This is an optimization exercise on Yosys and OpenROAD, whose aim is small area, not a production implementation.
At most, simulation tests tie the RTL to the original design; equivalence was not proved.
Not every run is shown, and edits may drop behaviour that the tests do not exercise.
For run 7, only the layout was checked, not whether the RTL still works.
No driver is modelled on the clock port, so clocking that relies on it looks cheaper here than on a real chip.

File: design/flow/run.sh
#!/bin/bash
# synth_recipe.tcl (not shown) runs the flow's synth.tcl, then flattens the netlist and writes it again
# the make line also repeats each setting of config.mk as NAME=value (left out here)
make -C /OpenROAD-flow-scripts/flow DESIGN_CONFIG=/design/flow/config.mk WORK_HOME=/design/flow/orfs CLKGATE_MAP_FILE= SYNTH_SCRIPT=/design/flow/synth_recipe.tcl finish
File: design/flow/config.mk
export PLATFORM = sky130hd
export DESIGN_NAME = top
export DESIGN_NICKNAME = top
export VERILOG_FILES = /design/flow/design.v
export SDC_FILE = /design/flow/constraint.sdc
export NUM_CORES = 4
export LEC_CHECK = 0
export CAP_MARGIN = 20
export CORE_MARGIN = 2
export CORE_UTILIZATION = 40
export SLEW_MARGIN = 20
File: design/flow/constraint.sdc
create_clock -name core_clock -period 10.0 [get_ports {clk}]
set_input_delay 2.0000 -clock core_clock [delete_from_list [all_inputs] [get_ports {clk}]]
set_output_delay 2.0000 -clock core_clock [all_outputs]
set_load 0.01 [all_outputs]
File: design/flow/design.v
module lfsr #(
  parameter integer W = 64
)(
  input  wire clk,
  input  wire rstn,
  input  wire enable,
  output reg  [W-1:0] state
);
  wire feedback;
  assign feedback = state[63] ^ state[62] ^ state[60] ^ state[59];
  always @(posedge clk or negedge rstn) begin
    if (!rstn) begin
      state <= {W{1'b1}};
    end else if (enable) begin
      state <= {state[W-2:0], feedback};
    end
  end
endmodule
module uart_tx #(
  parameter integer CLK_HZ = 100_000_000,
  parameter integer BAUD   = 115200
)(
  input  wire clk,
  input  wire rstn,
  input  wire start,
  input  wire [7:0] data,
  output reg  tx,
  output reg  busy
);
  localparam integer DIV = CLK_HZ / BAUD;
  reg [15:0] divcnt;
  reg [3:0]  bitcnt;
  reg [9:0]  shreg;
  always @(posedge clk or negedge rstn) begin
    if (!rstn) begin
      tx     <= 1'b1;
      busy   <= 1'b0;
      divcnt <= 0;
      bitcnt <= 0;
      shreg  <= 10'h3FF;
    end else begin
      if (!busy) begin
        if (start) begin
          shreg  <= {1'b1, data, 1'b0};
          busy   <= 1'b1;
          divcnt <= 0;
          bitcnt <= 0;
        end
      end else begin
        if (divcnt == DIV - 1) begin
          divcnt <= 0;
          tx     <= shreg[0];
          shreg  <= {1'b1, shreg[9:1]};
          bitcnt <= bitcnt + 1'b1;
          if (bitcnt == 10) begin
            busy <= 1'b0;
            tx   <= 1'b1;
          end
        end else begin
          divcnt <= divcnt + 1'b1;
        end
      end
    end
  end
endmodule
module top #(
  parameter integer N = 64,
  parameter integer CLK_HZ = 100_000_000,
  parameter integer BAUD   = 115200,
  parameter integer K      = 5                
)(
  input  wire clk,          
  input  wire btn_start,    
  input  wire rstn,         
  output wire uart_tx_o,    
  output wire [7:0] leds,
  output wire puf_launch,           
  output wire [N-1:0] puf_challenge,  
  input  wire puf_response          
);
  reg [2:0] btn_sync;
  always @(posedge clk or negedge rstn) begin
    if (!rstn) btn_sync <= 3'b000;
    else       btn_sync <= {btn_sync[1:0], btn_start};
  end
  wire start_pulse = (btn_sync[2:1] == 2'b01);
  reg lfsr_en;
  wire [N-1:0] chal;
  lfsr #(.W(N)) u_lfsr (
    .clk(clk),
    .rstn(rstn),
    .enable(lfsr_en),
    .state(chal)
  );
  reg launch;
  wire puf_bit = puf_response;
  assign puf_launch    = launch;
  assign puf_challenge = chal;
  reg [7:0] k_cnt;
  reg [7:0] ones_cnt;
  reg voted_bit;
  reg collecting;
  reg        uart_start;
  reg [7:0]  uart_data;
  wire       uart_busy;
  uart_tx #(.CLK_HZ(CLK_HZ), .BAUD(BAUD)) u_uart (
    .clk(clk),
    .rstn(rstn),
    .start(uart_start),
    .data(uart_data),
    .tx(uart_tx_o),
    .busy(uart_busy)
  );
  function [7:0] nybble_to_hex;
    input [3:0] nyb;
    begin
      nybble_to_hex = (nyb < 10) ? (8'h30 + nyb) : (8'h41 + (nyb - 10));
    end
  endfunction
  localparam S_IDLE   = 0;
  localparam S_LAUNCH = 1;
  localparam S_WAIT   = 2;
  localparam S_COUNT  = 3;
  localparam S_VOTE   = 4;
  localparam S_PRINT  = 5;
  reg [2:0] state;
  reg [7:0] print_idx;
  reg [3:0] nyb_idx;
  assign leds = {7'b0, voted_bit};
  always @(posedge clk or negedge rstn) begin
    if (!rstn) begin
      state      <= S_IDLE;
      lfsr_en    <= 1'b0;
      launch     <= 1'b0;
      collecting <= 1'b0;
      k_cnt      <= 0;
      ones_cnt   <= 0;
      voted_bit  <= 1'b0;
      uart_start <= 1'b0;
      uart_data  <= 8'h00;
      print_idx  <= 0;
      nyb_idx    <= 0;
    end else begin
      uart_start <= 1'b0;  
      launch     <= 1'b0;  
      case (state)
        S_IDLE: begin
          if (start_pulse) begin
            lfsr_en    <= 1'b1;
            collecting <= 1'b1;
            k_cnt      <= 0;
            ones_cnt   <= 0;
            state      <= S_LAUNCH;
          end
        end
        S_LAUNCH: begin
          lfsr_en <= 1'b0;  
          launch  <= 1'b1;  
          state   <= S_WAIT;
        end
        S_WAIT: begin
          k_cnt    <= k_cnt;
          state    <= S_COUNT;
        end
        S_COUNT: begin
          ones_cnt <= ones_cnt + puf_bit;
          k_cnt    <= k_cnt + 1'b1;
          if (k_cnt == K - 1) begin
            state <= S_VOTE;
          end else begin
            launch <= 1'b1;  
            state  <= S_WAIT;
          end
        end
        S_VOTE: begin
          voted_bit <= (ones_cnt >= ((K+1)/2));
          print_idx <= 0;
          nyb_idx   <= 0;
          state     <= S_PRINT;
        end
        S_PRINT: begin
          if (!uart_busy && !uart_start) begin
            case (print_idx)
              0: begin uart_data <= "C"; uart_start <= 1'b1; print_idx <= 1; end
              1: begin uart_data <= ","; uart_start <= 1'b1; print_idx <= 2; end
              2: begin
                   uart_data  <= nybble_to_hex(chal[63:60]);
                   uart_start <= 1'b1;
                   print_idx  <= 3;
                 end
              3: begin uart_data <= nybble_to_hex(chal[59:56]); uart_start <= 1'b1; print_idx <= 4; end
              4: begin uart_data <= nybble_to_hex(chal[55:52]); uart_start <= 1'b1; print_idx <= 5; end
              5: begin uart_data <= nybble_to_hex(chal[51:48]); uart_start <= 1'b1; print_idx <= 6; end
              6: begin uart_data <= nybble_to_hex(chal[47:44]); uart_start <= 1'b1; print_idx <= 7; end
              7: begin uart_data <= nybble_to_hex(chal[43:40]); uart_start <= 1'b1; print_idx <= 8; end
              8: begin uart_data <= nybble_to_hex(chal[39:36]); uart_start <= 1'b1; print_idx <= 9; end
              9: begin uart_data <= nybble_to_hex(chal[35:32]); uart_start <= 1'b1; print_idx <= 10; end
              10: begin uart_data <= nybble_to_hex(chal[31:28]); uart_start <= 1'b1; print_idx <= 11; end
              11: begin uart_data <= nybble_to_hex(chal[27:24]); uart_start <= 1'b1; print_idx <= 12; end
              12: begin uart_data <= nybble_to_hex(chal[23:20]); uart_start <= 1'b1; print_idx <= 13; end
              13: begin uart_data <= nybble_to_hex(chal[19:16]); uart_start <= 1'b1; print_idx <= 14; end
              14: begin uart_data <= nybble_to_hex(chal[15:12]); uart_start <= 1'b1; print_idx <= 15; end
              15: begin uart_data <= nybble_to_hex(chal[11:8]);  uart_start <= 1'b1; print_idx <= 16; end
              16: begin uart_data <= nybble_to_hex(chal[7:4]);   uart_start <= 1'b1; print_idx <= 17; end
              17: begin uart_data <= nybble_to_hex(chal[3:0]);   uart_start <= 1'b1; print_idx <= 18; end
              18: begin uart_data <= ","; uart_start <= 1'b1; print_idx <= 19; end
              19: begin uart_data <= "R"; uart_start <= 1'b1; print_idx <= 20; end
              20: begin uart_data <= ","; uart_start <= 1'b1; print_idx <= 21; end
              21: begin uart_data <= (voted_bit ? "1" : "0"); uart_start <= 1'b1; print_idx <= 22; end
              22: begin uart_data <= "\n"; uart_start <= 1'b1; print_idx <= 23; end
              default: begin
                state   <= S_IDLE;
              end
            endcase
          end
        end
      endcase
    end
  end
endmodule
### Top view of the die, run 1

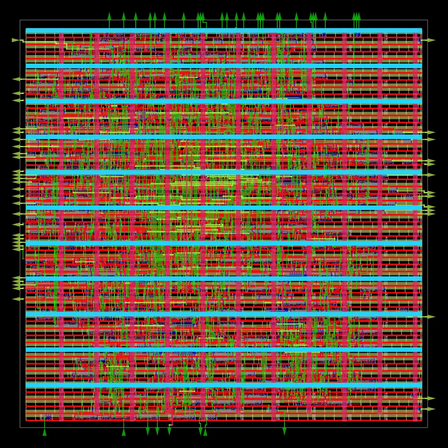
# rows: 55
Non-Filler Instances: 1391
Final Util: 0.4684
Die X: 156.3 µm

### Signal wires on met3, run 1

Bar = 50 µm. Cells faint in the background.
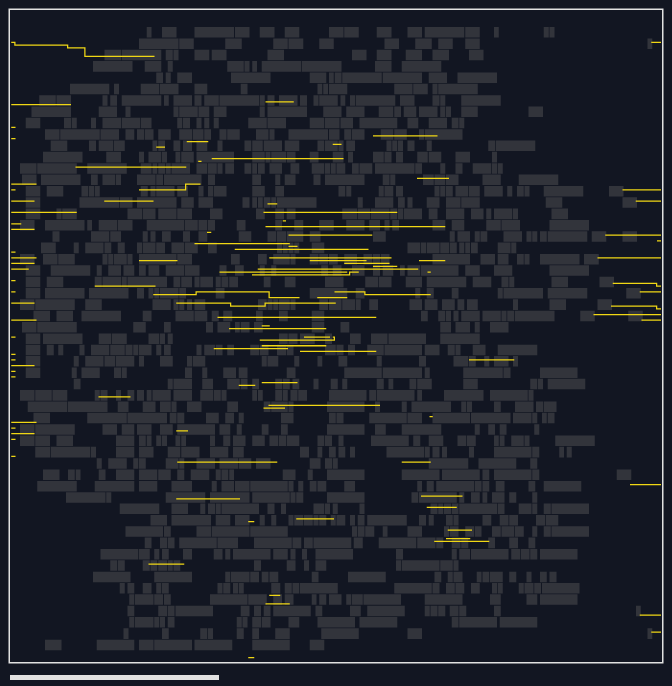
share of all routed wire = 4.8%
main direction = horizontal
nets with wire on the layer = 91
wire length on this layer = 1130 µm
Post-Route WL: 23550 µm
vias post-DR: 7633

### M4 wires, run 1

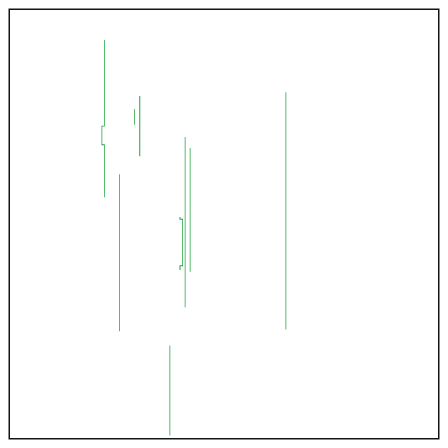
main direction = vertical
longest straight run = 86.4 µm
share of all routed wire = 1.7%

### The routed nets, run 1

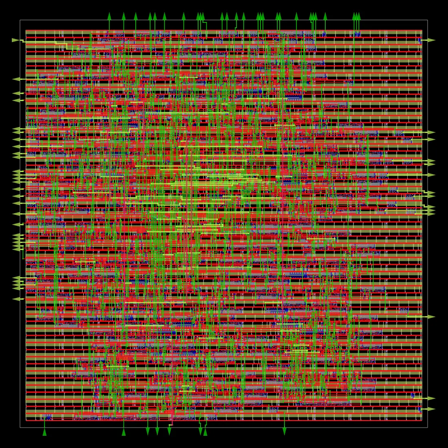
Top Metal Used: met4
met1 wire length: 11960 µm
Routed met3 length: 1125 µm
DR WL met2: 10080 µm

==> key figures, run 1 <==
Timing
  • Setup WS post-layout: 6.371 ns
  • Relative max-transition margin: 0.3429
  • Fmax: 275.6 MHz
  • RSZ-0062 raised after global routing: false
  • Clock Skew: 0.007564 ns
  • Slew Limit Fails: 0
  • Post-route minimum period: 3.629 ns
  • Final hold viol count: 0
  • Sum of negative setup slack: 0 ns
  • Worst slew pin tran: 0.9857 ns

Setup path
  • RR Startpoint: u_lfsr.state[13]
  • Launch point of the critical path: u_lfsr.state[60]
  • WP depth: 1
  • CP bufs+invs: 1
  • Crit Path Class: flop to primary output
  • R2R cell count: 9
  • Slowest-stage cell, CP: dfstp_2
  • Slowest stage delay, CP: 0.62 ns
  • Crit end category: primary output
  • CP delay by family, top: flip-flops
  • R2r endpoint: uart_data[1]
  • Critical path endpoint: puf_challenge[60]
  • CP Data Arrival Time: 1.63 ns
  • Reg2Reg Setup Slack: 7.14 ns
  • Worst Path Max Fanout: 8

Finish
  • Post-layout instance area: 0.01064 mm²
  • Register Area: 0.003422 mm²
  • Most frequent cells in the layout: 143 x nand2_1, 106 x o21ai_0, 74 x dfstp_2, 73 x ha_1, 69 x clkdlybuf4s50_1
  • Layout cell share with drive strength beyond 1: 0.1329
  • Filler cells: 2215
  • Commonest non-fill, non-tap cell in the layout: nand2_1
  • Area delta synth->final: 14.63%

Logic synthesis
  • Top-area cell type share of the netlist area: 0.2095
  • Top cells by area, synth: dfstp_2 21%, dfrtp_1 16%, ha_1 9.8%
  • #FFs+latches synth: 133
  • Count leader, synth: nand2_1
  • Synth cell types: 59
  • Post-synth EDFFs: 0
  • Yosys top cell by area: dfstp_2
  • Mapped Cells: 1055
  • Top cells by count, synth: 143 x nand2_1, 106 x o21ai_0, 74 x dfstp_2, 73 x ha_1, 59 x dfrtp_1
  • Ys flop type: dfstp_2
  • Asr flop ratio synth: 1.000
  • YS warnings: 3
  • Synth Cell Area: 0.009280 mm²

Clock network
  • Post-CTS Hold Fix Bufs: 0
  • Clock-pin transition on the worst setup and hold timing paths: 0.06 ns
  • TritonCTS clock tree: done
  • Root buffer cell: clkbuf_16
  • CTS sink cnt: 133
  • Htree depth: 4
  • Clock Tree Buf Depth: 2
  • Clk latency of the worst-skew pair: 0.43 ns
  • Post-CTS Setup Repair Bufs: 0

GRT
  • Vias in the first global route: 7080
  • Largest net degree at the start of global routing: 79
  • Initial antenna violation count: 0
  • First-pass GRT wire length: 38650 µm
  • Grt ovf: 0

Routing
  • Vias per cell: 5.487
  • DRT Pass-1 Iters: 5
  • DR iter-0 viols: 448
  • Post-DR wirelength/cell: 16.93 µm

Placement
  • Area after DPL: 0.01010 mm²
  • Placement-stage worst setup slack: 6.486 ns
  • GP Congestion: 0.9383
  • Port Buffers: 70
  • Placed instance count: 1359

Floorplan
  • I/O pins: 78
  • Initial Utilization: 0.4087
  • Core Box Area: 0.02271 mm²

Outcome
  • Status: timing/DRC/antenna clean

Worst hold path
  • Worst min-delay path class: flop to flop
-- run 1: worst min path at each step --
stage | cells past startpoint | startpoint | endpoint
global route | 0 | btn_sync[0] | btn_sync[1]
finish | 0 | btn_sync[0] | btn_sync[1]
detailed placement | 0 | btn_sync[0] | btn_sync[1]
floorplan | 0 | btn_sync[0] | btn_sync[1]
global placement | 0 | btn_sync[0] | btn_sync[1]
CTS | 0 | btn_sync[0] | btn_sync[1]
-- run 1: per-layer routing --
metal / vias up / GRT usage / share of wire
li1: 3799 / - / -
met4: 0 / 0.05767 / 0.017
met5: - / 0 / 0
met3: 24 / 0.03295 / 0.048
met1: 3655 / 0.3029 / 0.51
met2: 155 / 0.2895 / 0.43
-- run 1: state kept, by name (all words and copies together) (netlist names) --
register	count
voted_bit	1
u_lfsr.state	64
uart_data	7
ones_cnt	8
launch	1
u_uart.busy	1
u_uart.bitcnt	4
u_uart.tx	1
print_idx	5
btn_sync	3
lfsr_en	1
k_cnt	8
state	3
u_uart.divcnt	16
u_uart.shreg	9
uart_start	1
-- run 1: kinds of logic after synthesis --
family,synth area share
adder cells (fa/ha/maj),0.09842
buffers and inverters,0.05420
flip-flops,0.3686
AND/OR/NAND/NOR,0.1835
other,0.0004041
XOR/XNOR,0.06606
AO/OA/AOI/OAI,0.1490
multiplexers,0.07982
-- run 1: metrics by stage --
step                hold slack (ns)  utilization
global placement             0.3591       0.4447
CTS                          0.3745       0.4684
finish                       0.3740       0.4684
detailed placement           0.3544       0.4447
floorplan                    0.3312            -
global route                 0.3970       0.4684
-- run 1: area by class of cell --
type	count	share of cell area
Inverter	58	0.02047
Sequential cell	133	0.3217
Tap cell	285	0.03352
Multi-Input combinational cell	810	0.5056
Timing Repair Buffer	73	0.06810
Clock inverter	10	0.006940
Clock buffer	22	0.04364
### M1 wires, run 1

Cells faint in the background.
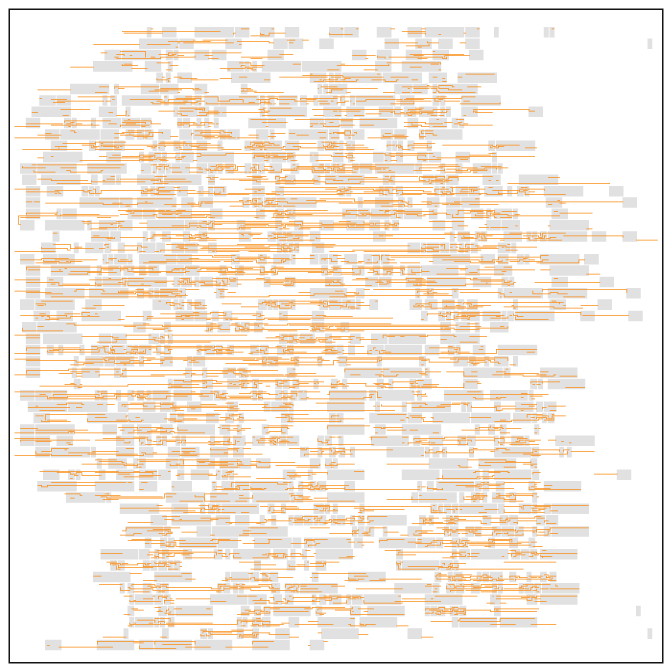

==> inputs of run 2 (changes only) <==
==> design/flow/design.v (replaced) <==
module lfsr #(
  parameter integer W = 64
)(
  input  wire clk,
  input  wire rstn,
  input  wire enable,
  output reg  [W-1:0] state
);
  wire feedback = state[63] ^ state[62] ^ state[60] ^ state[59];
  always @(posedge clk or negedge rstn) begin
    if (!rstn)
      state <= {W{1'b1}};
    else if (enable)
      state <= {state[W-2:0], feedback};
  end
endmodule
module uart_tx (
  input  wire [4:0]  k,
  input  wire [3:0]  s,
  input  wire [63:0] chal,
  input  wire        voted,
  output wire        tx
);
  wire [3:0] n = chal[{~k[3:0], 2'b00} +: 4];
  wire       hi = n[3] & (n[2] | n[1]);
  wire [7:0] hex = hi ? {4'h4, 1'b0, n[2] & (n[1] | n[0]), ~(n[1] ^ n[0]), ~n[0]}
                      : {4'h3, n};
  reg  [7:0] ch;
  always @(*) begin
    if (k[4])
      ch = hex;
    else case (k[3:0])
      4'd14:   ch = 8'h43;               
      4'd1:    ch = 8'h52;               
      4'd3:    ch = {7'h18, voted};      
      4'd4:    ch = 8'h0A;               
      default: ch = 8'h2C;               
    endcase
  end
  assign tx = s[3] ? ch[s[2:0]] : ~s[0];
endmodule
module top #(
  parameter integer N = 64
)(
  input  wire clk,
  input  wire btn_start,
  input  wire rstn,
  output wire uart_tx_o,
  output wire [7:0] leds,
  output wire puf_launch,
  output wire [N-1:0] puf_challenge,
  input  wire puf_response
);
  reg [2:0] btn_sync;
  always @(posedge clk or negedge rstn) begin
    if (!rstn) btn_sync <= 3'b000;
    else       btn_sync <= {btn_sync[1:0], btn_start};
  end
  reg  [4:0] k;           
  reg  [3:0] s;           
  reg  [9:0] c;           
  reg  [1:0] ones;        
  reg        voted;
  wire idle  = (k == 5'd5);
  wire start = idle & ~btn_sync[2] & btn_sync[1];
  wire pre    = ~idle & (&c[9:4]);
  wire step   = pre & (c[3:0] == 4'd3);
  wire launch = pre & ~c[0] & (c[3:2] != 2'b00) & (c[3:2] != 2'b11 | c[1:0] == 2'b00);
  wire sample = pre &  c[0] & (c[3:2] != 2'b00) & (c[3:2] != 2'b11 | c[1:0] == 2'b01);
  wire vote   = pre & (c[3:0] == 4'd14);
  wire lng  = ~s[3] & ~s[0];
  wire tick = (c[9:3] == 7'b1101100) & (lng ? (c[2:0] == 3'b100) : (c[2:0] == 3'b011));
  always @(posedge clk) begin
    if (start) begin
      c    <= 10'd1011;
      s    <= 4'd6;
      ones <= 2'd0;
    end else begin
      c <= tick ? 10'd0 : c + 10'd1;
      if (tick) s <= (s == 4'd0) ? 4'd6 : s + 4'd1;
      if (sample & puf_response & ~&ones) ones <= ones + 2'd1;
    end
  end
  always @(posedge clk or negedge rstn) begin
    if (!rstn) begin
      k     <= 5'd5;
      voted <= 1'b0;
    end else begin
      if (start)
        k <= 5'd14;
      else if (~idle & tick & (s == 4'd0))
        k <= k + 5'd1;
      if (vote) voted <= &ones;
    end
  end
  lfsr #(.W(N)) u_lfsr (
    .clk(clk), .rstn(rstn), .enable(step), .state(puf_challenge)
  );
  wire tx;
  uart_tx u_tx (.k(k), .s(s), .chal(puf_challenge), .voted(voted), .tx(tx));
  assign uart_tx_o  = idle | tx;
  assign puf_launch = launch;
  assign leds       = {7'b0, voted};
endmodule
### M1 wires, run 2

Cells faint in the background.
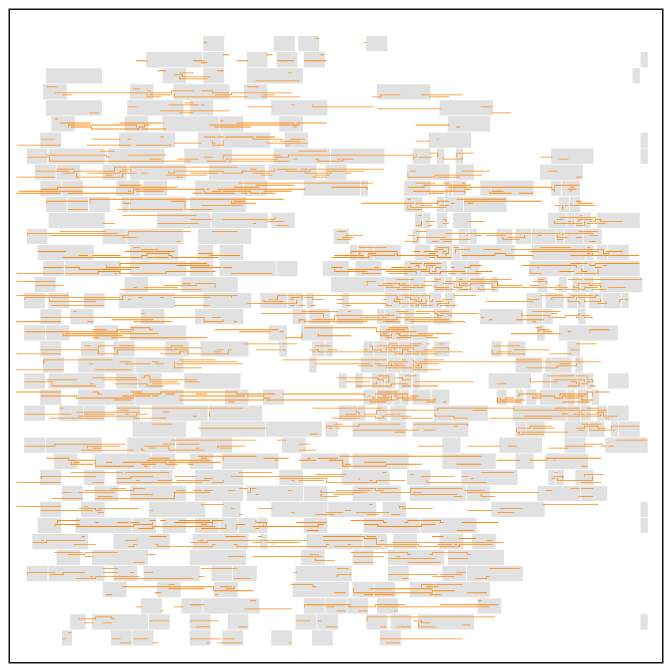
wire length on this layer = 4600 µm
main direction = horizontal
nets with wire on the layer = 376
longest straight run = 32.7 µm
GR Util met1: 0.2285
Post-Route WL: 9940 µm
vias post-DR: 3084

### The routed nets, run 2

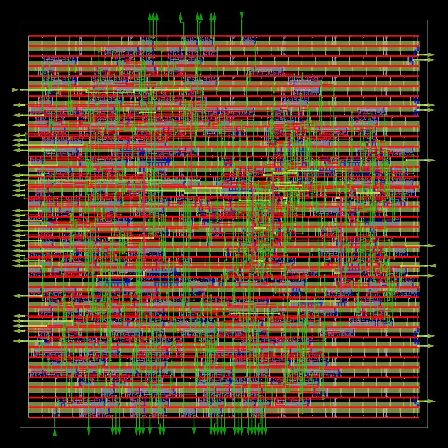
post-DR wirelength/cell: 17.56 µm
Routed met3 length: 452 µm
Total GRT Usage: 0.1647

### Met2 routing, run 2

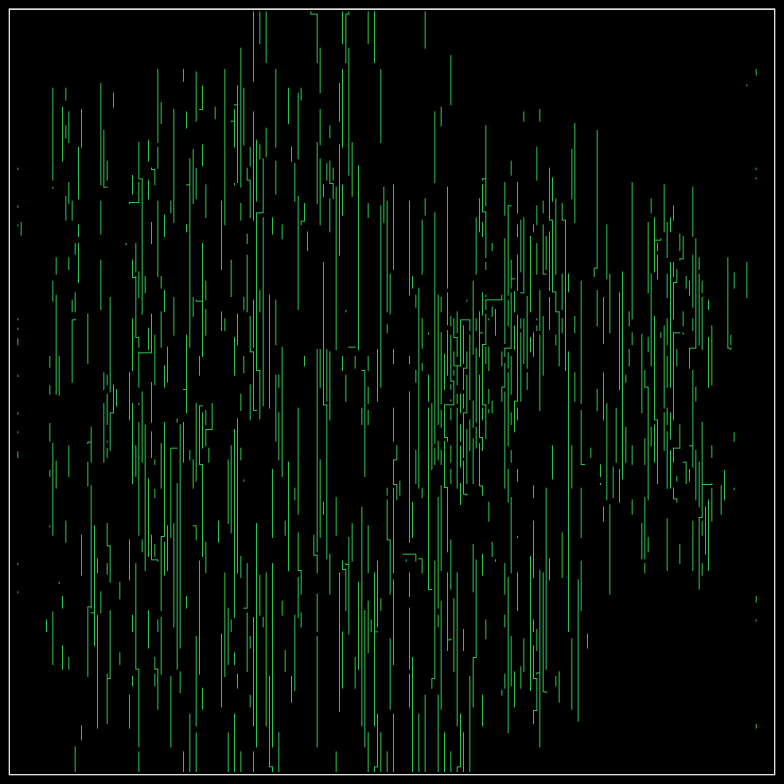
nets with wire on the layer = 392
longest straight run = 40.5 µm
share of all routed wire = 48%
GRT met2 Usage: 0.2605

### Signal wires on met3, run 2

Bar = 20 µm. Cells faint in the background.
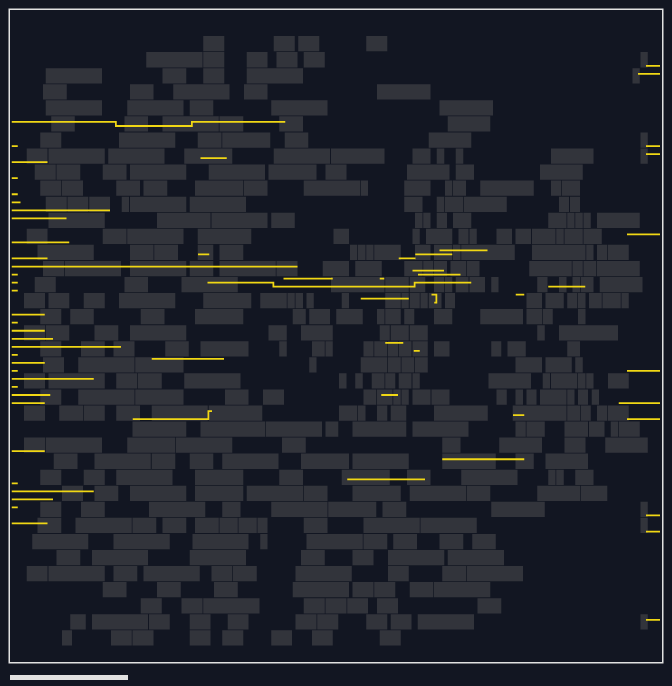
main direction = horizontal
share of all routed wire = 4.6%
wire length on this layer = 452 µm
nets with wire on the layer = 56
longest straight run = 48.1 µm
grt met3 use: 0.04226

==> run 2 against run 1 <==
  * Still clean on timing, DRC and antenna
  * Utilization rose by 4.2 points
  * Hold slack got worse by 0.019 ns
  * Fmax fell by 39%
  * Via count fell by 60%
  * Routed wire length fell by 58%
  * First-iteration DRC count fell by 55%
  * Synthesized area fell by 51%
  * Die area fell by 50%
  * Flip-flop and latch count fell by 44
  * Non-clock buffer count fell by 1
  * Sequential share of layout area rose by 7.8 points
  * Clock-buffer cell count fell by 12
  * Critical endpoint is now uart_tx_o
==> key figures, run 2 <==
Setup path
  • Crit end category: primary output
  • Crit Path Class: flop to primary output
  • CP Data Arrival Time: 3.95 ns
  • Critical path launch point type: flop
  • Worst Path Max Fanout: 22
  • Critical Path RT: 8.00 ns

Timing
  • Relative max-transition margin: 0.4052
  • Final Setup Violations: 0
  • Clock Skew: 0.006919 ns
  • Hold WS: 0.3551 ns
  • Post-route minimum period: 5.952 ns
  • Final hold viol count: 0
  • Fmax: 168.0 MHz
  • Worst slew pin tran: 0.8922 ns
  • RSZ-0062 raised after global routing: false
  • Sum of negative setup slack: 0 ns
  • Part of the cycle the worst path needs: 0.5952
  • Slew Limit Fails: 0

Routing
  • DRT Pass-1 Iters: 4
  • Met1 wire length: 4599 µm
  • Top Metal Used: met4
  • # DRC: 0
  • DR iter-0 viols: 202
  • ANT nets after route: 0
  • Vias per cell: 5.449
  • DR WL met2: 4773 µm

Floorplan
  • # rows: 38
  • I/O pins: 78
  • Die Y-Extent: 110.4 µm
  • Die area: 0.01219 mm²
  • Die X: 110.4 µm
  • Core Box Area: 0.01094 mm²
  • Initial Utilization: 0.4143

GRT
  • Largest net degree at the start of global routing: 74
  • Vias in the first global route: 3046
  • Initial antenna violation count: 0
  • First-pass GRT wire length: 16500 µm
  • Grt ovf: 0

Clock network
  • Clk latency of the worst-skew pair: 0.34 ns
  • Post-CTS Setup Repair Bufs: 0
  • Cts repair resizes: 0
  • CTS sink cnt: 89
  • Post-CTS Hold Fix Bufs: 0
  • Clock Tree Buf Depth: 2
  • TritonCTS buffer count: 9
  • Root buffer cell: clkbuf_16
  • TritonCTS clock tree: done
  • Htree depth: 3
  • Clock-pin transition on the worst setup and hold timing paths: 0.07 ns

Finish
  • Register name with the most flops: u_lfsr.state
  • Layout cell share with drive strength beyond 1: 0.3991
  • Commonest non-fill, non-tap cell in the layout: clkdlybuf4s50_1
  • Filler cells: 953
  • Final Net Count: 437
  • Multi-input logic area: 0.002113 mm²
  • Antenna Diode Count: 0
  • Register Area: 0.002230 mm²
  • Most frequent cells in the layout: 69 x clkdlybuf4s50_1, 66 x dfstp_2, 64 x mux2_2, 21 x nand2_1, 18 x nor2_1
  • Area delta synth->final: 23.28%
  • Top flop regs: u_lfsr.state: 64 flops, c: 10 flops, k: 5 flops
  • Max reg flops: 64

Logic synthesis
  • #FFs+latches synth: 89
  • Avg Cell Area, Syn: 12.58 µm²
  • Post-synthesis sequential area ratio: 0.4921
  • Yosys top cell by area: dfstp_2
  • Synth Cell Area: 0.004531 mm²
  • Post-synth EDFFs: 0
  • Count leader, synth: dfstp_2
  • Ys flop type: dfstp_2
  • YS warnings: 3
  • Top cells by area, synth: dfstp_2 38%, mux2_2 16%, mux4_2 8.0%
  • Top-area cell type share of the netlist area: 0.3828
  • Top cells by count, synth: 66 x dfstp_2, 64 x mux2_2, 21 x nand2_1, 18 x nor2_1
  • Synth cell types: 49
  • Mapped Cells: 360
  • Asr flop ratio synth: 0.8202

Placement
  • GP Congestion: 0.8737
  • DP HPWL: 6798 µm
  • Port Buffers: 70

Worst hold path
  • Worst min-delay path class: flop to flop

Outcome
  • Status: timing/DRC/antenna clean

Job
  • MaxCap Viol Count: 0
run 2: layer usage:
layer	track usage	up-vias
met2	0.2605	79
met4	0.03750	0
met3	0.04226	12
met5	0	-
li1	-	1407
met1	0.2285	1586
run 2: final timing paths:
kind,startpoint,endpoint,slack [ns],cells after the start
setup / recovery,k[0],uart_tx_o,4.05,10
hold / removal,btn_sync[0],btn_sync[1],0.36,0
setup reg to reg,k[1],u_lfsr.state[31],6.63,7
hold reg to reg,btn_sync[0],btn_sync[1],0.36,0
max in group asynchronous,rstn,btn_sync[2],7.55,2
min in group asynchronous,rstn,voted,1.89,2
run 2: critical path: stages (launching register included):
cell and delay (ns):
dfstp_2 0.96, mux4_2 0.60, a22o_1 0.23, a221oi_2 0.26, ha_1 0.30, nand3_1 0.09, o211ai_1 0.08, nor3_1 0.17
o21ai_0 0.11, a22oi_1 0.22, clkdlybuf4s50_1 0.58
run 2: cells by family (layout without fill, tap and decap cells):
logic type,after synthesis,after routing,share of synthesized area
DFF,89,89,0.4921
muxes,83,83,0.2452
and+or+nand+nor,79,79,0.08561
buffers and inverters,42,102,0.04667
AOI/OAI and AO/OA,35,35,0.05965
xor gates and xnor gates,19,19,0.03673
adders and majority gates,12,12,0.03314
other,1,7,0.0008277
run 2: per-stage QoR:
stage	setup WS, ns	std cells	area [µm²]	utilization
after floorplan	5.370	366	4553	-
after global placement	4.506	550	5281	0.4830
after detailed placement	4.410	550	5281	0.4830
after CTS	4.039	566	5585	0.5108
after global routing	3.821	566	5585	0.5108
final	4.048	566	5585	0.5108
run 2: final cells by class:
| class | count | area share |
|---|---|---|
| Sequential cell | 89 | 0.3992 |
| Multi-Input combinational cell | 235 | 0.3784 |
| Timing Repair Buffer | 72 | 0.1272 |
| Clock buffer | 10 | 0.04099 |
| Tap cell | 140 | 0.03136 |
| Clock inverter | 6 | 0.01344 |
| Inverter | 14 | 0.009409 |
### Top view of the die, run 2

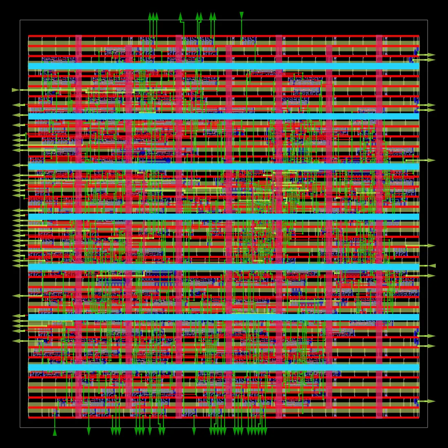

==> inputs of run 3 (changes only) <==
==> design/flow/flow/run.sh (new file) <==
#!/bin/bash
# Own layout flow: the standard synthesis, its combinational logic re-mapped
# for area by ABC (registers untouched), then the standard ORFS layout with
# small port buffers and a clock tree of small buffers.
set -euo pipefail
W=$(pwd)
P=${FLOW_PLATFORM:-sky130hd}
R=$W/orfs/results/$P/top/base
LIB=$FLOW_HOME/platforms/$P/lib/sky130_fd_sc_hd__tt_025C_1v80.lib
DU=$(grep -o "sky130_fd_sc_hd__lpflow[a-z_0-9]*\|sky130_fd_sc_hd__probe[a-z_0-9]*" $FLOW_HOME/platforms/$P/config.mk | sed 's/^/-dont_use /' | tr '\n' ' ')
ABC=$(cat $W/flow/abc.script | tr '\n' ' ')

bash standard.sh synth > $W/synth.log 2>&1
cp $R/1_2_yosys.v $W/1_2_yosys.std.v
sed -e "s#LIBFILE#$LIB#g" -e "s#DONTUSE#$DU#" -e "s#INFILE#$W/1_2_yosys.std.v#" \
    -e "s#OUTFILE#$R/1_2_yosys.v#" -e "s#OUTDIR#$W#" -e "s#TOPNAME#$FLOW_TOP#" \
    -e "s#ABCSCRIPT#$ABC#" $W/flow/resynth.ys > $W/resynth_run.ys
yosys -l $W/resynth.log -q -s $W/resynth_run.ys > /dev/null 2>&1
rm -f $R/1_synth.odb $R/1_synth.sdc

bash standard.sh \
  "BUFFER_PORTS_ARGS=-buffer_cell sky130_fd_sc_hd__buf_1" \
  "CTS_ARGS=$(cat $W/flow/cts_args.txt)" \
  finish > $W/layout.log 2>&1
==> design/flow/flow/abc.script (new file) <==
strash; dch; amap
==> design/flow/flow/cts_args.txt (new file) <==
-sink_clustering_enable -repair_clock_nets -dont_use_dummy_load -buf_list {sky130_fd_sc_hd__clkbuf_4 sky130_fd_sc_hd__clkbuf_8}
==> design/flow/flow/resynth.ys (new file) <==
# Re-map the combinational logic of the standard synthesis for area.
# Registers (and their names and cell types) are kept as they are.
read_liberty -ignore_miss_func -overwrite LIBFILE
blackbox sky130_fd_sc_hd__df* sky130_fd_sc_hd__edf* sky130_fd_sc_hd__sdf* sky130_fd_sc_hd__sedf* sky130_fd_sc_hd__dl*
read_verilog INFILE
hierarchy -top TOPNAME
flatten
rename -hide w:*.*
opt -purge
abc -liberty LIBFILE DONTUSE -script "+ABCSCRIPT"
opt_clean -purge
hilomap -singleton -hicell sky130_fd_sc_hd__conb_1 HI -locell sky130_fd_sc_hd__conb_1 LO
splitnets
opt_clean -purge
tee -o OUTDIR/resynth_stat.txt stat -liberty LIBFILE
write_verilog -noattr -nohex -nodec OUTFILE
==> design/flow/standard.sh (new file) <==
#!/bin/bash
# synth_recipe.tcl (not shown) runs the flow's synth.tcl, then flattens the netlist and writes it again
# the make line also repeats each setting of config.mk as NAME=value (left out here)
make -C /OpenROAD-flow-scripts/flow DESIGN_CONFIG=/design/flow/config.mk WORK_HOME=/design/flow/orfs CLKGATE_MAP_FILE= SYNTH_SCRIPT=/design/flow/synth_recipe.tcl "${@:-finish}"
--- a/design/flow/config.mk
+++ b/design/flow/config.mk
@@ -7,5 +7,6 @@
 export LEC_CHECK = 0
 export CAP_MARGIN = 20
 export CORE_MARGIN = 2
-export CORE_UTILIZATION = 40
+export CORE_UTILIZATION = 60
+export PLACE_DENSITY = 0.7
 export SLEW_MARGIN = 20
removed: design/flow/run.sh
### Top view of the die, run 3

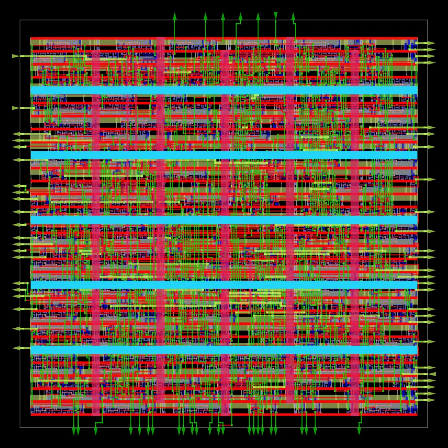
# rows: 29
die area: 0.007299 mm²
Final Util: 0.7069
post-layout instance area: 0.004514 mm²

### M1 wires, run 3

Cells faint in the background.
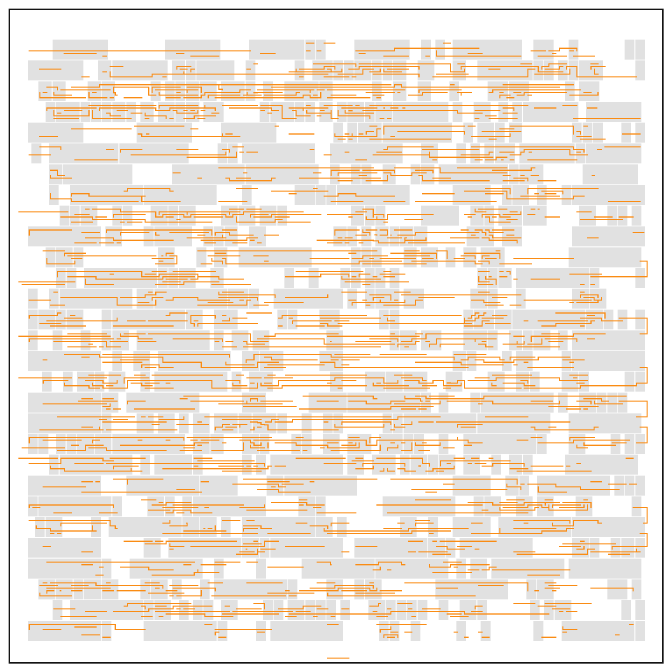
main direction = horizontal
longest straight run = 38.2 µm
Post-Route WL: 9912 µm
vias post-DR: 3564

==> run 3 against run 2 <==
  * Still clean on timing, DRC and antenna
  * Hold slack better by 0.0052 ns
  * Register-to-register slack worse by 0.80 ns
  * Die area decreased by 40%
  * Via count increased by 16%
  * Routed wire length decreased by 0.28%
  * Synthesized area shrank 12%
  * Non-clock buffer count increased by 1
  * Utilization is 20 points higher
  * Sequential share of layout area rose by 9.5 points
  * Clock skew grew 0.021 ns
  * Critical endpoint unchanged
==> key figures, run 3 <==
Outcome
  • Status: timing/DRC/antenna clean

Routing
  • Routed met3 length: 571 µm
  • Top Metal Used: met4
  • # DRC: 0
  • DRT Pass-1 Iters: 5
  • Vias per cell: 5.940
  • DR iter-0 viols: 252
  • ANT nets after route: 0

Logic synthesis
  • Avg Cell Area, Syn: 9.147 µm²
  • Synth Cell Area: 0.003979 mm²
  • YS warnings: 3
  • Mapped Cells: 435

Setup path
  • Slowest-stage cell, CP: nor2_1
  • Crit Path Class: flop to primary output
  • Slowest stage delay, CP: 0.71 ns
  • R2R cell count: 9
  • Worst Path Max Fanout: 14
  • Critical path launch point type: flop
  • Reg2Reg Setup Slack: 5.83 ns
  • CP Data Arrival Time: 4.33 ns
  • CP Cell Sequence: clkinv_1 > nor2_1 > clkinv_1 > o22ai_1 > a2111oi_0 > or4_1 > or2_0 > a211oi_1 > nor2_1 > o32a_1 > a311oi_1 > nand2_1 > buf_1
  • R2r endpoint: u_lfsr.state[18]
  • RR Startpoint: k[1]
  • Crit end category: primary output
  • Critical Path RT: 8.00 ns

Clock network
  • Post-CTS Setup Repair Bufs: 0
  • Clock Tree Buf Depth: 2
  • Root buffer cell: clkbuf_8
  • TritonCTS clock tree: done
  • Post-CTS Hold Fix Bufs: 0
  • Cts repair resizes: 0
  • TritonCTS buffer count: 9
  • Clk latency of the worst-skew pair: 0.36 ns
  • Htree depth: 3
  • Clock-pin transition on the worst setup and hold timing paths: 0.08 ns
  • CTS sink cnt: 89

Timing
  • Fmax: 157.9 MHz
  • Slew Limit Fails: 0
  • Sum of negative setup slack: 0 ns
  • Post-route minimum period: 6.333 ns
  • Final hold viol count: 0
  • Relative max-transition margin: 0.3560
  • Worst slew pin tran: 0.9587 ns
  • Part of the cycle the worst path needs: 0.6333
  • RSZ-0062 raised after global routing: false
  • Clock Skew: 0.02839 ns
  • Setup WS post-layout: 3.667 ns
  • Final Setup Violations: 0

Floorplan
  • Initial Utilization: 0.6230
  • Die Y-Extent: 85.44 µm
  • Core Box Area: 0.006386 mm²
  • Die X: 85.44 µm
  • I/O pins: 78

Placement
  • DP HPWL: 7154 µm
  • Port Buffers: 70
  • GP Congestion: 0.9487
  • Placement-stage worst setup slack: 4.170 ns

Finish
  • Area delta synth->final: 13.46%
  • Filler cells: 537
  • Register name with the most flops: u_lfsr.state
  • Register Area: 0.002230 mm²
  • Commonest non-fill, non-tap cell in the layout: clkinv_1
  • Most frequent cells in the layout: 94 x clkinv_1, 75 x o22ai_1, 69 x buf_1, 66 x dfstp_2, 52 x nor2_1
  • Multi-input logic area: 0.001425 mm²
  • Max reg flops: 64
  • Antenna Diode Count: 0
  • Layout cell share with drive strength beyond 1: 0.1530
  • Top flop regs: u_lfsr.state: 64 flops, c: 10 flops, k: 5 flops
  • Final Net Count: 529

Job
  • MaxCap Viol Count: 0

GRT
  • Largest net degree at the start of global routing: 74
  • First-pass GRT wire length: 16320 µm
  • Initial antenna violation count: 0
  • Grt ovf: 0
  • Vias in the first global route: 3315

Worst hold path
  • HP Start: btn_sync[0]
  • Worst min-delay path class: flop to flop
  • Worst Hold Depth: 0
  • WHS Endpoint: btn_sync[1]
### The routed nets, run 3

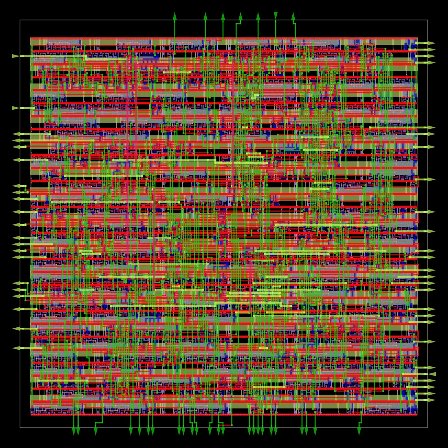
post-DR wirelength/cell: 16.52 µm
met1 wire length: 4691 µm
DR WL met2: 4527 µm
Total GRT Usage: 0.2863

### Signal wires on met3, run 3

Bar = 20 µm. Cells faint in the background.
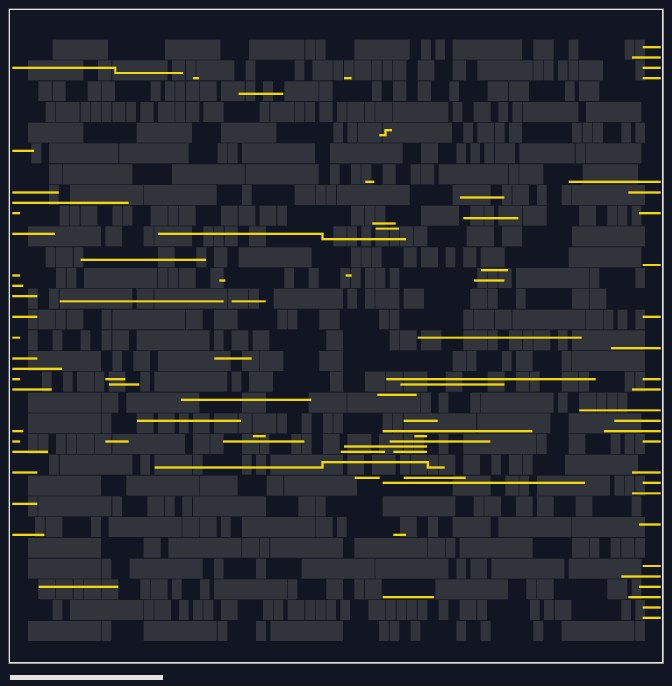
grt met3 use: 0.06323

==> run 3: stage by stage <==
stage | hold WS (ns) | instance area (µm²) | instances
finish | 0.3602 | 4514 | 600
global route | 0.3765 | 4514 | 600
CTS | 0.3635 | 4514 | 600
detailed placement | 0.3450 | 4390 | 591
global placement | 0.3325 | 4390 | 591
floorplan | 0.3312 | 4001 | 441
==> run 3: worst max-delay path by stage <==
| stage | startpoint | endpoint | cells after the start |
|---|---|---|---|
| 6_report | k[0] | uart_tx_o | 13 |
| 5_1_grt | k[0] | uart_tx_o | 13 |
| 4_1_cts | k[0] | uart_tx_o | 13 |
| 3_5_place_dp | k[0] | uart_tx_o | 13 |
| 3_3_place_gp | k[0] | uart_tx_o | 12 |
| 2_1_floorplan | k[1] | u_lfsr.state[10] | 7 |
==> run 3: critical path: cells and delay by family (launching register included) <==
kind,cells,cell delay (ns)
buffers and inverters,3,0.60
and+or+nand+nor,5,1.74
DFF,1,0.59
AOI/OAI and AO/OA,5,1.05
==> run 3: metal layers <==
| layer | vias up | global-route usage |
|---|---|---|
| met2 | 131 | 0.4190 |
| met1 | 1695 | 0.4243 |
| li1 | 1728 | - |
| met3 | 10 | 0.06323 |
| met5 | - | 0 |
| met4 | 0 | 0.09668 |
==> run 3: cell type report <==
class	instances	area share
Timing Repair Buffer	73	0.06347
Tap cell	77	0.02134
Clock buffer	9	0.02744
Inverter	94	0.07816
Sequential cell	89	0.4939
Multi-Input combinational cell	258	0.3157
### Met2 routing, run 3

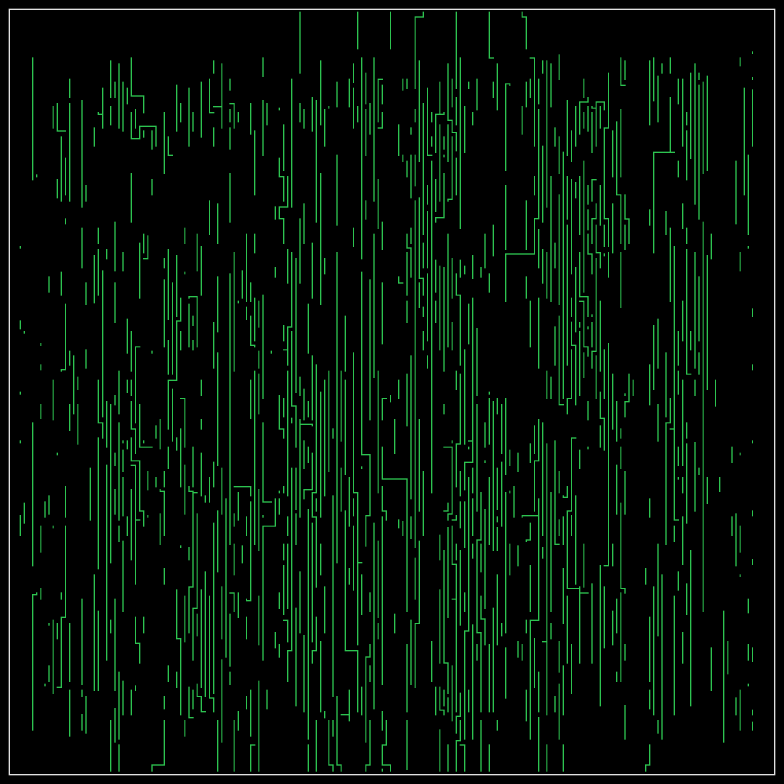

==> inputs of run 4 (changes only) <==
==> design/flow/flow/run.sh (replaced) <==
#!/bin/bash
# Own layout flow: the standard synthesis, its combinational logic re-mapped
# for area by ABC (registers untouched; several ABC scripts are tried and the
# smallest result is kept), then the standard ORFS layout with small port
# buffers and a clock tree of small buffers.
set -euo pipefail
W=$(pwd)
P=${FLOW_PLATFORM:-sky130hd}
R=$W/orfs/results/$P/top/base
LIB=$FLOW_HOME/platforms/$P/lib/sky130_fd_sc_hd__tt_025C_1v80.lib
DU=$(grep -o "sky130_fd_sc_hd__lpflow[a-z_0-9]*\|sky130_fd_sc_hd__probe[a-z_0-9]*" $FLOW_HOME/platforms/$P/config.mk | sed 's/^/-dont_use /' | tr '\n' ' ')

bash standard.sh synth > $W/synth.log 2>&1
cp $R/1_2_yosys.v $W/1_2_yosys.std.v

best=""; bestarea=1e18; i=0
while IFS= read -r scr; do
  [[ -z "$scr" || "$scr" == \#* ]] && continue
  i=$((i+1))
  sed -e "s#LIBFILE#$LIB#g" -e "s#DONTUSE#$DU#" -e "s#INFILE#$W/1_2_yosys.std.v#" \
      -e "s#OUTFILE#$W/rs_$i.v#" -e "s#OUTDIR/resynth_stat.txt#$W/rs_$i.stat#" -e "s#TOPNAME#$FLOW_TOP#" \
      -e "s#ABCSCRIPT#$scr#" $W/flow/resynth.ys > $W/rs_$i.ys
  if timeout 600 yosys -l $W/rs_$i.log -q -s $W/rs_$i.ys > /dev/null 2>&1; then
    a=$(grep "Chip area" $W/rs_$i.stat | awk '{print $NF}')
    echo "script $i: $scr -> $a" >> $W/resynth_summary.log
    if python3 -c "import sys; sys.exit(0 if $a < $bestarea else 1)"; then best=$i; bestarea=$a; fi
  else
    echo "script $i: $scr -> failed" >> $W/resynth_summary.log
  fi
done < $W/flow/abc_scripts.txt
echo "best: $best ($bestarea)" >> $W/resynth_summary.log
cp $W/rs_$best.v $R/1_2_yosys.v
rm -f $R/1_synth.odb $R/1_synth.sdc

bash standard.sh \
  "BUFFER_PORTS_ARGS=-buffer_cell sky130_fd_sc_hd__buf_1" \
  "CTS_ARGS=$(cat $W/flow/cts_args.txt)" \
  $(cat $W/flow/make_vars.txt) \
  finish > $W/layout.log 2>&1
==> design/flow/flow/abc_scripts.txt (new file) <==
strash; dch; amap
strash; dc2; dch; amap; strash; dch; amap
strash; &get -n; &deepsyn -T 30; &put; dch; amap
strash; &get -n; &deepsyn -T 30 -S 7; &put; dch; amap
==> design/flow/flow/cts_args.txt (replaced) <==
-sink_clustering_enable -repair_clock_nets -dont_use_dummy_load -sink_clustering_size 40 -sink_clustering_max_diameter 100 -buf_list {sky130_fd_sc_hd__clkbuf_16}
==> design/flow/flow/make_vars.txt (new file) <==
SKIP_REPAIR_TIE_FANOUT=1 SLEW_MARGIN=0 CAP_MARGIN=0
removed: design/flow/flow/abc.script
### Met2 routing, run 4

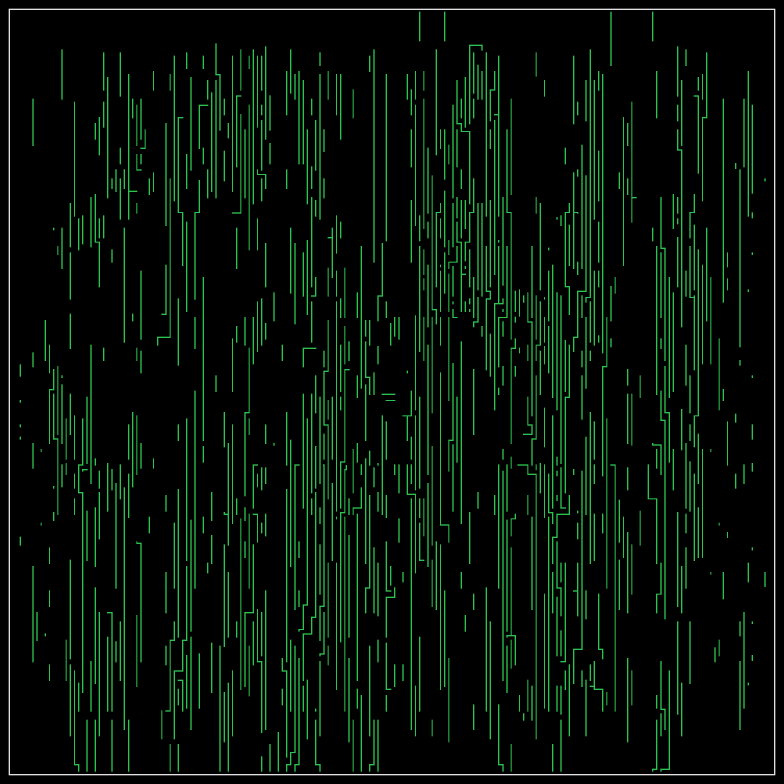
vias post-DR: 3333
Post-Route WL: 9516 µm
GRT met2 Usage: 0.4295

### M1 wires, run 4

Cells faint in the background.
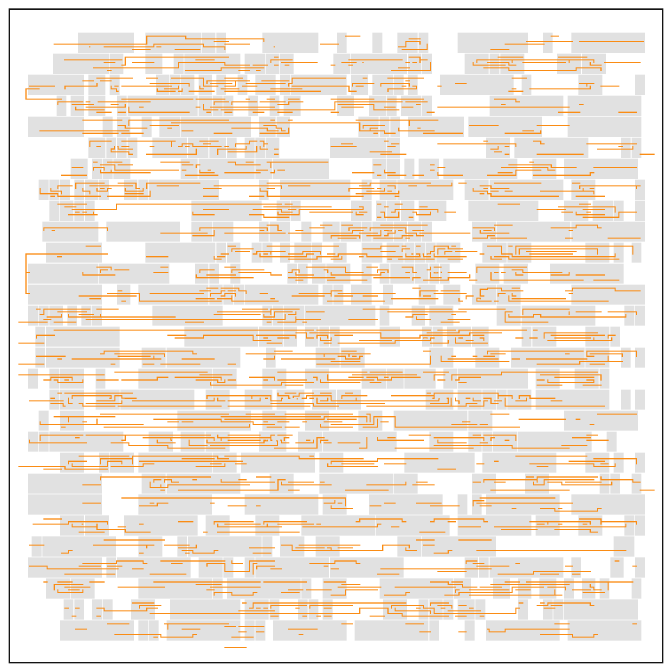
nets with wire on the layer = 391
wire length on this layer = 4340 µm
GR Util met1: 0.3976

==> run 4 against run 3 <==
  * Final cell count down 13%
  * Clock-buffer cell count unchanged
  * Synthesized cell count down 18%
  * Critical path type unchanged
  * Critical endpoint unchanged
  * Largest cell class unchanged
==> key figures, run 4 <==
Setup path
  • CP Data Arrival Time: 3.99 ns
  • RR Startpoint: k[0]
  • R2R cell count: 10
  • Crit end category: primary output
  • Launch point of the critical path: k[0]
  • Critical Path RT: 8.00 ns
  • Crit Path Class: flop to primary output
  • Critical path launch point type: flop

Timing
  • Sum of negative setup slack: 0 ns
  • Part of the cycle the worst path needs: 0.5986
  • Relative max-transition margin: 0.2730
  • Final Setup Violations: 0
  • Slew Limit Fails: 0
  • Worst slew pin tran: 1.087 ns
  • Hold WS: 0.3467 ns
  • RSZ-0062 raised after global routing: false
  • Clock Skew: 0.01310 ns
  • Final hold viol count: 0
  • Post-route minimum period: 5.986 ns

GRT
  • Grt ovf: 0
  • First-pass GRT wire length: 15870 µm
  • Initial antenna violation count: 0
  • Total GRT Usage: 0.2779
  • Vias in the first global route: 3191
  • Largest net degree at the start of global routing: 74

Clock network
  • Htree depth: 3
  • Clock-pin transition on the worst setup and hold timing paths: 0.05 ns
  • TritonCTS buffer count: 9
  • TritonCTS clock tree: done
  • CTS sink cnt: 89
  • Root buffer cell: clkbuf_16
  • Post-CTS Hold Fix Bufs: 0
  • Post-CTS Setup Repair Bufs: 0

Placement
  • DP HPWL: 6551 µm
  • Port Buffers: 70
  • Placed instance count: 511

Floorplan
  • # rows: 29
  • I/O pins: 78
  • Core Box Area: 0.006314 mm²

Routing
  • Vias per cell: 6.410
  • DR WL met2: 4489 µm
  • Routed met3 length: 521 µm
  • DRT Pass-1 Iters: 8
  • Post-DR wirelength/cell: 18.30 µm
  • DR iter-0 viols: 243
  • Top Metal Used: met4
  • # DRC: 0
  • ANT nets after route: 0

Finish
  • Antenna Diode Count: 0
  • Most frequent cells in the layout: 69 x buf_1, 66 x dfstp_2, 59 x o22a_1, 41 x nor2_1, 26 x clkinv_1
  • Area delta synth->final: 16.38%
  • Final Net Count: 449
  • Final Util: 0.7166
  • Filler cells: 505
  • Max reg flops: 64

Outcome
  • Status: timing/DRC/antenna clean

Logic synthesis
  • Mapped Cells: 358

Worst hold path
  • Worst min-delay path class: flop to flop
  • Worst Hold Depth: 0

Job
  • MaxCap Viol Count: 0
### Top view of the die, run 4

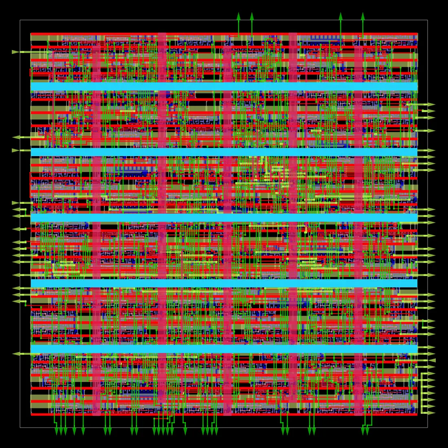
Non-Filler Instances: 520
die area: 0.007139 mm²
Die X: 84.50 µm

### Signal wires on met3, run 4

Bar = 20 µm. Cells faint in the background.
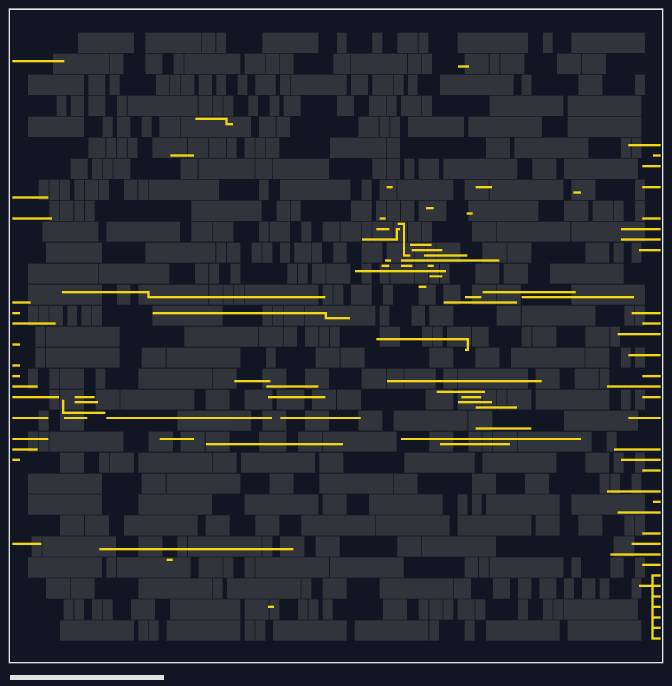
share of all routed wire = 5.5%
main direction = horizontal
longest straight run = 24.8 µm
nets with wire on the layer = 77
grt met3 use: 0.04523

run 4: cell types whose count changed in the layout (fill, tap and decap cells not counted), moves of 5 or more:
cell       previous run  this run
a22o_1                0         9
a31oi_1               9         1
clkbuf_16             0         9
conb_1                7         1
nor3_1               10         5
a221oi_1              6        12
o21a_1                0         5
o22ai_1              75         4
clkbuf_8              9         0
nand2_1              29        24
nor2_1               52        41
clkinv_1             94        26
o22a_1                0        59
run 4: layout make-up:
class                      count  share of cell area
sequential                    89              0.4928
multi-input combinational    243              0.3462
timing repair buffer          76             0.06831
clock buffer                   9             0.04978
inverter                      26             0.02157
tap                           77             0.02129
run 4: layer usage:
| layer | GRT usage | up-vias |
|---|---|---|
| li1 | - | 1555 |
| met5 | 0 | - |
| met2 | 0.4295 | 131 |
| met1 | 0.3976 | 1625 |
| met4 | 0.1068 | 0 |
| met3 | 0.04523 | 22 |
run 4: path summary, 6_finish.rpt:
| check | to | slack, ns |
|---|---|---|
| hold / removal | btn_sync[1] | 0.35 |
| setup reg to reg | u_lfsr.state[20] | 6.20 |
| min in group asynchronous | voted | 1.90 |
| hold reg to reg | btn_sync[1] | 0.35 |
| setup / recovery | uart_tx_o | 4.01 |
| max in group asynchronous | btn_sync[2] | 7.56 |
run 4: worst max-delay path: stages (launching register included):
cell       delay [ns]
dfstp_2          0.53
clkinv_1         0.14
nor2_1           0.86
and2_0           0.23
a2111oi_0        0.07
a2111o_1         0.47
nor2_1           0.26
a21oi_1          0.11
a21oi_1          0.17
a21oi_1          0.09
a311oi_1         0.34
nor3_1           0.09
nand3b_1         0.17
buf_1            0.13
run 4: stage by stage:
stage / instance area [µm²] / worst slack (ns)
after detailed placement: 4299 / 4.449
after global routing: 4524 / 3.621
after CTS: 4524 / 4.091
after global placement: 4299 / 4.624
after floorplan: 3887 / 0.5138
final: 4524 / 4.015
### The routed nets, run 4

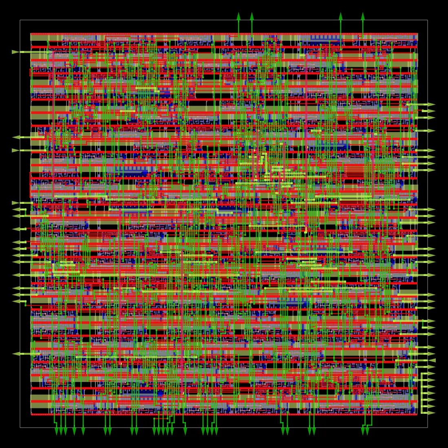

==> inputs of run 5 (changes only) <==
--- a/design/flow/flow/run.sh
+++ b/design/flow/flow/run.sh
@@ -17,9 +17,10 @@
 while IFS= read -r scr; do
   [[ -z "$scr" || "$scr" == \#* ]] && continue
   i=$((i+1))
+  esc=${scr//&/\\&}
   sed -e "s#LIBFILE#$LIB#g" -e "s#DONTUSE#$DU#" -e "s#INFILE#$W/1_2_yosys.std.v#" \
       -e "s#OUTFILE#$W/rs_$i.v#" -e "s#OUTDIR/resynth_stat.txt#$W/rs_$i.stat#" -e "s#TOPNAME#$FLOW_TOP#" \
-      -e "s#ABCSCRIPT#$scr#" $W/flow/resynth.ys > $W/rs_$i.ys
+      -e "s#ABCSCRIPT#$esc#" $W/flow/resynth.ys > $W/rs_$i.ys
   if timeout 600 yosys -l $W/rs_$i.log -q -s $W/rs_$i.ys > /dev/null 2>&1; then
     a=$(grep "Chip area" $W/rs_$i.stat | awk '{print $NF}')
     echo "script $i: $scr -> $a" >> $W/resynth_summary.log
@@ -35,5 +36,6 @@
 bash standard.sh \
   "BUFFER_PORTS_ARGS=-buffer_cell sky130_fd_sc_hd__buf_1" \
   "CTS_ARGS=$(cat $W/flow/cts_args.txt)" \
+  "POST_CTS_TCL=$W/flow/shrink_clk.tcl" \
   $(cat $W/flow/make_vars.txt) \
   finish > $W/layout.log 2>&1
==> design/flow/flow/abc_scripts.txt (replaced) <==
strash; dch; amap
strash; dc2; dch; amap; strash; dch; amap
strash; &get -n; &deepsyn -T 30; &put; dch; amap
strash; &get -n; &deepsyn -T 30 -S 7; &put; dch; amap
strash; &get -n; &deepsyn -I 10 -S 3; &put; dch; amap
strash; dc2; &get -n; &dch -f; &nf -R 1000 -p; &put; strash; dch; amap
==> design/flow/flow/cts_args.txt (replaced) <==
-sink_clustering_enable -repair_clock_nets -dont_use_dummy_load -buf_list {sky130_fd_sc_hd__clkbuf_8}
==> design/flow/flow/make_vars.txt (replaced) <==
SKIP_REPAIR_TIE_FANOUT=1
==> design/flow/flow/shrink_clk.tcl (new file) <==
# Shrink clock buffers while every flip-flop clock pin keeps a slew under
# the target (placement-estimated parasitics).
proc clk_max_slew {} {
  set mx 0
  foreach pin [get_pins -hierarchical */CLK] {
    foreach p {slew_max_rise slew_max_fall} {
      set s [get_property $pin $p]
      if {$s > $mx} {set mx $s}
    }
  }
  return $mx
}
set target [expr {[info exists ::env(CLK_SLEW_TARGET)] ? $::env(CLK_SLEW_TARGET) : 0.110}]
set sizes {sky130_fd_sc_hd__clkbuf_1 sky130_fd_sc_hd__clkbuf_2 sky130_fd_sc_hd__clkbuf_4 sky130_fd_sc_hd__clkbuf_8 sky130_fd_sc_hd__clkbuf_16}
set changed 1
while {$changed} {
  set changed 0
  foreach inst [[ord::get_db_block] getInsts] {
    set m [[$inst getMaster] getName]
    set i [lsearch $sizes $m]
    if {$i <= 0} continue
    set smaller [lindex $sizes [expr $i - 1]]
    set name [$inst getName]
    replace_cell $name $smaller
    estimate_parasitics -placement
    if {[clk_max_slew] > $target} {
      replace_cell $name $m
      estimate_parasitics -placement
    } else {
      puts "shrink_clk: $name $m -> $smaller"
      set changed 1
    }
  }
}
puts "shrink_clk: max clock pin slew [clk_max_slew]"
### The routed nets, run 5

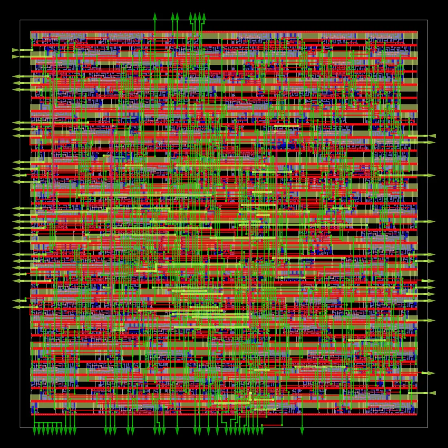
met1 wire length: 4578 µm
post-DR wirelength/cell: 19.06 µm

### Signal wires on met3, run 5

Bar = 20 µm. Cells faint in the background.
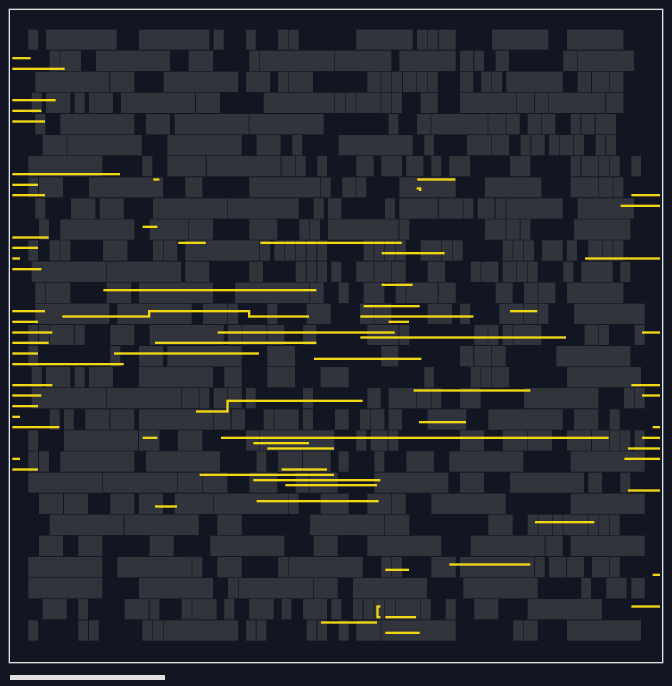
nets with wire on the layer = 61
wire length on this layer = 593 µm
share of all routed wire = 6.0%
longest straight run = 49.7 µm
grt met3 use: 0.06231
Post-Route WL: 9892 µm

==> run 5 against run 4 <==
  * Highest routed layer unchanged
  * Flip-flop and latch count is the same
  * Critical path type unchanged
  * Register-to-register slack lost 0.17 ns
  * Non-clock buffer count shrank 3
==> key figures, run 5 <==
Finish
  • Commonest non-fill, non-tap cell in the layout: buf_1
  • Post-layout instance area: 0.004330 mm²
  • Non-Filler Instances: 519
  • Final Net Count: 448
  • Register name with the most flops: u_lfsr.state
  • Most frequent cells in the layout: 69 x buf_1, 66 x dfstp_2, 57 x o22a_1, 43 x nor2_1, 32 x clkinv_1
  • Area delta synth->final: 12.59%
  • Layout cell share with drive strength beyond 1: 0.1810
  • Final Util: 0.6899
  • Top flop regs: u_lfsr.state: 64 flops, c: 10 flops, k: 5 flops
  • Multi-input logic area: 0.001501 mm²
  • Antenna Diode Count: 0
  • Filler cells: 521
  • Register Area: 0.002230 mm²
  • Max reg flops: 64

Floorplan
  • Die area: 0.007067 mm²
  • I/O pins: 78
  • Die X: 84.07 µm
  • # rows: 29
  • Initial Utilization: 0.6127
  • Core Box Area: 0.006277 mm²
  • Die Y-Extent: 84.07 µm

Setup path
  • Critical Path RT: 8.00 ns
  • Critical path launch point type: flop
  • WP depth: 13
  • CP Cell Sequence: clkinv_1 > nor2_1 > clkinv_1 > o21ai_0 > nor3_1 > nor4_1 > nand2_1 > and3_1 > o311a_1 > a21oi_1 > nor2_1 > or3_1 > buf_1
  • CP bufs+invs: 3
  • Crit Path Class: flop to primary output
  • R2R cell count: 12
  • CP Data Arrival Time: 4.25 ns
  • Crit end category: primary output
  • Slowest stage delay, CP: 0.62 ns
  • CP delay by family, top: simple AND/OR/NAND/NOR gates
  • Slowest-stage cell, CP: dfstp_2
  • Reg2Reg Setup Slack: 6.03 ns
  • Worst Path Max Fanout: 10

Logic synthesis
  • Synth Cell Area: 0.003846 mm²
  • YS warnings: 3
  • Mapped Cells: 360
  • Avg Cell Area, Syn: 10.68 µm²

Timing
  • Worst slew pin tran: 0.8704 ns
  • Sum of negative setup slack: 0 ns
  • Post-route minimum period: 6.255 ns
  • Final Setup Violations: 0
  • Fmax: 159.9 MHz
  • Relative max-transition margin: 0.4197
  • Clock Skew: 0.03583 ns
  • Slew Limit Fails: 0
  • RSZ-0062 raised after global routing: false
  • Setup WS post-layout: 3.745 ns
  • Final hold viol count: 0
  • Part of the cycle the worst path needs: 0.6255

Job
  • MaxCap Viol Count: 0

Routing
  • DR iter-0 viols: 296
  • # DRC: 0
  • ANT nets after route: 0
  • DRT Pass-1 Iters: 7
  • Vias per cell: 6.285

GRT
  • Initial antenna violation count: 0
  • First-pass GRT wire length: 16240 µm
  • Total GRT Usage: 0.2940
  • Grt ovf: 0
  • Vias in the first global route: 3045
  • Largest net degree at the start of global routing: 74

Worst hold path
  • Worst Hold Depth: 0
  • Worst min-delay path class: flop to flop

Placement
  • DP HPWL: 7040 µm
  • GP Congestion: 0.9484
  • Placed instance count: 510
  • Placement-stage worst setup slack: 4.364 ns
  • Area after DPL: 0.004234 mm²
  • Port Buffers: 70

Clock network
  • Clk latency of the worst-skew pair: 0.51 ns
  • CTS sink cnt: 89
  • TritonCTS clock tree: done
  • Clock-pin transition on the worst setup and hold timing paths: 0.09 ns

Outcome
  • Status: timing/DRC/antenna clean
### Met2 routing, run 5

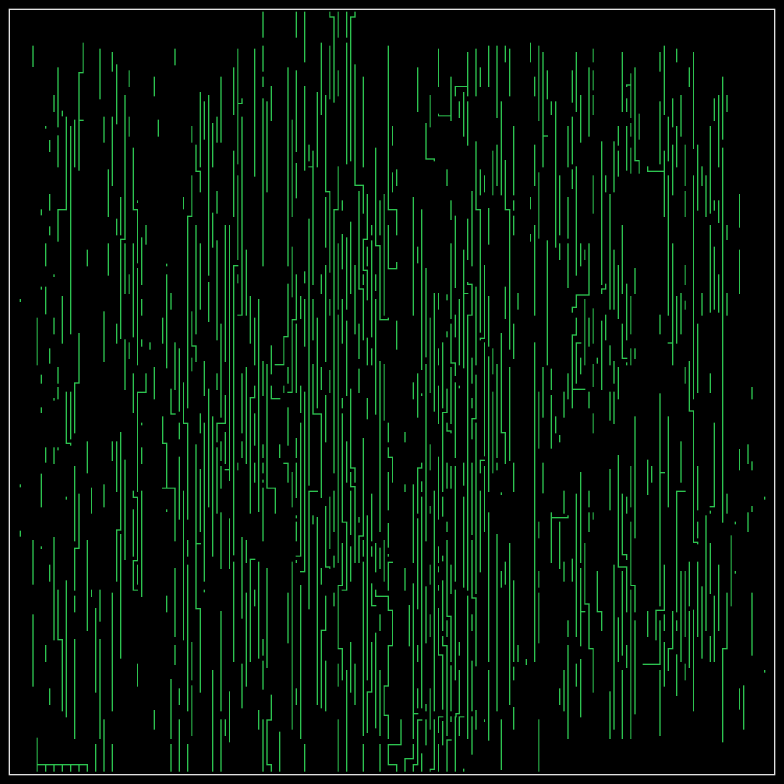
vias post-DR: 3262
GRT met2 Usage: 0.4343

### M4 wires, run 5

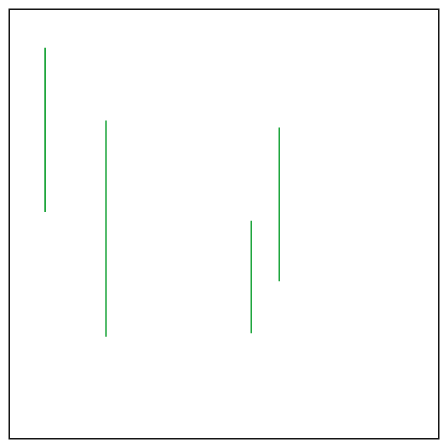
wire length on this layer = 126 µm
nets with wire on the layer = 3

run 5: stage by stage:
step,hold slack (ns)
2_1_floorplan,0.3312
3_3_place_gp,0.3343
3_5_place_dp,0.3394
5_1_grt,0.3739
6_report,0.3584
run 5: routing by layer:
metal | share of wire | track usage
met5 | 0 | 0
met2 | 0.46 | 0.4343
met1 | 0.46 | 0.4432
met4 | 0.013 | 0.07771
met3 | 0.060 | 0.06231
run 5: final timing paths:
check,from,endpoint
setup / recovery,k[0],uart_tx_o
hold / removal,btn_sync[0],btn_sync[1]
setup reg to reg,k[0],u_lfsr.state[62]
hold reg to reg,btn_sync[0],btn_sync[1]
max in group asynchronous,rstn,k[3]
min in group asynchronous,rstn,voted
run 5: layout make-up:
type                    count  share of cell area
flip-flops and latches     89              0.5149
inverters                  32             0.02774
multi-input cells         239              0.3467
clock buffers               9             0.02225
well taps                  77             0.02225
repair buffers             73             0.06617
==> inputs of run 6 (changes only) <==
==> design/flow/flow/run.sh (replaced) <==
#!/bin/bash
# Own layout flow: the standard synthesis, its combinational logic re-mapped
# for area (flow/resynth.py; registers untouched), then the standard ORFS
# layout with buf_1 port buffers, one tie cell for all constant outputs, and
# clock buffers shrunk after CTS while the clock pin slews stay low.
set -euo pipefail
W=$(pwd)
P=${FLOW_PLATFORM:-sky130hd}
R=$W/orfs/results/$P/top/base

bash standard.sh synth > $W/synth.log 2>&1
cp $R/1_2_yosys.v $W/1_2_yosys.std.v
mkdir -p $W/resynth
python3 $W/flow/resynth.py $W/1_2_yosys.std.v $W/1_2_yosys.rs.v $W/resynth > $W/resynth.log 2>&1
cp $W/resynth/resynth_summary.log $W/resynth_summary.log
cp $W/1_2_yosys.rs.v $R/1_2_yosys.v
rm -f $R/1_synth.odb $R/1_synth.sdc

bash standard.sh \
  "BUFFER_PORTS_ARGS=-buffer_cell sky130_fd_sc_hd__buf_1" \
  "CTS_ARGS=$(cat $W/flow/cts_args.txt)" \
  "POST_CTS_TCL=$W/flow/shrink_clk.tcl" \
  $(cat $W/flow/make_vars.txt) \
  finish > $W/layout.log 2>&1
==> design/flow/flow/abc_scripts.txt (replaced) <==
strash; dch; amap
strash; dc2; dch; amap; strash; dch; amap
strash; &get -n; &deepsyn -T 30; &put; dch; amap
strash; &get -n; &deepsyn -T 30 -S 7; &put; dch; amap
==> design/flow/flow/resynth.py (new file) <==
#!/usr/bin/env python3
"""Re-map the combinational logic of the standard synthesis for area.

Registers keep their instance names and cell types. Each ABC script in
abc_scripts.txt is tried twice: on all the logic, and with the 2:1 muxes that
feed flip-flop D pins kept out of ABC and mapped afterwards to a22o cells that
share one inverter per select net. The smallest netlist is kept.

usage: resynth.py STD_NETLIST OUT_NETLIST WORKDIR
"""
import os, re, subprocess, sys

std, out, work = sys.argv[1:4]
here = os.path.dirname(os.path.abspath(__file__))
plat = os.environ.get("FLOW_PLATFORM", "sky130hd")
top = os.environ.get("FLOW_TOP", "top")
flow_home = os.environ["FLOW_HOME"]
lib = f"{flow_home}/platforms/{plat}/lib/sky130_fd_sc_hd__tt_025C_1v80.lib"
cfg = open(f"{flow_home}/platforms/{plat}/config.mk").read()
dont_use = sorted(set(re.findall(r"sky130_fd_sc_hd__(?:lpflow|probe)\w*", cfg)))
du_args = " ".join(f"-dont_use {c}" for c in dont_use)
SEQ = r"sky130_fd_sc_hd__(df|edf|sdf|sedf|dl)"


def keep_muxes(src):
    """Rename mux2 cells whose output drives a flip-flop D pin to KEEPMUX."""
    insts = list(re.finditer(r"^\s*(sky130_fd_sc_hd__\w+)\s+(\S+)\s*\((.*?)\);", src, re.M | re.S))
    dnets = set()
    for m in insts:
        if re.match(SEQ, m.group(1)):
            d = re.search(r"\.D\(([^)]*)\)", m.group(3))
            if d:
                dnets.add(d.group(1).strip())
    parts, last, n = [], 0, 0
    for m in insts:
        if re.match(r"sky130_fd_sc_hd__mux2_\d", m.group(1)):
            x = re.search(r"\.X\(([^)]*)\)", m.group(3))
            if x and x.group(1).strip() in dnets:
                parts += [src[last:m.start(1)], "KEEPMUX"]
                last = m.end(1)
                n += 1
    parts.append(src[last:])
    return "".join(parts), n


def map_kept(src):
    """KEEPMUX -> a22o_1, with one clkinv_1 per select net."""
    invs = {}

    def pin(body, p):
        return re.search(r"\." + p + r"\(([^)]*)\)", body).group(1).strip()

    def rep(m):
        ind, name, body = m.group(1), m.group(2), m.group(3)
        a0, a1, s, x = (pin(body, p) for p in ("A0", "A1", "S", "X"))
        sn = invs.setdefault(s, f"keepmux_sn_{len(invs)}")
        return (f"{ind}sky130_fd_sc_hd__a22o_1 {name} (\n    .A1({s}),\n    .A2({a1}),\n"
                f"    .B1({sn}),\n    .B2({a0}),\n    .X({x})\n  );")

    src = re.sub(r"^(\s*)KEEPMUX\s+(\S+)\s*\((.*?)\);", rep, src, flags=re.M | re.S)
    decl = "".join(f"  wire {sn};\n  sky130_fd_sc_hd__clkinv_1 {sn}_inv (\n    .A({s}),\n    .Y({sn})\n  );\n"
                   for s, sn in invs.items())
    i = src.rfind("endmodule")
    return src[:i] + decl + src[i:]


def yosys(script, log):
    with open(log, "w") as f:
        return subprocess.run(["yosys", "-q", "-l", log + ".yosys", "-p", script],
                              stdout=f, stderr=subprocess.STDOUT, timeout=900).returncode == 0


def area(netlist, log):
    st = netlist + ".stat"
    ok = yosys(f"read_liberty -lib {lib}; read_verilog {netlist}; hierarchy -top {top}; "
               f"tee -q -o {st} stat -liberty {lib}", log)
    if not ok:
        return None
    m = re.search(r"Chip area for module .*?: ([\d.]+)", open(st).read())
    return float(m.group(1)) if m else None


def run(idx, scr, keep, keep4):
    tag = f"rs_{idx}_{'k' if keep else 'p'}{'4' if keep4 else ''}"
    inp = std
    if keep:
        text, n = keep_muxes(open(std).read())
        if n == 0:
            return None, None
        inp = f"{work}/{tag}_in.v"
        open(inp, "w").write(text)
        open(f"{work}/keepmux_bb.v", "w").write(
            "(* blackbox *)\nmodule KEEPMUX(input A0, input A1, input S, output X);\nendmodule\n")
    mid = f"{work}/{tag}_mid.v"
    scr_q = scr.replace('"', '\\"')
    script = f"""
read_liberty -ignore_miss_func -overwrite -setattr liberty_cell {lib}
blackbox sky130_fd_sc_hd__df* sky130_fd_sc_hd__edf* sky130_fd_sc_hd__sdf* sky130_fd_sc_hd__sedf* sky130_fd_sc_hd__dl*
{'blackbox sky130_fd_sc_hd__mux4*' if keep4 else ''}
{'read_verilog -lib ' + work + '/keepmux_bb.v' if keep else ''}
read_verilog {inp}
hierarchy -top {top}
flatten
rename -hide w:*.*
opt -purge
abc -liberty {lib} {du_args} -script "+{scr_q}"
opt_clean -purge
hilomap -singleton -hicell sky130_fd_sc_hd__conb_1 HI -locell sky130_fd_sc_hd__conb_1 LO
splitnets
opt_clean -purge
write_verilog -noattr -nohex -nodec {mid}
"""
    if not yosys(script, f"{work}/{tag}.log"):
        return None, None
    res = f"{work}/{tag}.v"
    text = open(mid).read()
    open(res, "w").write(map_kept(text) if keep else text)
    return area(res, f"{work}/{tag}_area.log"), res


scripts = [l.strip() for l in open(f"{here}/abc_scripts.txt") if l.strip() and not l.startswith("#")]
best = (area(std, f"{work}/rs_std_area.log"), std)
with open(f"{work}/resynth_summary.log", "w") as log:
    log.write(f"standard synthesis: {best[0]}\n")
    for i, scr in enumerate(scripts, 1):
        for keep, keep4 in ((False, False), (True, False)):
            try:
                a, res = run(i, scr, keep, keep4)
            except subprocess.TimeoutExpired:
                a, res = None, None
            log.write(f"script {i} keep={keep} keep4={keep4}: {scr} -> {a}\n")
            log.flush()
            if a is not None and (best[0] is None or a < best[0]):
                best = (a, res)
    log.write(f"best: {best[1]} ({best[0]})\n")
open(out, "w").write(open(best[1]).read())
removed: design/flow/flow/resynth.ys
### Top view of the die, run 6

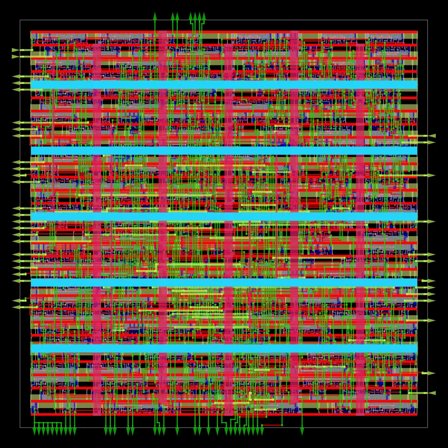
I/O pins: 78
Non-Filler Instances: 519

==> run 6 against run 5 <==
  * Design area did not move
  * Final cell count did not move
  * Sequential share of layout area did not move
  * Synthesized cell count did not move
  * Hold slack did not move
  * Critical path depth did not move
  * Non-clock buffer count did not move
  * Highest routed layer unchanged
==> key figures, run 6 <==
Outcome
  • Status: timing/DRC/antenna clean

Routing
  • Post-DR wirelength/cell: 19.06 µm
  • ANT nets after route: 0
  • DR iter-0 viols: 296
  • Post-Route WL: 9892 µm
  • # DRC: 0
  • Vias post-DR: 3262
  • Vias per cell: 6.285

Logic synthesis
  • YS warnings: 3
  • Mapped Cells: 360
  • Avg Cell Area, Syn: 10.68 µm²
  • Synth Cell Area: 0.003846 mm²

Clock network
  • CTS sink cnt: 89
  • Clk latency of the worst-skew pair: 0.51 ns
  • TritonCTS clock tree: done
  • Clock-pin transition on the worst setup and hold timing paths: 0.09 ns

Timing
  • Part of the cycle the worst path needs: 0.6255
  • Relative max-transition margin: 0.4197
  • Post-route minimum period: 6.255 ns
  • Clock Skew: 0.03583 ns
  • Final hold viol count: 0
  • Slew Limit Fails: 0
  • Final Setup Violations: 0
  • Sum of negative setup slack: 0 ns
  • Fmax: 159.9 MHz
  • RSZ-0062 raised after global routing: false

Floorplan
  • Die area: 0.007067 mm²
  • Die X: 84.07 µm
  • # rows: 29
  • Initial Utilization: 0.6127
  • Core Box Area: 0.006277 mm²

Finish
  • Layout cell share with drive strength beyond 1: 0.1810
  • Commonest non-fill, non-tap cell in the layout: buf_1
  • Filler cells: 521
  • Multi-input logic area: 0.001501 mm²
  • Most frequent cells in the layout: 69 x buf_1, 66 x dfstp_2, 57 x o22a_1, 43 x nor2_1, 32 x clkinv_1
  • Antenna Diode Count: 0
  • Top flop regs: u_lfsr.state: 64 flops, c: 10 flops, k: 5 flops
  • Register name with the most flops: u_lfsr.state
  • Area delta synth->final: 12.59%
  • Register Area: 0.002230 mm²
  • Final Net Count: 448
  • Max reg flops: 64

Setup path
  • R2r endpoint: u_lfsr.state[62]
  • Critical path launch point type: flop
  • Reg2Reg Setup Slack: 6.03 ns
  • CP delay by family, top: simple AND/OR/NAND/NOR gates
  • Worst Path Max Fanout: 10
  • CP Data Arrival Time: 4.25 ns
  • Crit end category: primary output
  • RR Startpoint: k[0]
  • Slowest-stage cell, CP: dfstp_2
  • Critical Path RT: 8.00 ns
  • R2R cell count: 12
  • CP bufs+invs: 3
  • CP Cell Sequence: clkinv_1 > nor2_1 > clkinv_1 > o21ai_0 > nor3_1 > nor4_1 > nand2_1 > and3_1 > o311a_1 > a21oi_1 > nor2_1 > or3_1 > buf_1
  • Crit Path Class: flop to primary output
  • Slowest stage delay, CP: 0.62 ns

Worst hold path
  • WHS Endpoint: btn_sync[1]
  • HP Start: btn_sync[0]
  • Worst min-delay path class: flop to flop
  • Worst Hold Depth: 0

GRT
  • Initial antenna violation count: 0
  • First-pass GRT wire length: 16240 µm
  • Total GRT Usage: 0.2940
  • Largest net degree at the start of global routing: 74
  • Vias in the first global route: 3045
  • Grt ovf: 0

Placement
  • Port Buffers: 70
  • Placed instance count: 510
  • GP Congestion: 0.9484
  • DP HPWL: 7040 µm
### M1 wires, run 6

Cells faint in the background.
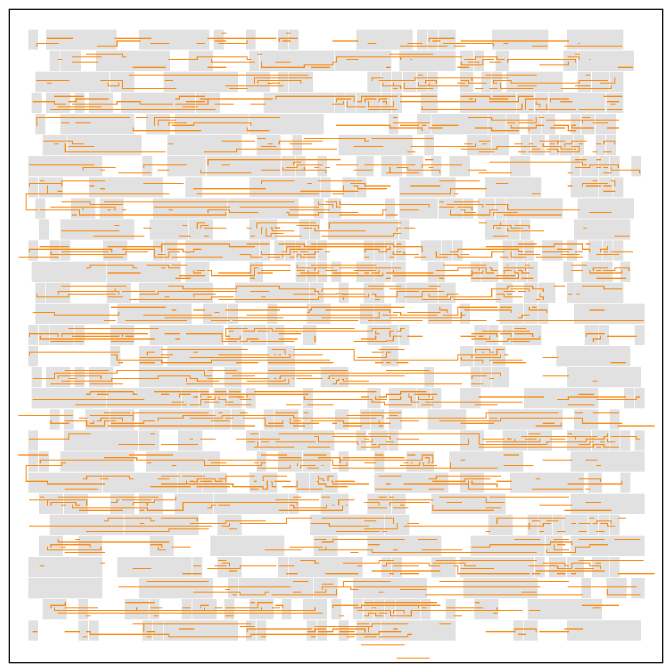
wire length on this layer = 4580 µm
nets with wire on the layer = 398
share of all routed wire = 46%
longest straight run = 35.4 µm
GR Util met1: 0.4432

[run 6: metrics by stage]
stage / util / setup slack, ns / hold WS, ns / instance area (µm²)
finish: 0.6899 / 3.745 / 0.3584 / 4330
floorplan: - / 2.440 / 0.3312 / 3846
global route: 0.6899 / 3.418 / 0.3739 / 4330
detailed placement: 0.6745 / 4.364 / 0.3394 / 4234
global placement: 0.6745 / 4.420 / 0.3343 / 4234
[run 6: how the worst max path moves through the flow]
| stage | from | endpoint | slack [ns] | cells after the start |
|---|---|---|---|---|
| finish | k[0] | uart_tx_o | 3.75 | 13 |
| global placement | k[0] | uart_tx_o | 4.42 | 14 |
| detailed placement | k[0] | uart_tx_o | 4.36 | 13 |
| global route | k[0] | uart_tx_o | 3.42 | 15 |
| floorplan | k[0] | u_lfsr.state[60] | 2.44 | 9 |
[run 6: metal layers]
layer / vias to the layer above / global-route usage / wire length [µm]
li1: 1536 / - / -
met1: 1604 / 0.4432 / 4578
met2: 110 / 0.4343 / 4594
met3: 12 / 0.06231 / 593
met4: 0 / 0.07771 / 125
met5: - / 0 / 0
[run 6: cell type report]
| cell class | count | share of cell area |
|---|---|---|
| inverter | 32 | 0.02774 |
| multi-input combinational | 239 | 0.3467 |
| tap | 77 | 0.02225 |
| clock buffer | 9 | 0.02225 |
| sequential | 89 | 0.5149 |
| timing repair buffer | 73 | 0.06617 |
==> inputs of run 7 (changes only) <==
--- a/design/flow/design.v
+++ b/design/flow/design.v
@@ -37,7 +37,7 @@
       default: ch = 8'h2C;               
     endcase
   end
-  assign tx = s[3] ? ch[s[2:0]] : ~s[0];
+  assign tx = s[3] ? ch[s[2:0]] : ~(s[1] & s[0]);
 endmodule
 module top #(
   parameter integer N = 64
@@ -61,25 +61,36 @@
   reg  [9:0] c;           
   reg  [1:0] ones;        
   reg        voted;
-  wire idle  = (k == 5'd5);
+  wire quiet = ~k[4] & k[2] & ~k[1] & k[0];    
+  wire idle  = quiet & ~k[3];
+  wire pre   = quiet &  k[3];
   wire start = idle & ~btn_sync[2] & btn_sync[1];
-  wire pre    = ~idle & (&c[9:4]);
-  wire step   = pre & (c[3:0] == 4'd3);
-  wire launch = pre & ~c[0] & (c[3:2] != 2'b00) & (c[3:2] != 2'b11 | c[1:0] == 2'b00);
-  wire sample = pre &  c[0] & (c[3:2] != 2'b00) & (c[3:2] != 2'b11 | c[1:0] == 2'b01);
-  wire vote   = pre & (c[3:0] == 4'd14);
-  wire lng  = ~s[3] & ~s[0];
-  wire tick = (c[9:3] == 7'b1101100) & (lng ? (c[2:0] == 3'b100) : (c[2:0] == 3'b011));
+  wire step   = pre & (s == 4'd0);
+  wire launch = pre &  s[0] & (s <= 4'd9);
+  wire sample = pre & ~s[0] & (s != 4'd0) & (s <= 4'd10);
+  wire vote   = pre & (s == 4'd11);
+  wire go     = pre & (s == 4'd12);
+  wire tick = &c;
+  wire lng  = (s == 4'd15) | (s == 4'd0);       
   always @(posedge clk) begin
-    if (start) begin
-      c    <= 10'd1011;
-      s    <= 4'd6;
+    if (go)
+      c <= 10'h006;
+    else if (tick)
+      c <= lng ? 10'h006 : 10'h00c;
+    else
+      c <= {c[8:0], c[9] ^ c[6]};
+    if (start)
+      s <= 4'd0;
+    else if (go)
+      s <= 4'd6;
+    else if (pre)
+      s <= s + 4'd1;
+    else if (tick)
+      s <= (s == 4'd0) ? 4'd6 : s + 4'd1;
+    if (start)
       ones <= 2'd0;
-    end else begin
-      c <= tick ? 10'd0 : c + 10'd1;
-      if (tick) s <= (s == 4'd0) ? 4'd6 : s + 4'd1;
-      if (sample & puf_response & ~&ones) ones <= ones + 2'd1;
-    end
+    else if (sample & puf_response & ~&ones)
+      ones <= ones + 2'd1;
   end
   always @(posedge clk or negedge rstn) begin
     if (!rstn) begin
@@ -87,8 +98,8 @@
       voted <= 1'b0;
     end else begin
       if (start)
-        k <= 5'd14;
-      else if (~idle & tick & (s == 4'd0))
+        k <= 5'd13;
+      else if (go | (~quiet & tick & (s == 4'd0)))
         k <= k + 5'd1;
       if (vote) voted <= &ones;
     end
@@ -98,7 +109,7 @@
   );
   wire tx;
   uart_tx u_tx (.k(k), .s(s), .chal(puf_challenge), .voted(voted), .tx(tx));
-  assign uart_tx_o  = idle | tx;
+  assign uart_tx_o  = quiet | tx;
   assign puf_launch = launch;
   assign leds       = {7'b0, voted};
 endmodule
--- a/design/flow/flow/resynth.py
+++ b/design/flow/flow/resynth.py
@@ -80,8 +80,8 @@
     return float(m.group(1)) if m else None
 
 
-def run(idx, scr, keep, keep4):
-    tag = f"rs_{idx}_{'k' if keep else 'p'}{'4' if keep4 else ''}"
+def run(idx, scr, keep):
+    tag = f"rs_{idx}_{'k' if keep else 'p'}"
     inp = std
     if keep:
         text, n = keep_muxes(open(std).read())
@@ -96,7 +96,6 @@
     script = f"""
 read_liberty -ignore_miss_func -overwrite -setattr liberty_cell {lib}
 blackbox sky130_fd_sc_hd__df* sky130_fd_sc_hd__edf* sky130_fd_sc_hd__sdf* sky130_fd_sc_hd__sedf* sky130_fd_sc_hd__dl*
-{'blackbox sky130_fd_sc_hd__mux4*' if keep4 else ''}
 {'read_verilog -lib ' + work + '/keepmux_bb.v' if keep else ''}
 read_verilog {inp}
 hierarchy -top {top}
@@ -123,12 +122,12 @@
 with open(f"{work}/resynth_summary.log", "w") as log:
     log.write(f"standard synthesis: {best[0]}\n")
     for i, scr in enumerate(scripts, 1):
-        for keep, keep4 in ((False, False), (True, False)):
+        for keep in (False, True):
             try:
-                a, res = run(i, scr, keep, keep4)
+                a, res = run(i, scr, keep)
             except subprocess.TimeoutExpired:
                 a, res = None, None
-            log.write(f"script {i} keep={keep} keep4={keep4}: {scr} -> {a}\n")
+            log.write(f"script {i} keep={keep}: {scr} -> {a}\n")
             log.flush()
             if a is not None and (best[0] is None or a < best[0]):
                 best = (a, res)
### M4 wires, run 7

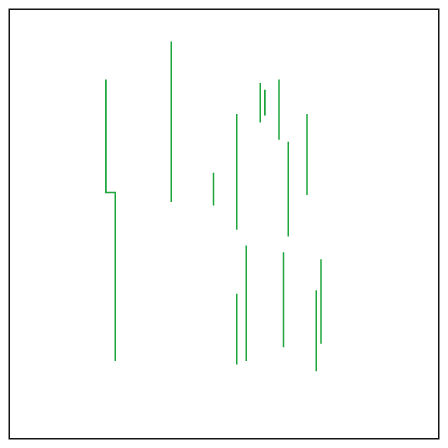
main direction = vertical
longest straight run = 33.0 µm
Post-Route WL: 9445 µm
vias post-DR: 3344

### Signal wires on met3, run 7

Bar = 20 µm. Cells faint in the background.
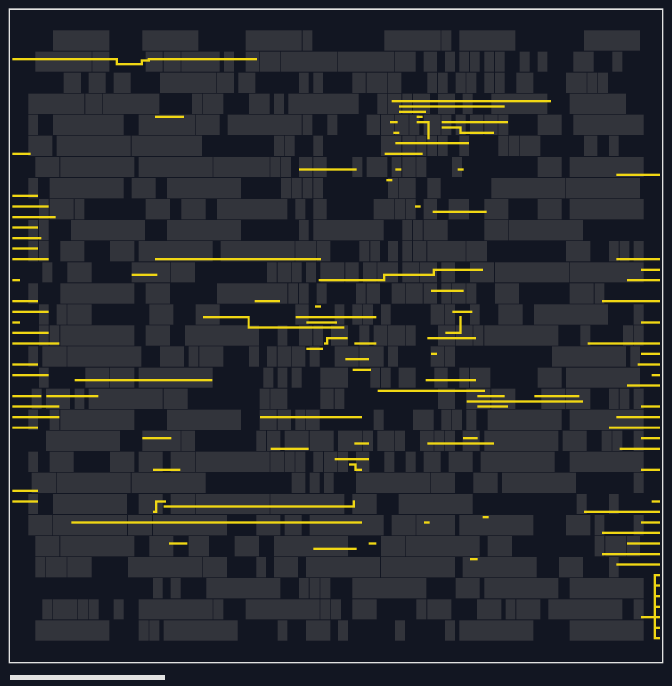
main direction = horizontal
nets with wire on the layer = 87
wire length on this layer = 616 µm
longest straight run = 37.3 µm
share of all routed wire = 6.5%
grt met3 use: 0.04621

==> run 7 against run 6 <==
  * Routed wire length shrank 4.5%
  * Design area is 0.17% higher
  * Clock-buffer cell count unchanged
  * Hold slack better by 0.0022 ns
  * Utilization is 0.12 points higher
  * Sequential share of layout area is 0.089 points lower
  * Final cell count rose by 1.7%
  * First-iteration DRC count fell by 19%
  * Critical path type unchanged
==> key figures, run 7 <==
Finish
  • Top flop regs: u_lfsr.state: 64 flops, c: 10 flops, k: 5 flops
  • Antenna Diode Count: 0
  • Layout cell share with drive strength beyond 1: 0.1752
  • Area delta synth->final: 12.42%
  • Commonest non-fill, non-tap cell in the layout: nor2_1
  • Most frequent cells in the layout: 72 x nor2_1, 69 x buf_1, 68 x a22o_1, 66 x dfstp_2, 28 x clkinv_1
  • Final Net Count: 457
  • Register name with the most flops: u_lfsr.state
  • Max reg flops: 64

Timing
  • Worst slew pin tran: 0.8463 ns
  • Clock Skew: 0.03693 ns
  • Final Setup Violations: 0
  • Final hold viol count: 0
  • Hold WS: 0.3606 ns
  • RSZ-0062 raised after global routing: false
  • Setup WS post-layout: 3.976 ns
  • Part of the cycle the worst path needs: 0.6024
  • Sum of negative setup slack: 0 ns
  • Fmax: 166.0 MHz
  • Relative max-transition margin: 0.4358
  • Slew Limit Fails: 0
  • Post-route minimum period: 6.024 ns

Routing
  • DRT Pass-1 Iters: 5
  • # DRC: 0
  • Top Metal Used: met4
  • ANT nets after route: 0
  • DR iter-0 viols: 240
  • Vias per cell: 6.333
  • Routed met3 length: 616 µm

GRT
  • Vias in the first global route: 3118
  • Total GRT Usage: 0.2833
  • First-pass GRT wire length: 15820 µm
  • Largest net degree at the start of global routing: 74
  • Initial antenna violation count: 0
  • Grt ovf: 0

Floorplan
  • Core Box Area: 0.006277 mm²
  • # rows: 29
  • Die Y-Extent: 84.20 µm
  • I/O pins: 78
  • Die area: 0.007089 mm²
  • Initial Utilization: 0.6147
  • Die X: 84.20 µm

Placement
  • GP Congestion: 0.8926
  • Port Buffers: 70
  • DP HPWL: 6615 µm
  • Placement-stage worst setup slack: 4.633 ns

Setup path
  • Critical Path RT: 8.00 ns
  • Slowest stage delay, CP: 0.57 ns
  • Slowest-stage cell, CP: dfstp_2
  • Worst Path Max Fanout: 12
  • Crit end category: primary output
  • Crit Path Class: flop to primary output
  • R2R cell count: 13
  • CP Cell Sequence: clkinv_1 > nor2_1 > clkinv_1 > o21ai_0 > nor4_1 > nor4_1 > nor2b_1 > nor2_1 > or3_1 > a31oi_1 > nor3_1 > nand2b_1 > buf_1
  • Critical path launch point type: flop
  • Reg2Reg Setup Slack: 6.16 ns
  • CP Data Arrival Time: 4.02 ns

Logic synthesis
  • Mapped Cells: 369
  • YS warnings: 3
  • Synth Cell Area: 0.003859 mm²
  • Avg Cell Area, Syn: 10.46 µm²

Worst hold path
  • Worst min-delay path class: flop to flop
  • Worst Hold Depth: 0

Clock network
  • TritonCTS clock tree: done
  • CTS sink cnt: 89
  • Clk latency of the worst-skew pair: 0.54 ns
  • Clock-pin transition on the worst setup and hold timing paths: 0.10 ns

Outcome
  • Status: timing/DRC/antenna clean

Job
  • MaxCap Viol Count: 0
### M1 wires, run 7

Cells faint in the background.
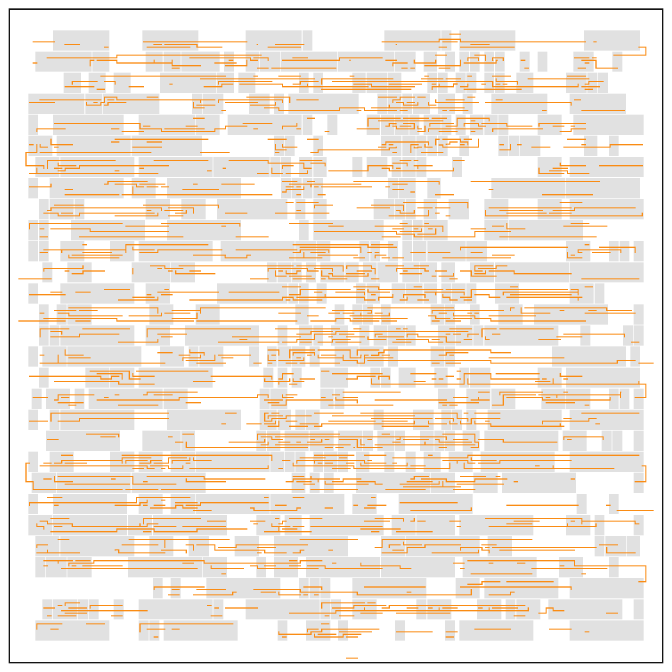
wire length on this layer = 4270 µm
main direction = horizontal
longest straight run = 24.8 µm
nets with wire on the layer = 395
share of all routed wire = 45%
GR Util met1: 0.4127

### The routed nets, run 7

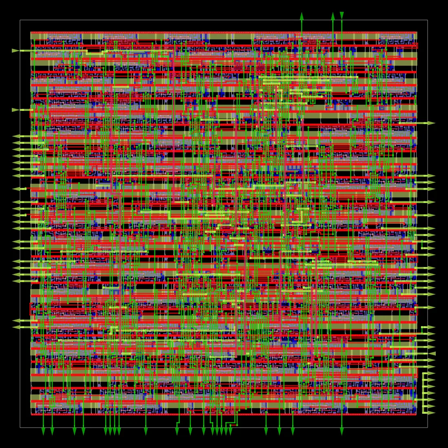
DR WL met2: 4295 µm
met1 wire length: 4272 µm
post-DR wirelength/cell: 17.89 µm

==> run 7: path summary, 6_finish.rpt <==
path | start | endpoint
max | k[0] | uart_tx_o
min | btn_sync[0] | btn_sync[1]
max reg2reg | k[0] | k[3]
min reg2reg | btn_sync[0] | btn_sync[1]
max in group asynchronous | rstn | btn_sync[2]
min in group asynchronous | rstn | k[4]
==> run 7: routing by layer <==
| layer | vias to the layer above | track usage |
|---|---|---|
| met5 | - | 0 |
| met4 | 0 | 0.1246 |
| met3 | 32 | 0.04621 |
| met2 | 158 | 0.4235 |
| met1 | 1624 | 0.4127 |
| li1 | 1530 | - |
==> run 7: critical path: cells and delay by family (launching register included) <==
kind	cells	cell delay, ns
AOI/OAI and AO/OA	2	0.48
buffers and inverters	3	0.72
DFF	1	0.57
and+or+nand+nor	8	1.73
==> run 7: stage by stage <==
step / instances / utilization / instance area, µm²
floorplan: 369 / - / 3859
global placement: 519 / 0.6757 / 4242
detailed placement: 519 / 0.6757 / 4242
global route: 528 / 0.6911 / 4338
finish: 528 / 0.6911 / 4338
==> run 7: area by class of cell <==
type                            count  area [µm²]
Clock buffer                        9       96.34
Multi-Input combinational cell    252        1524
Timing Repair Buffer               73       286.5
Tap cell                           77       96.34
Inverter                           28       105.1
Fill cell                         519        1939
Sequential cell                    89        2230
### Top view of the die, run 7

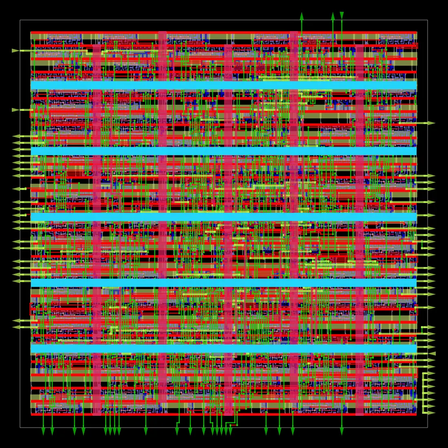

==> inputs of run 8 (changes only) <==
--- a/design/flow/design.v
+++ b/design/flow/design.v
@@ -25,18 +25,16 @@
   wire       hi = n[3] & (n[2] | n[1]);
   wire [7:0] hex = hi ? {4'h4, 1'b0, n[2] & (n[1] | n[0]), ~(n[1] ^ n[0]), ~n[0]}
                       : {4'h3, n};
-  reg  [7:0] ch;
-  always @(*) begin
-    if (k[4])
-      ch = hex;
-    else case (k[3:0])
-      4'd14:   ch = 8'h43;               
-      4'd1:    ch = 8'h52;               
-      4'd3:    ch = {7'h18, voted};      
-      4'd4:    ch = 8'h0A;               
-      default: ch = 8'h2C;               
-    endcase
-  end
+  wire [7:0] other;
+  assign other[7] = 1'b0;
+  assign other[6] = k[3] ? ~k[0] : (k[0] & ~k[1]);
+  assign other[5] = k[3] ?  k[0] : (~k[2] & (k[1] | ~k[0]));
+  assign other[4] = k[0] & ~k[3];
+  assign other[3] = ~(k[3] ^ k[0]);
+  assign other[2] = k[3] ?  k[0] : (~k[0] & ~k[2]);
+  assign other[1] = ~other[5];
+  assign other[0] = k[3] ? ~k[0] : (k[0] & k[1] & voted);
+  wire [7:0] ch = k[4] ? hex : other;
   assign tx = s[3] ? ch[s[2:0]] : ~(s[1] & s[0]);
 endmodule
 module top #(
@@ -59,26 +57,34 @@
   reg  [4:0] k;           
   reg  [3:0] s;           
   reg  [9:0] c;           
-  reg  [1:0] ones;        
   reg        voted;
   wire quiet = ~k[4] & k[2] & ~k[1] & k[0];    
   wire idle  = quiet & ~k[3];
   wire pre   = quiet &  k[3];
   wire start = idle & ~btn_sync[2] & btn_sync[1];
   wire step   = pre & (s == 4'd0);
-  wire launch = pre &  s[0] & (s <= 4'd9);
-  wire sample = pre & ~s[0] & (s != 4'd0) & (s <= 4'd10);
-  wire vote   = pre & (s == 4'd11);
-  wire go     = pre & (s == 4'd12);
+  wire launch = pre &  s[0] & ~(s[3] & s[1]);
+  wire sample = pre & ~s[0] & (s != 4'd0) & ~(s[3] & s[2]);
+  wire vote   = pre & s[3] & s[1] & s[0];
+  wire go     = pre & s[3] & s[2];
   wire tick = &c;
   wire lng  = (s == 4'd15) | (s == 4'd0);       
+  wire [1:0] ones = c[1:0];
   always @(posedge clk) begin
     if (go)
       c <= 10'h006;
-    else if (tick)
+    else if (tick & ~pre)
       c <= lng ? 10'h006 : 10'h00c;
-    else
-      c <= {c[8:0], c[9] ^ c[6]};
+    else begin
+      c[9:2] <= c[8:1];
+      if (start)
+        c[1:0] <= 2'd0;
+      else if (pre) begin
+        if (sample & puf_response & ~&ones)
+          c[1:0] <= ones + 2'd1;
+      end else
+        c[1:0] <= {c[0], c[9] ^ c[6]};
+    end
     if (start)
       s <= 4'd0;
     else if (go)
@@ -87,10 +93,6 @@
       s <= s + 4'd1;
     else if (tick)
       s <= (s == 4'd0) ? 4'd6 : s + 4'd1;
-    if (start)
-      ones <= 2'd0;
-    else if (sample & puf_response & ~&ones)
-      ones <= ones + 2'd1;
   end
   always @(posedge clk or negedge rstn) begin
     if (!rstn) begin
--- a/design/flow/flow/resynth.py
+++ b/design/flow/flow/resynth.py
@@ -80,8 +80,8 @@
     return float(m.group(1)) if m else None
 
 
-def run(idx, scr, keep):
-    tag = f"rs_{idx}_{'k' if keep else 'p'}"
+def run(idx, scr, keep, keep4):
+    tag = f"rs_{idx}_{'k' if keep else 'p'}{'4' if keep4 else ''}"
     inp = std
     if keep:
         text, n = keep_muxes(open(std).read())
@@ -96,6 +96,7 @@
     script = f"""
 read_liberty -ignore_miss_func -overwrite -setattr liberty_cell {lib}
 blackbox sky130_fd_sc_hd__df* sky130_fd_sc_hd__edf* sky130_fd_sc_hd__sdf* sky130_fd_sc_hd__sedf* sky130_fd_sc_hd__dl*
+{'blackbox sky130_fd_sc_hd__mux4*' if keep4 else ''}
 {'read_verilog -lib ' + work + '/keepmux_bb.v' if keep else ''}
 read_verilog {inp}
 hierarchy -top {top}
@@ -122,12 +123,12 @@
 with open(f"{work}/resynth_summary.log", "w") as log:
     log.write(f"standard synthesis: {best[0]}\n")
     for i, scr in enumerate(scripts, 1):
-        for keep in (False, True):
+        for keep, keep4 in ((False, False), (True, False)):
             try:
-                a, res = run(i, scr, keep)
+                a, res = run(i, scr, keep, keep4)
             except subprocess.TimeoutExpired:
                 a, res = None, None
-            log.write(f"script {i} keep={keep}: {scr} -> {a}\n")
+            log.write(f"script {i} keep={keep} keep4={keep4}: {scr} -> {a}\n")
             log.flush()
             if a is not None and (best[0] is None or a < best[0]):
                 best = (a, res)
### Top view of the die, run 8

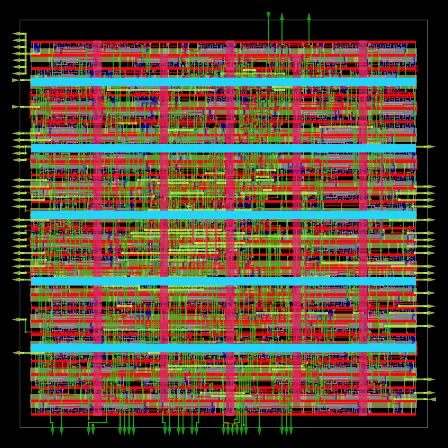
Post-Route WL: 9680 µm
Die Y-Extent: 83.37 µm
Non-Filler Instances: 510
Die X: 83.37 µm

### The routed nets, run 8

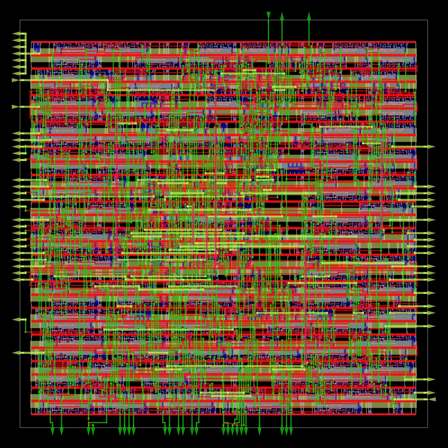
met1 wire length: 4424 µm
post-DR wirelength/cell: 18.98 µm
vias post-DR: 3240
Routed met3 length: 800 µm
DR WL met2: 4325 µm

### M4 wires, run 8

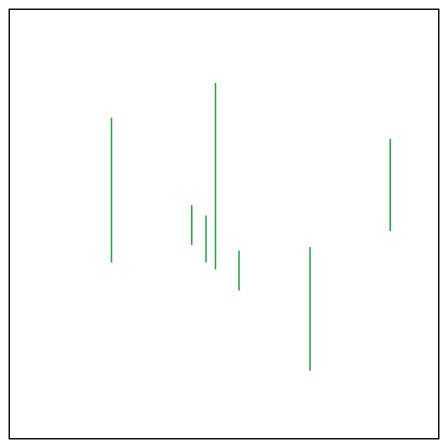
share of all routed wire = 1.3%
main direction = vertical
wire length on this layer = 129 µm

### Met2 routing, run 8

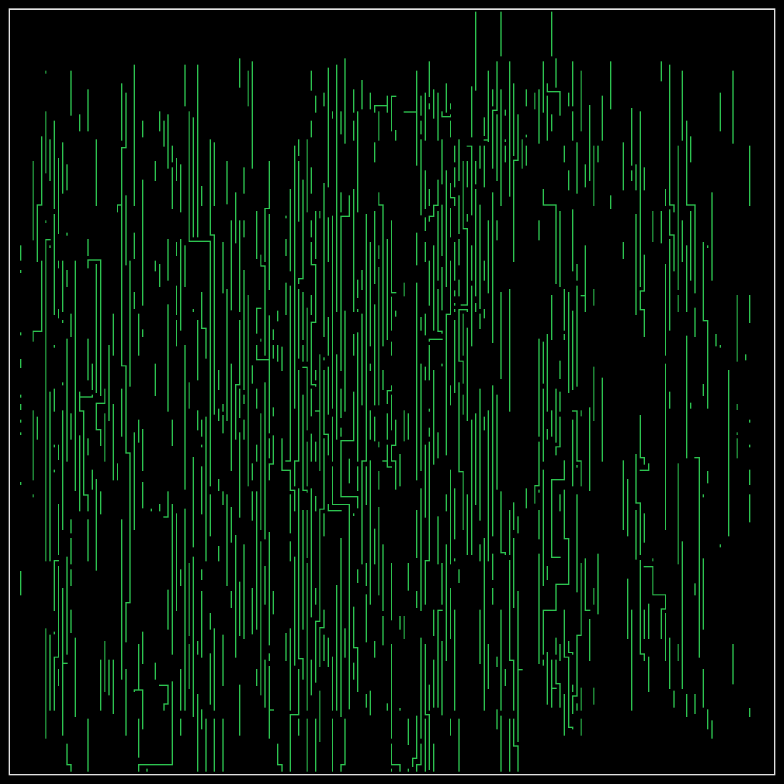
GRT met2 Usage: 0.4135

==> run 8 against run 7 <==
  * Still clean on timing, DRC and antenna
  * Die area down 2.0%
  * Synthesized cell count shrank 4.3%
  * Via count shrank 3.1%
  * Non-clock buffer count unchanged
  * Fmax is 1.7% higher
  * First-iteration DRC count rose by 28%
  * Final cell count decreased by 3.4%
  * Largest cell class unchanged
==> key figures, run 8 <==
Outcome
  • Status: timing/DRC/antenna clean

Placement
  • Placed instance count: 501
  • GP Congestion: 0.9534
  • Port Buffers: 70
  • Area after DPL: 0.004160 mm²
  • DP HPWL: 6848 µm

Routing
  • # DRC: 0
  • ANT nets after route: 0
  • DRT Pass-1 Iters: 8
  • Vias per cell: 6.353
  • DR iter-0 viols: 306

Finish
  • Final Net Count: 441
  • Filler cells: 475
  • Area delta synth->final: 12.45%
  • Max reg flops: 64
  • Top flop regs: u_lfsr.state: 64 flops, c: 10 flops, k: 5 flops
  • Commonest non-fill, non-tap cell in the layout: buf_1
  • Most frequent cells in the layout: 69 x buf_1, 66 x dfstp_2, 65 x a22o_1, 57 x nor2_1, 34 x clkinv_1
  • Layout cell share with drive strength beyond 1: 0.1816
  • Register name with the most flops: u_lfsr.state
  • Antenna Diode Count: 0
  • Post-layout instance area: 0.004250 mm²

GRT
  • First-pass GRT wire length: 15520 µm
  • Largest net degree at the start of global routing: 74
  • Grt ovf: 0
  • Total GRT Usage: 0.2827
  • Vias in the first global route: 3003
  • Initial antenna violation count: 0

Logic synthesis
  • Avg Cell Area, Syn: 10.71 µm²
  • Mapped Cells: 353
  • Synth Cell Area: 0.003780 mm²
  • YS warnings: 2

Timing
  • Slew Limit Fails: 0
  • Final Setup Violations: 0
  • RSZ-0062 raised after global routing: false
  • Sum of negative setup slack: 0 ns
  • Clock Skew: 0.03655 ns
  • Fmax: 168.9 MHz
  • Worst slew pin tran: 0.8563 ns
  • Final hold viol count: 0
  • Post-route minimum period: 5.922 ns
  • Part of the cycle the worst path needs: 0.5922
  • Relative max-transition margin: 0.4292

Floorplan
  • I/O pins: 78
  • Core Box Area: 0.005991 mm²
  • Die area: 0.006951 mm²
  • # rows: 28
  • Initial Utilization: 0.6310

Setup path
  • Crit Path Class: flop to primary output
  • Worst Path Max Fanout: 8
  • Critical Path RT: 8.00 ns
  • Slowest stage delay, CP: 0.62 ns
  • Critical path launch point type: flop
  • CP Data Arrival Time: 3.92 ns
  • CP Cell Sequence: clkinv_1 > nor2_1 > a222oi_1 > o311a_1 > nor4_1 > nor2_1 > nor2_1 > nand2_1 > clkinv_1 > nor2b_1 > o311ai_0 > o311ai_0 > nand3_1 > nand2_1 > buf_1
  • CP delay by family, top: simple AND/OR/NAND/NOR gates
  • Slowest-stage cell, CP: dfstp_2
  • CP bufs+invs: 3
  • Crit end category: primary output
  • Most frequent CP cell: nor2_1

Clock network
  • CTS sink cnt: 87
  • Clk latency of the worst-skew pair: 0.50 ns
  • TritonCTS clock tree: done
  • Clock-pin transition on the worst setup and hold timing paths: 0.09 ns

Job
  • MaxCap Viol Count: 0

Worst hold path
  • Worst min-delay path class: flop to flop
-- run 8: cell type report --
class / count / area [µm²] / share of cell area
multi-input combinational: 232 / 1463 / 0.3441
timing repair buffer: 73 / 286.5 / 0.06741
tap: 75 / 93.84 / 0.02208
clock buffer: 9 / 90.09 / 0.02120
inverter: 34 / 127.6 / 0.03003
sequential: 87 / 2190 / 0.5152
-- run 8: final timing paths --
check	from	endpoint	cells after the start	slack, ns
min in group asynchronous	rstn	btn_sync[0]	2	1.71
worst max register to register	k[0]	u_lfsr.state[25]	11	6.75
worst min-delay path	btn_sync[1]	btn_sync[2]	0	0.40
worst min register to register	btn_sync[1]	btn_sync[2]	0	0.40
max in group asynchronous	rstn	btn_sync[2]	2	7.74
worst max-delay path	k[2]	uart_tx_o	15	4.08
-- run 8: routing by layer --
metal  vias up  global-route usage  routed length (µm)
met2       153              0.4135                4325
met5         -                   0                   0
met1      1577              0.4207                4424
li1       1495                   -                   -
met4         0             0.09985                 129
met3        15             0.05666                 800
-- run 8: stage by stage --
step / setup WS, ns / util / hold WS [ns]
6_report: 4.078 / 0.7095 / 0.4019
5_1_grt: 3.656 / 0.7095 / 0.4188
3_3_place_gp: 4.732 / 0.6944 / 0.3348
3_5_place_dp: 4.606 / 0.6944 / 0.3636
2_1_floorplan: 5.389 / - / 0.3312

## separate check: timing with driven ports
Ports are ideal in the flow. The routed layouts listed here were re-timed in OpenROAD. Step 1 sets driving cells, clkbuf_16 on the clock port and buf_2 on the other inputs (assumed; they add their load-dependent delay and slew). Step 2, shift: input delay + t, output delay - t, t = (earliest + latest rising clock arrival at the registers) / 2. This alone moves slack from input paths to output paths. Slacks: ideal ports / drivers / drivers and shift; pairs: ideal ports / drivers.
| run | t (ns) | slack for setup (ns) | worst setup path at the end | worst data-port slew with drivers (ns) |
|---|---|---|---|---|
| run 1 | 0.468 | 6.371 / 6.325 / 6.617 | input, reset recovery | 0.04 |
| run 2 | 0.369 | 4.048 / 4.013 / 4.382 | register to output | 0.03 |
| run 3 | 0.373 | 3.667 / 3.635 / 4.009 | register to output | 0.03 |
| run 4 | 0.359 | 4.014 / 3.981 / 4.340 | register to output | 0.03 |
| run 5 | 0.523 | 3.745 / 3.717 / 4.240 | register to output | 0.03 |
| run 6 | 0.523 | 3.745 / 3.717 / 4.240 | register to output | 0.03 |
| run 7 | 0.552 | 3.976 / 3.949 / 4.501 | register to output | 0.03 |
| run 8 | 0.509 | 4.078 / 4.049 / 4.558 | register to output | 0.03 |
After both steps setup and hold are still met in every run listed. The worst setup slack also covers recovery checks on asynchronous resets.
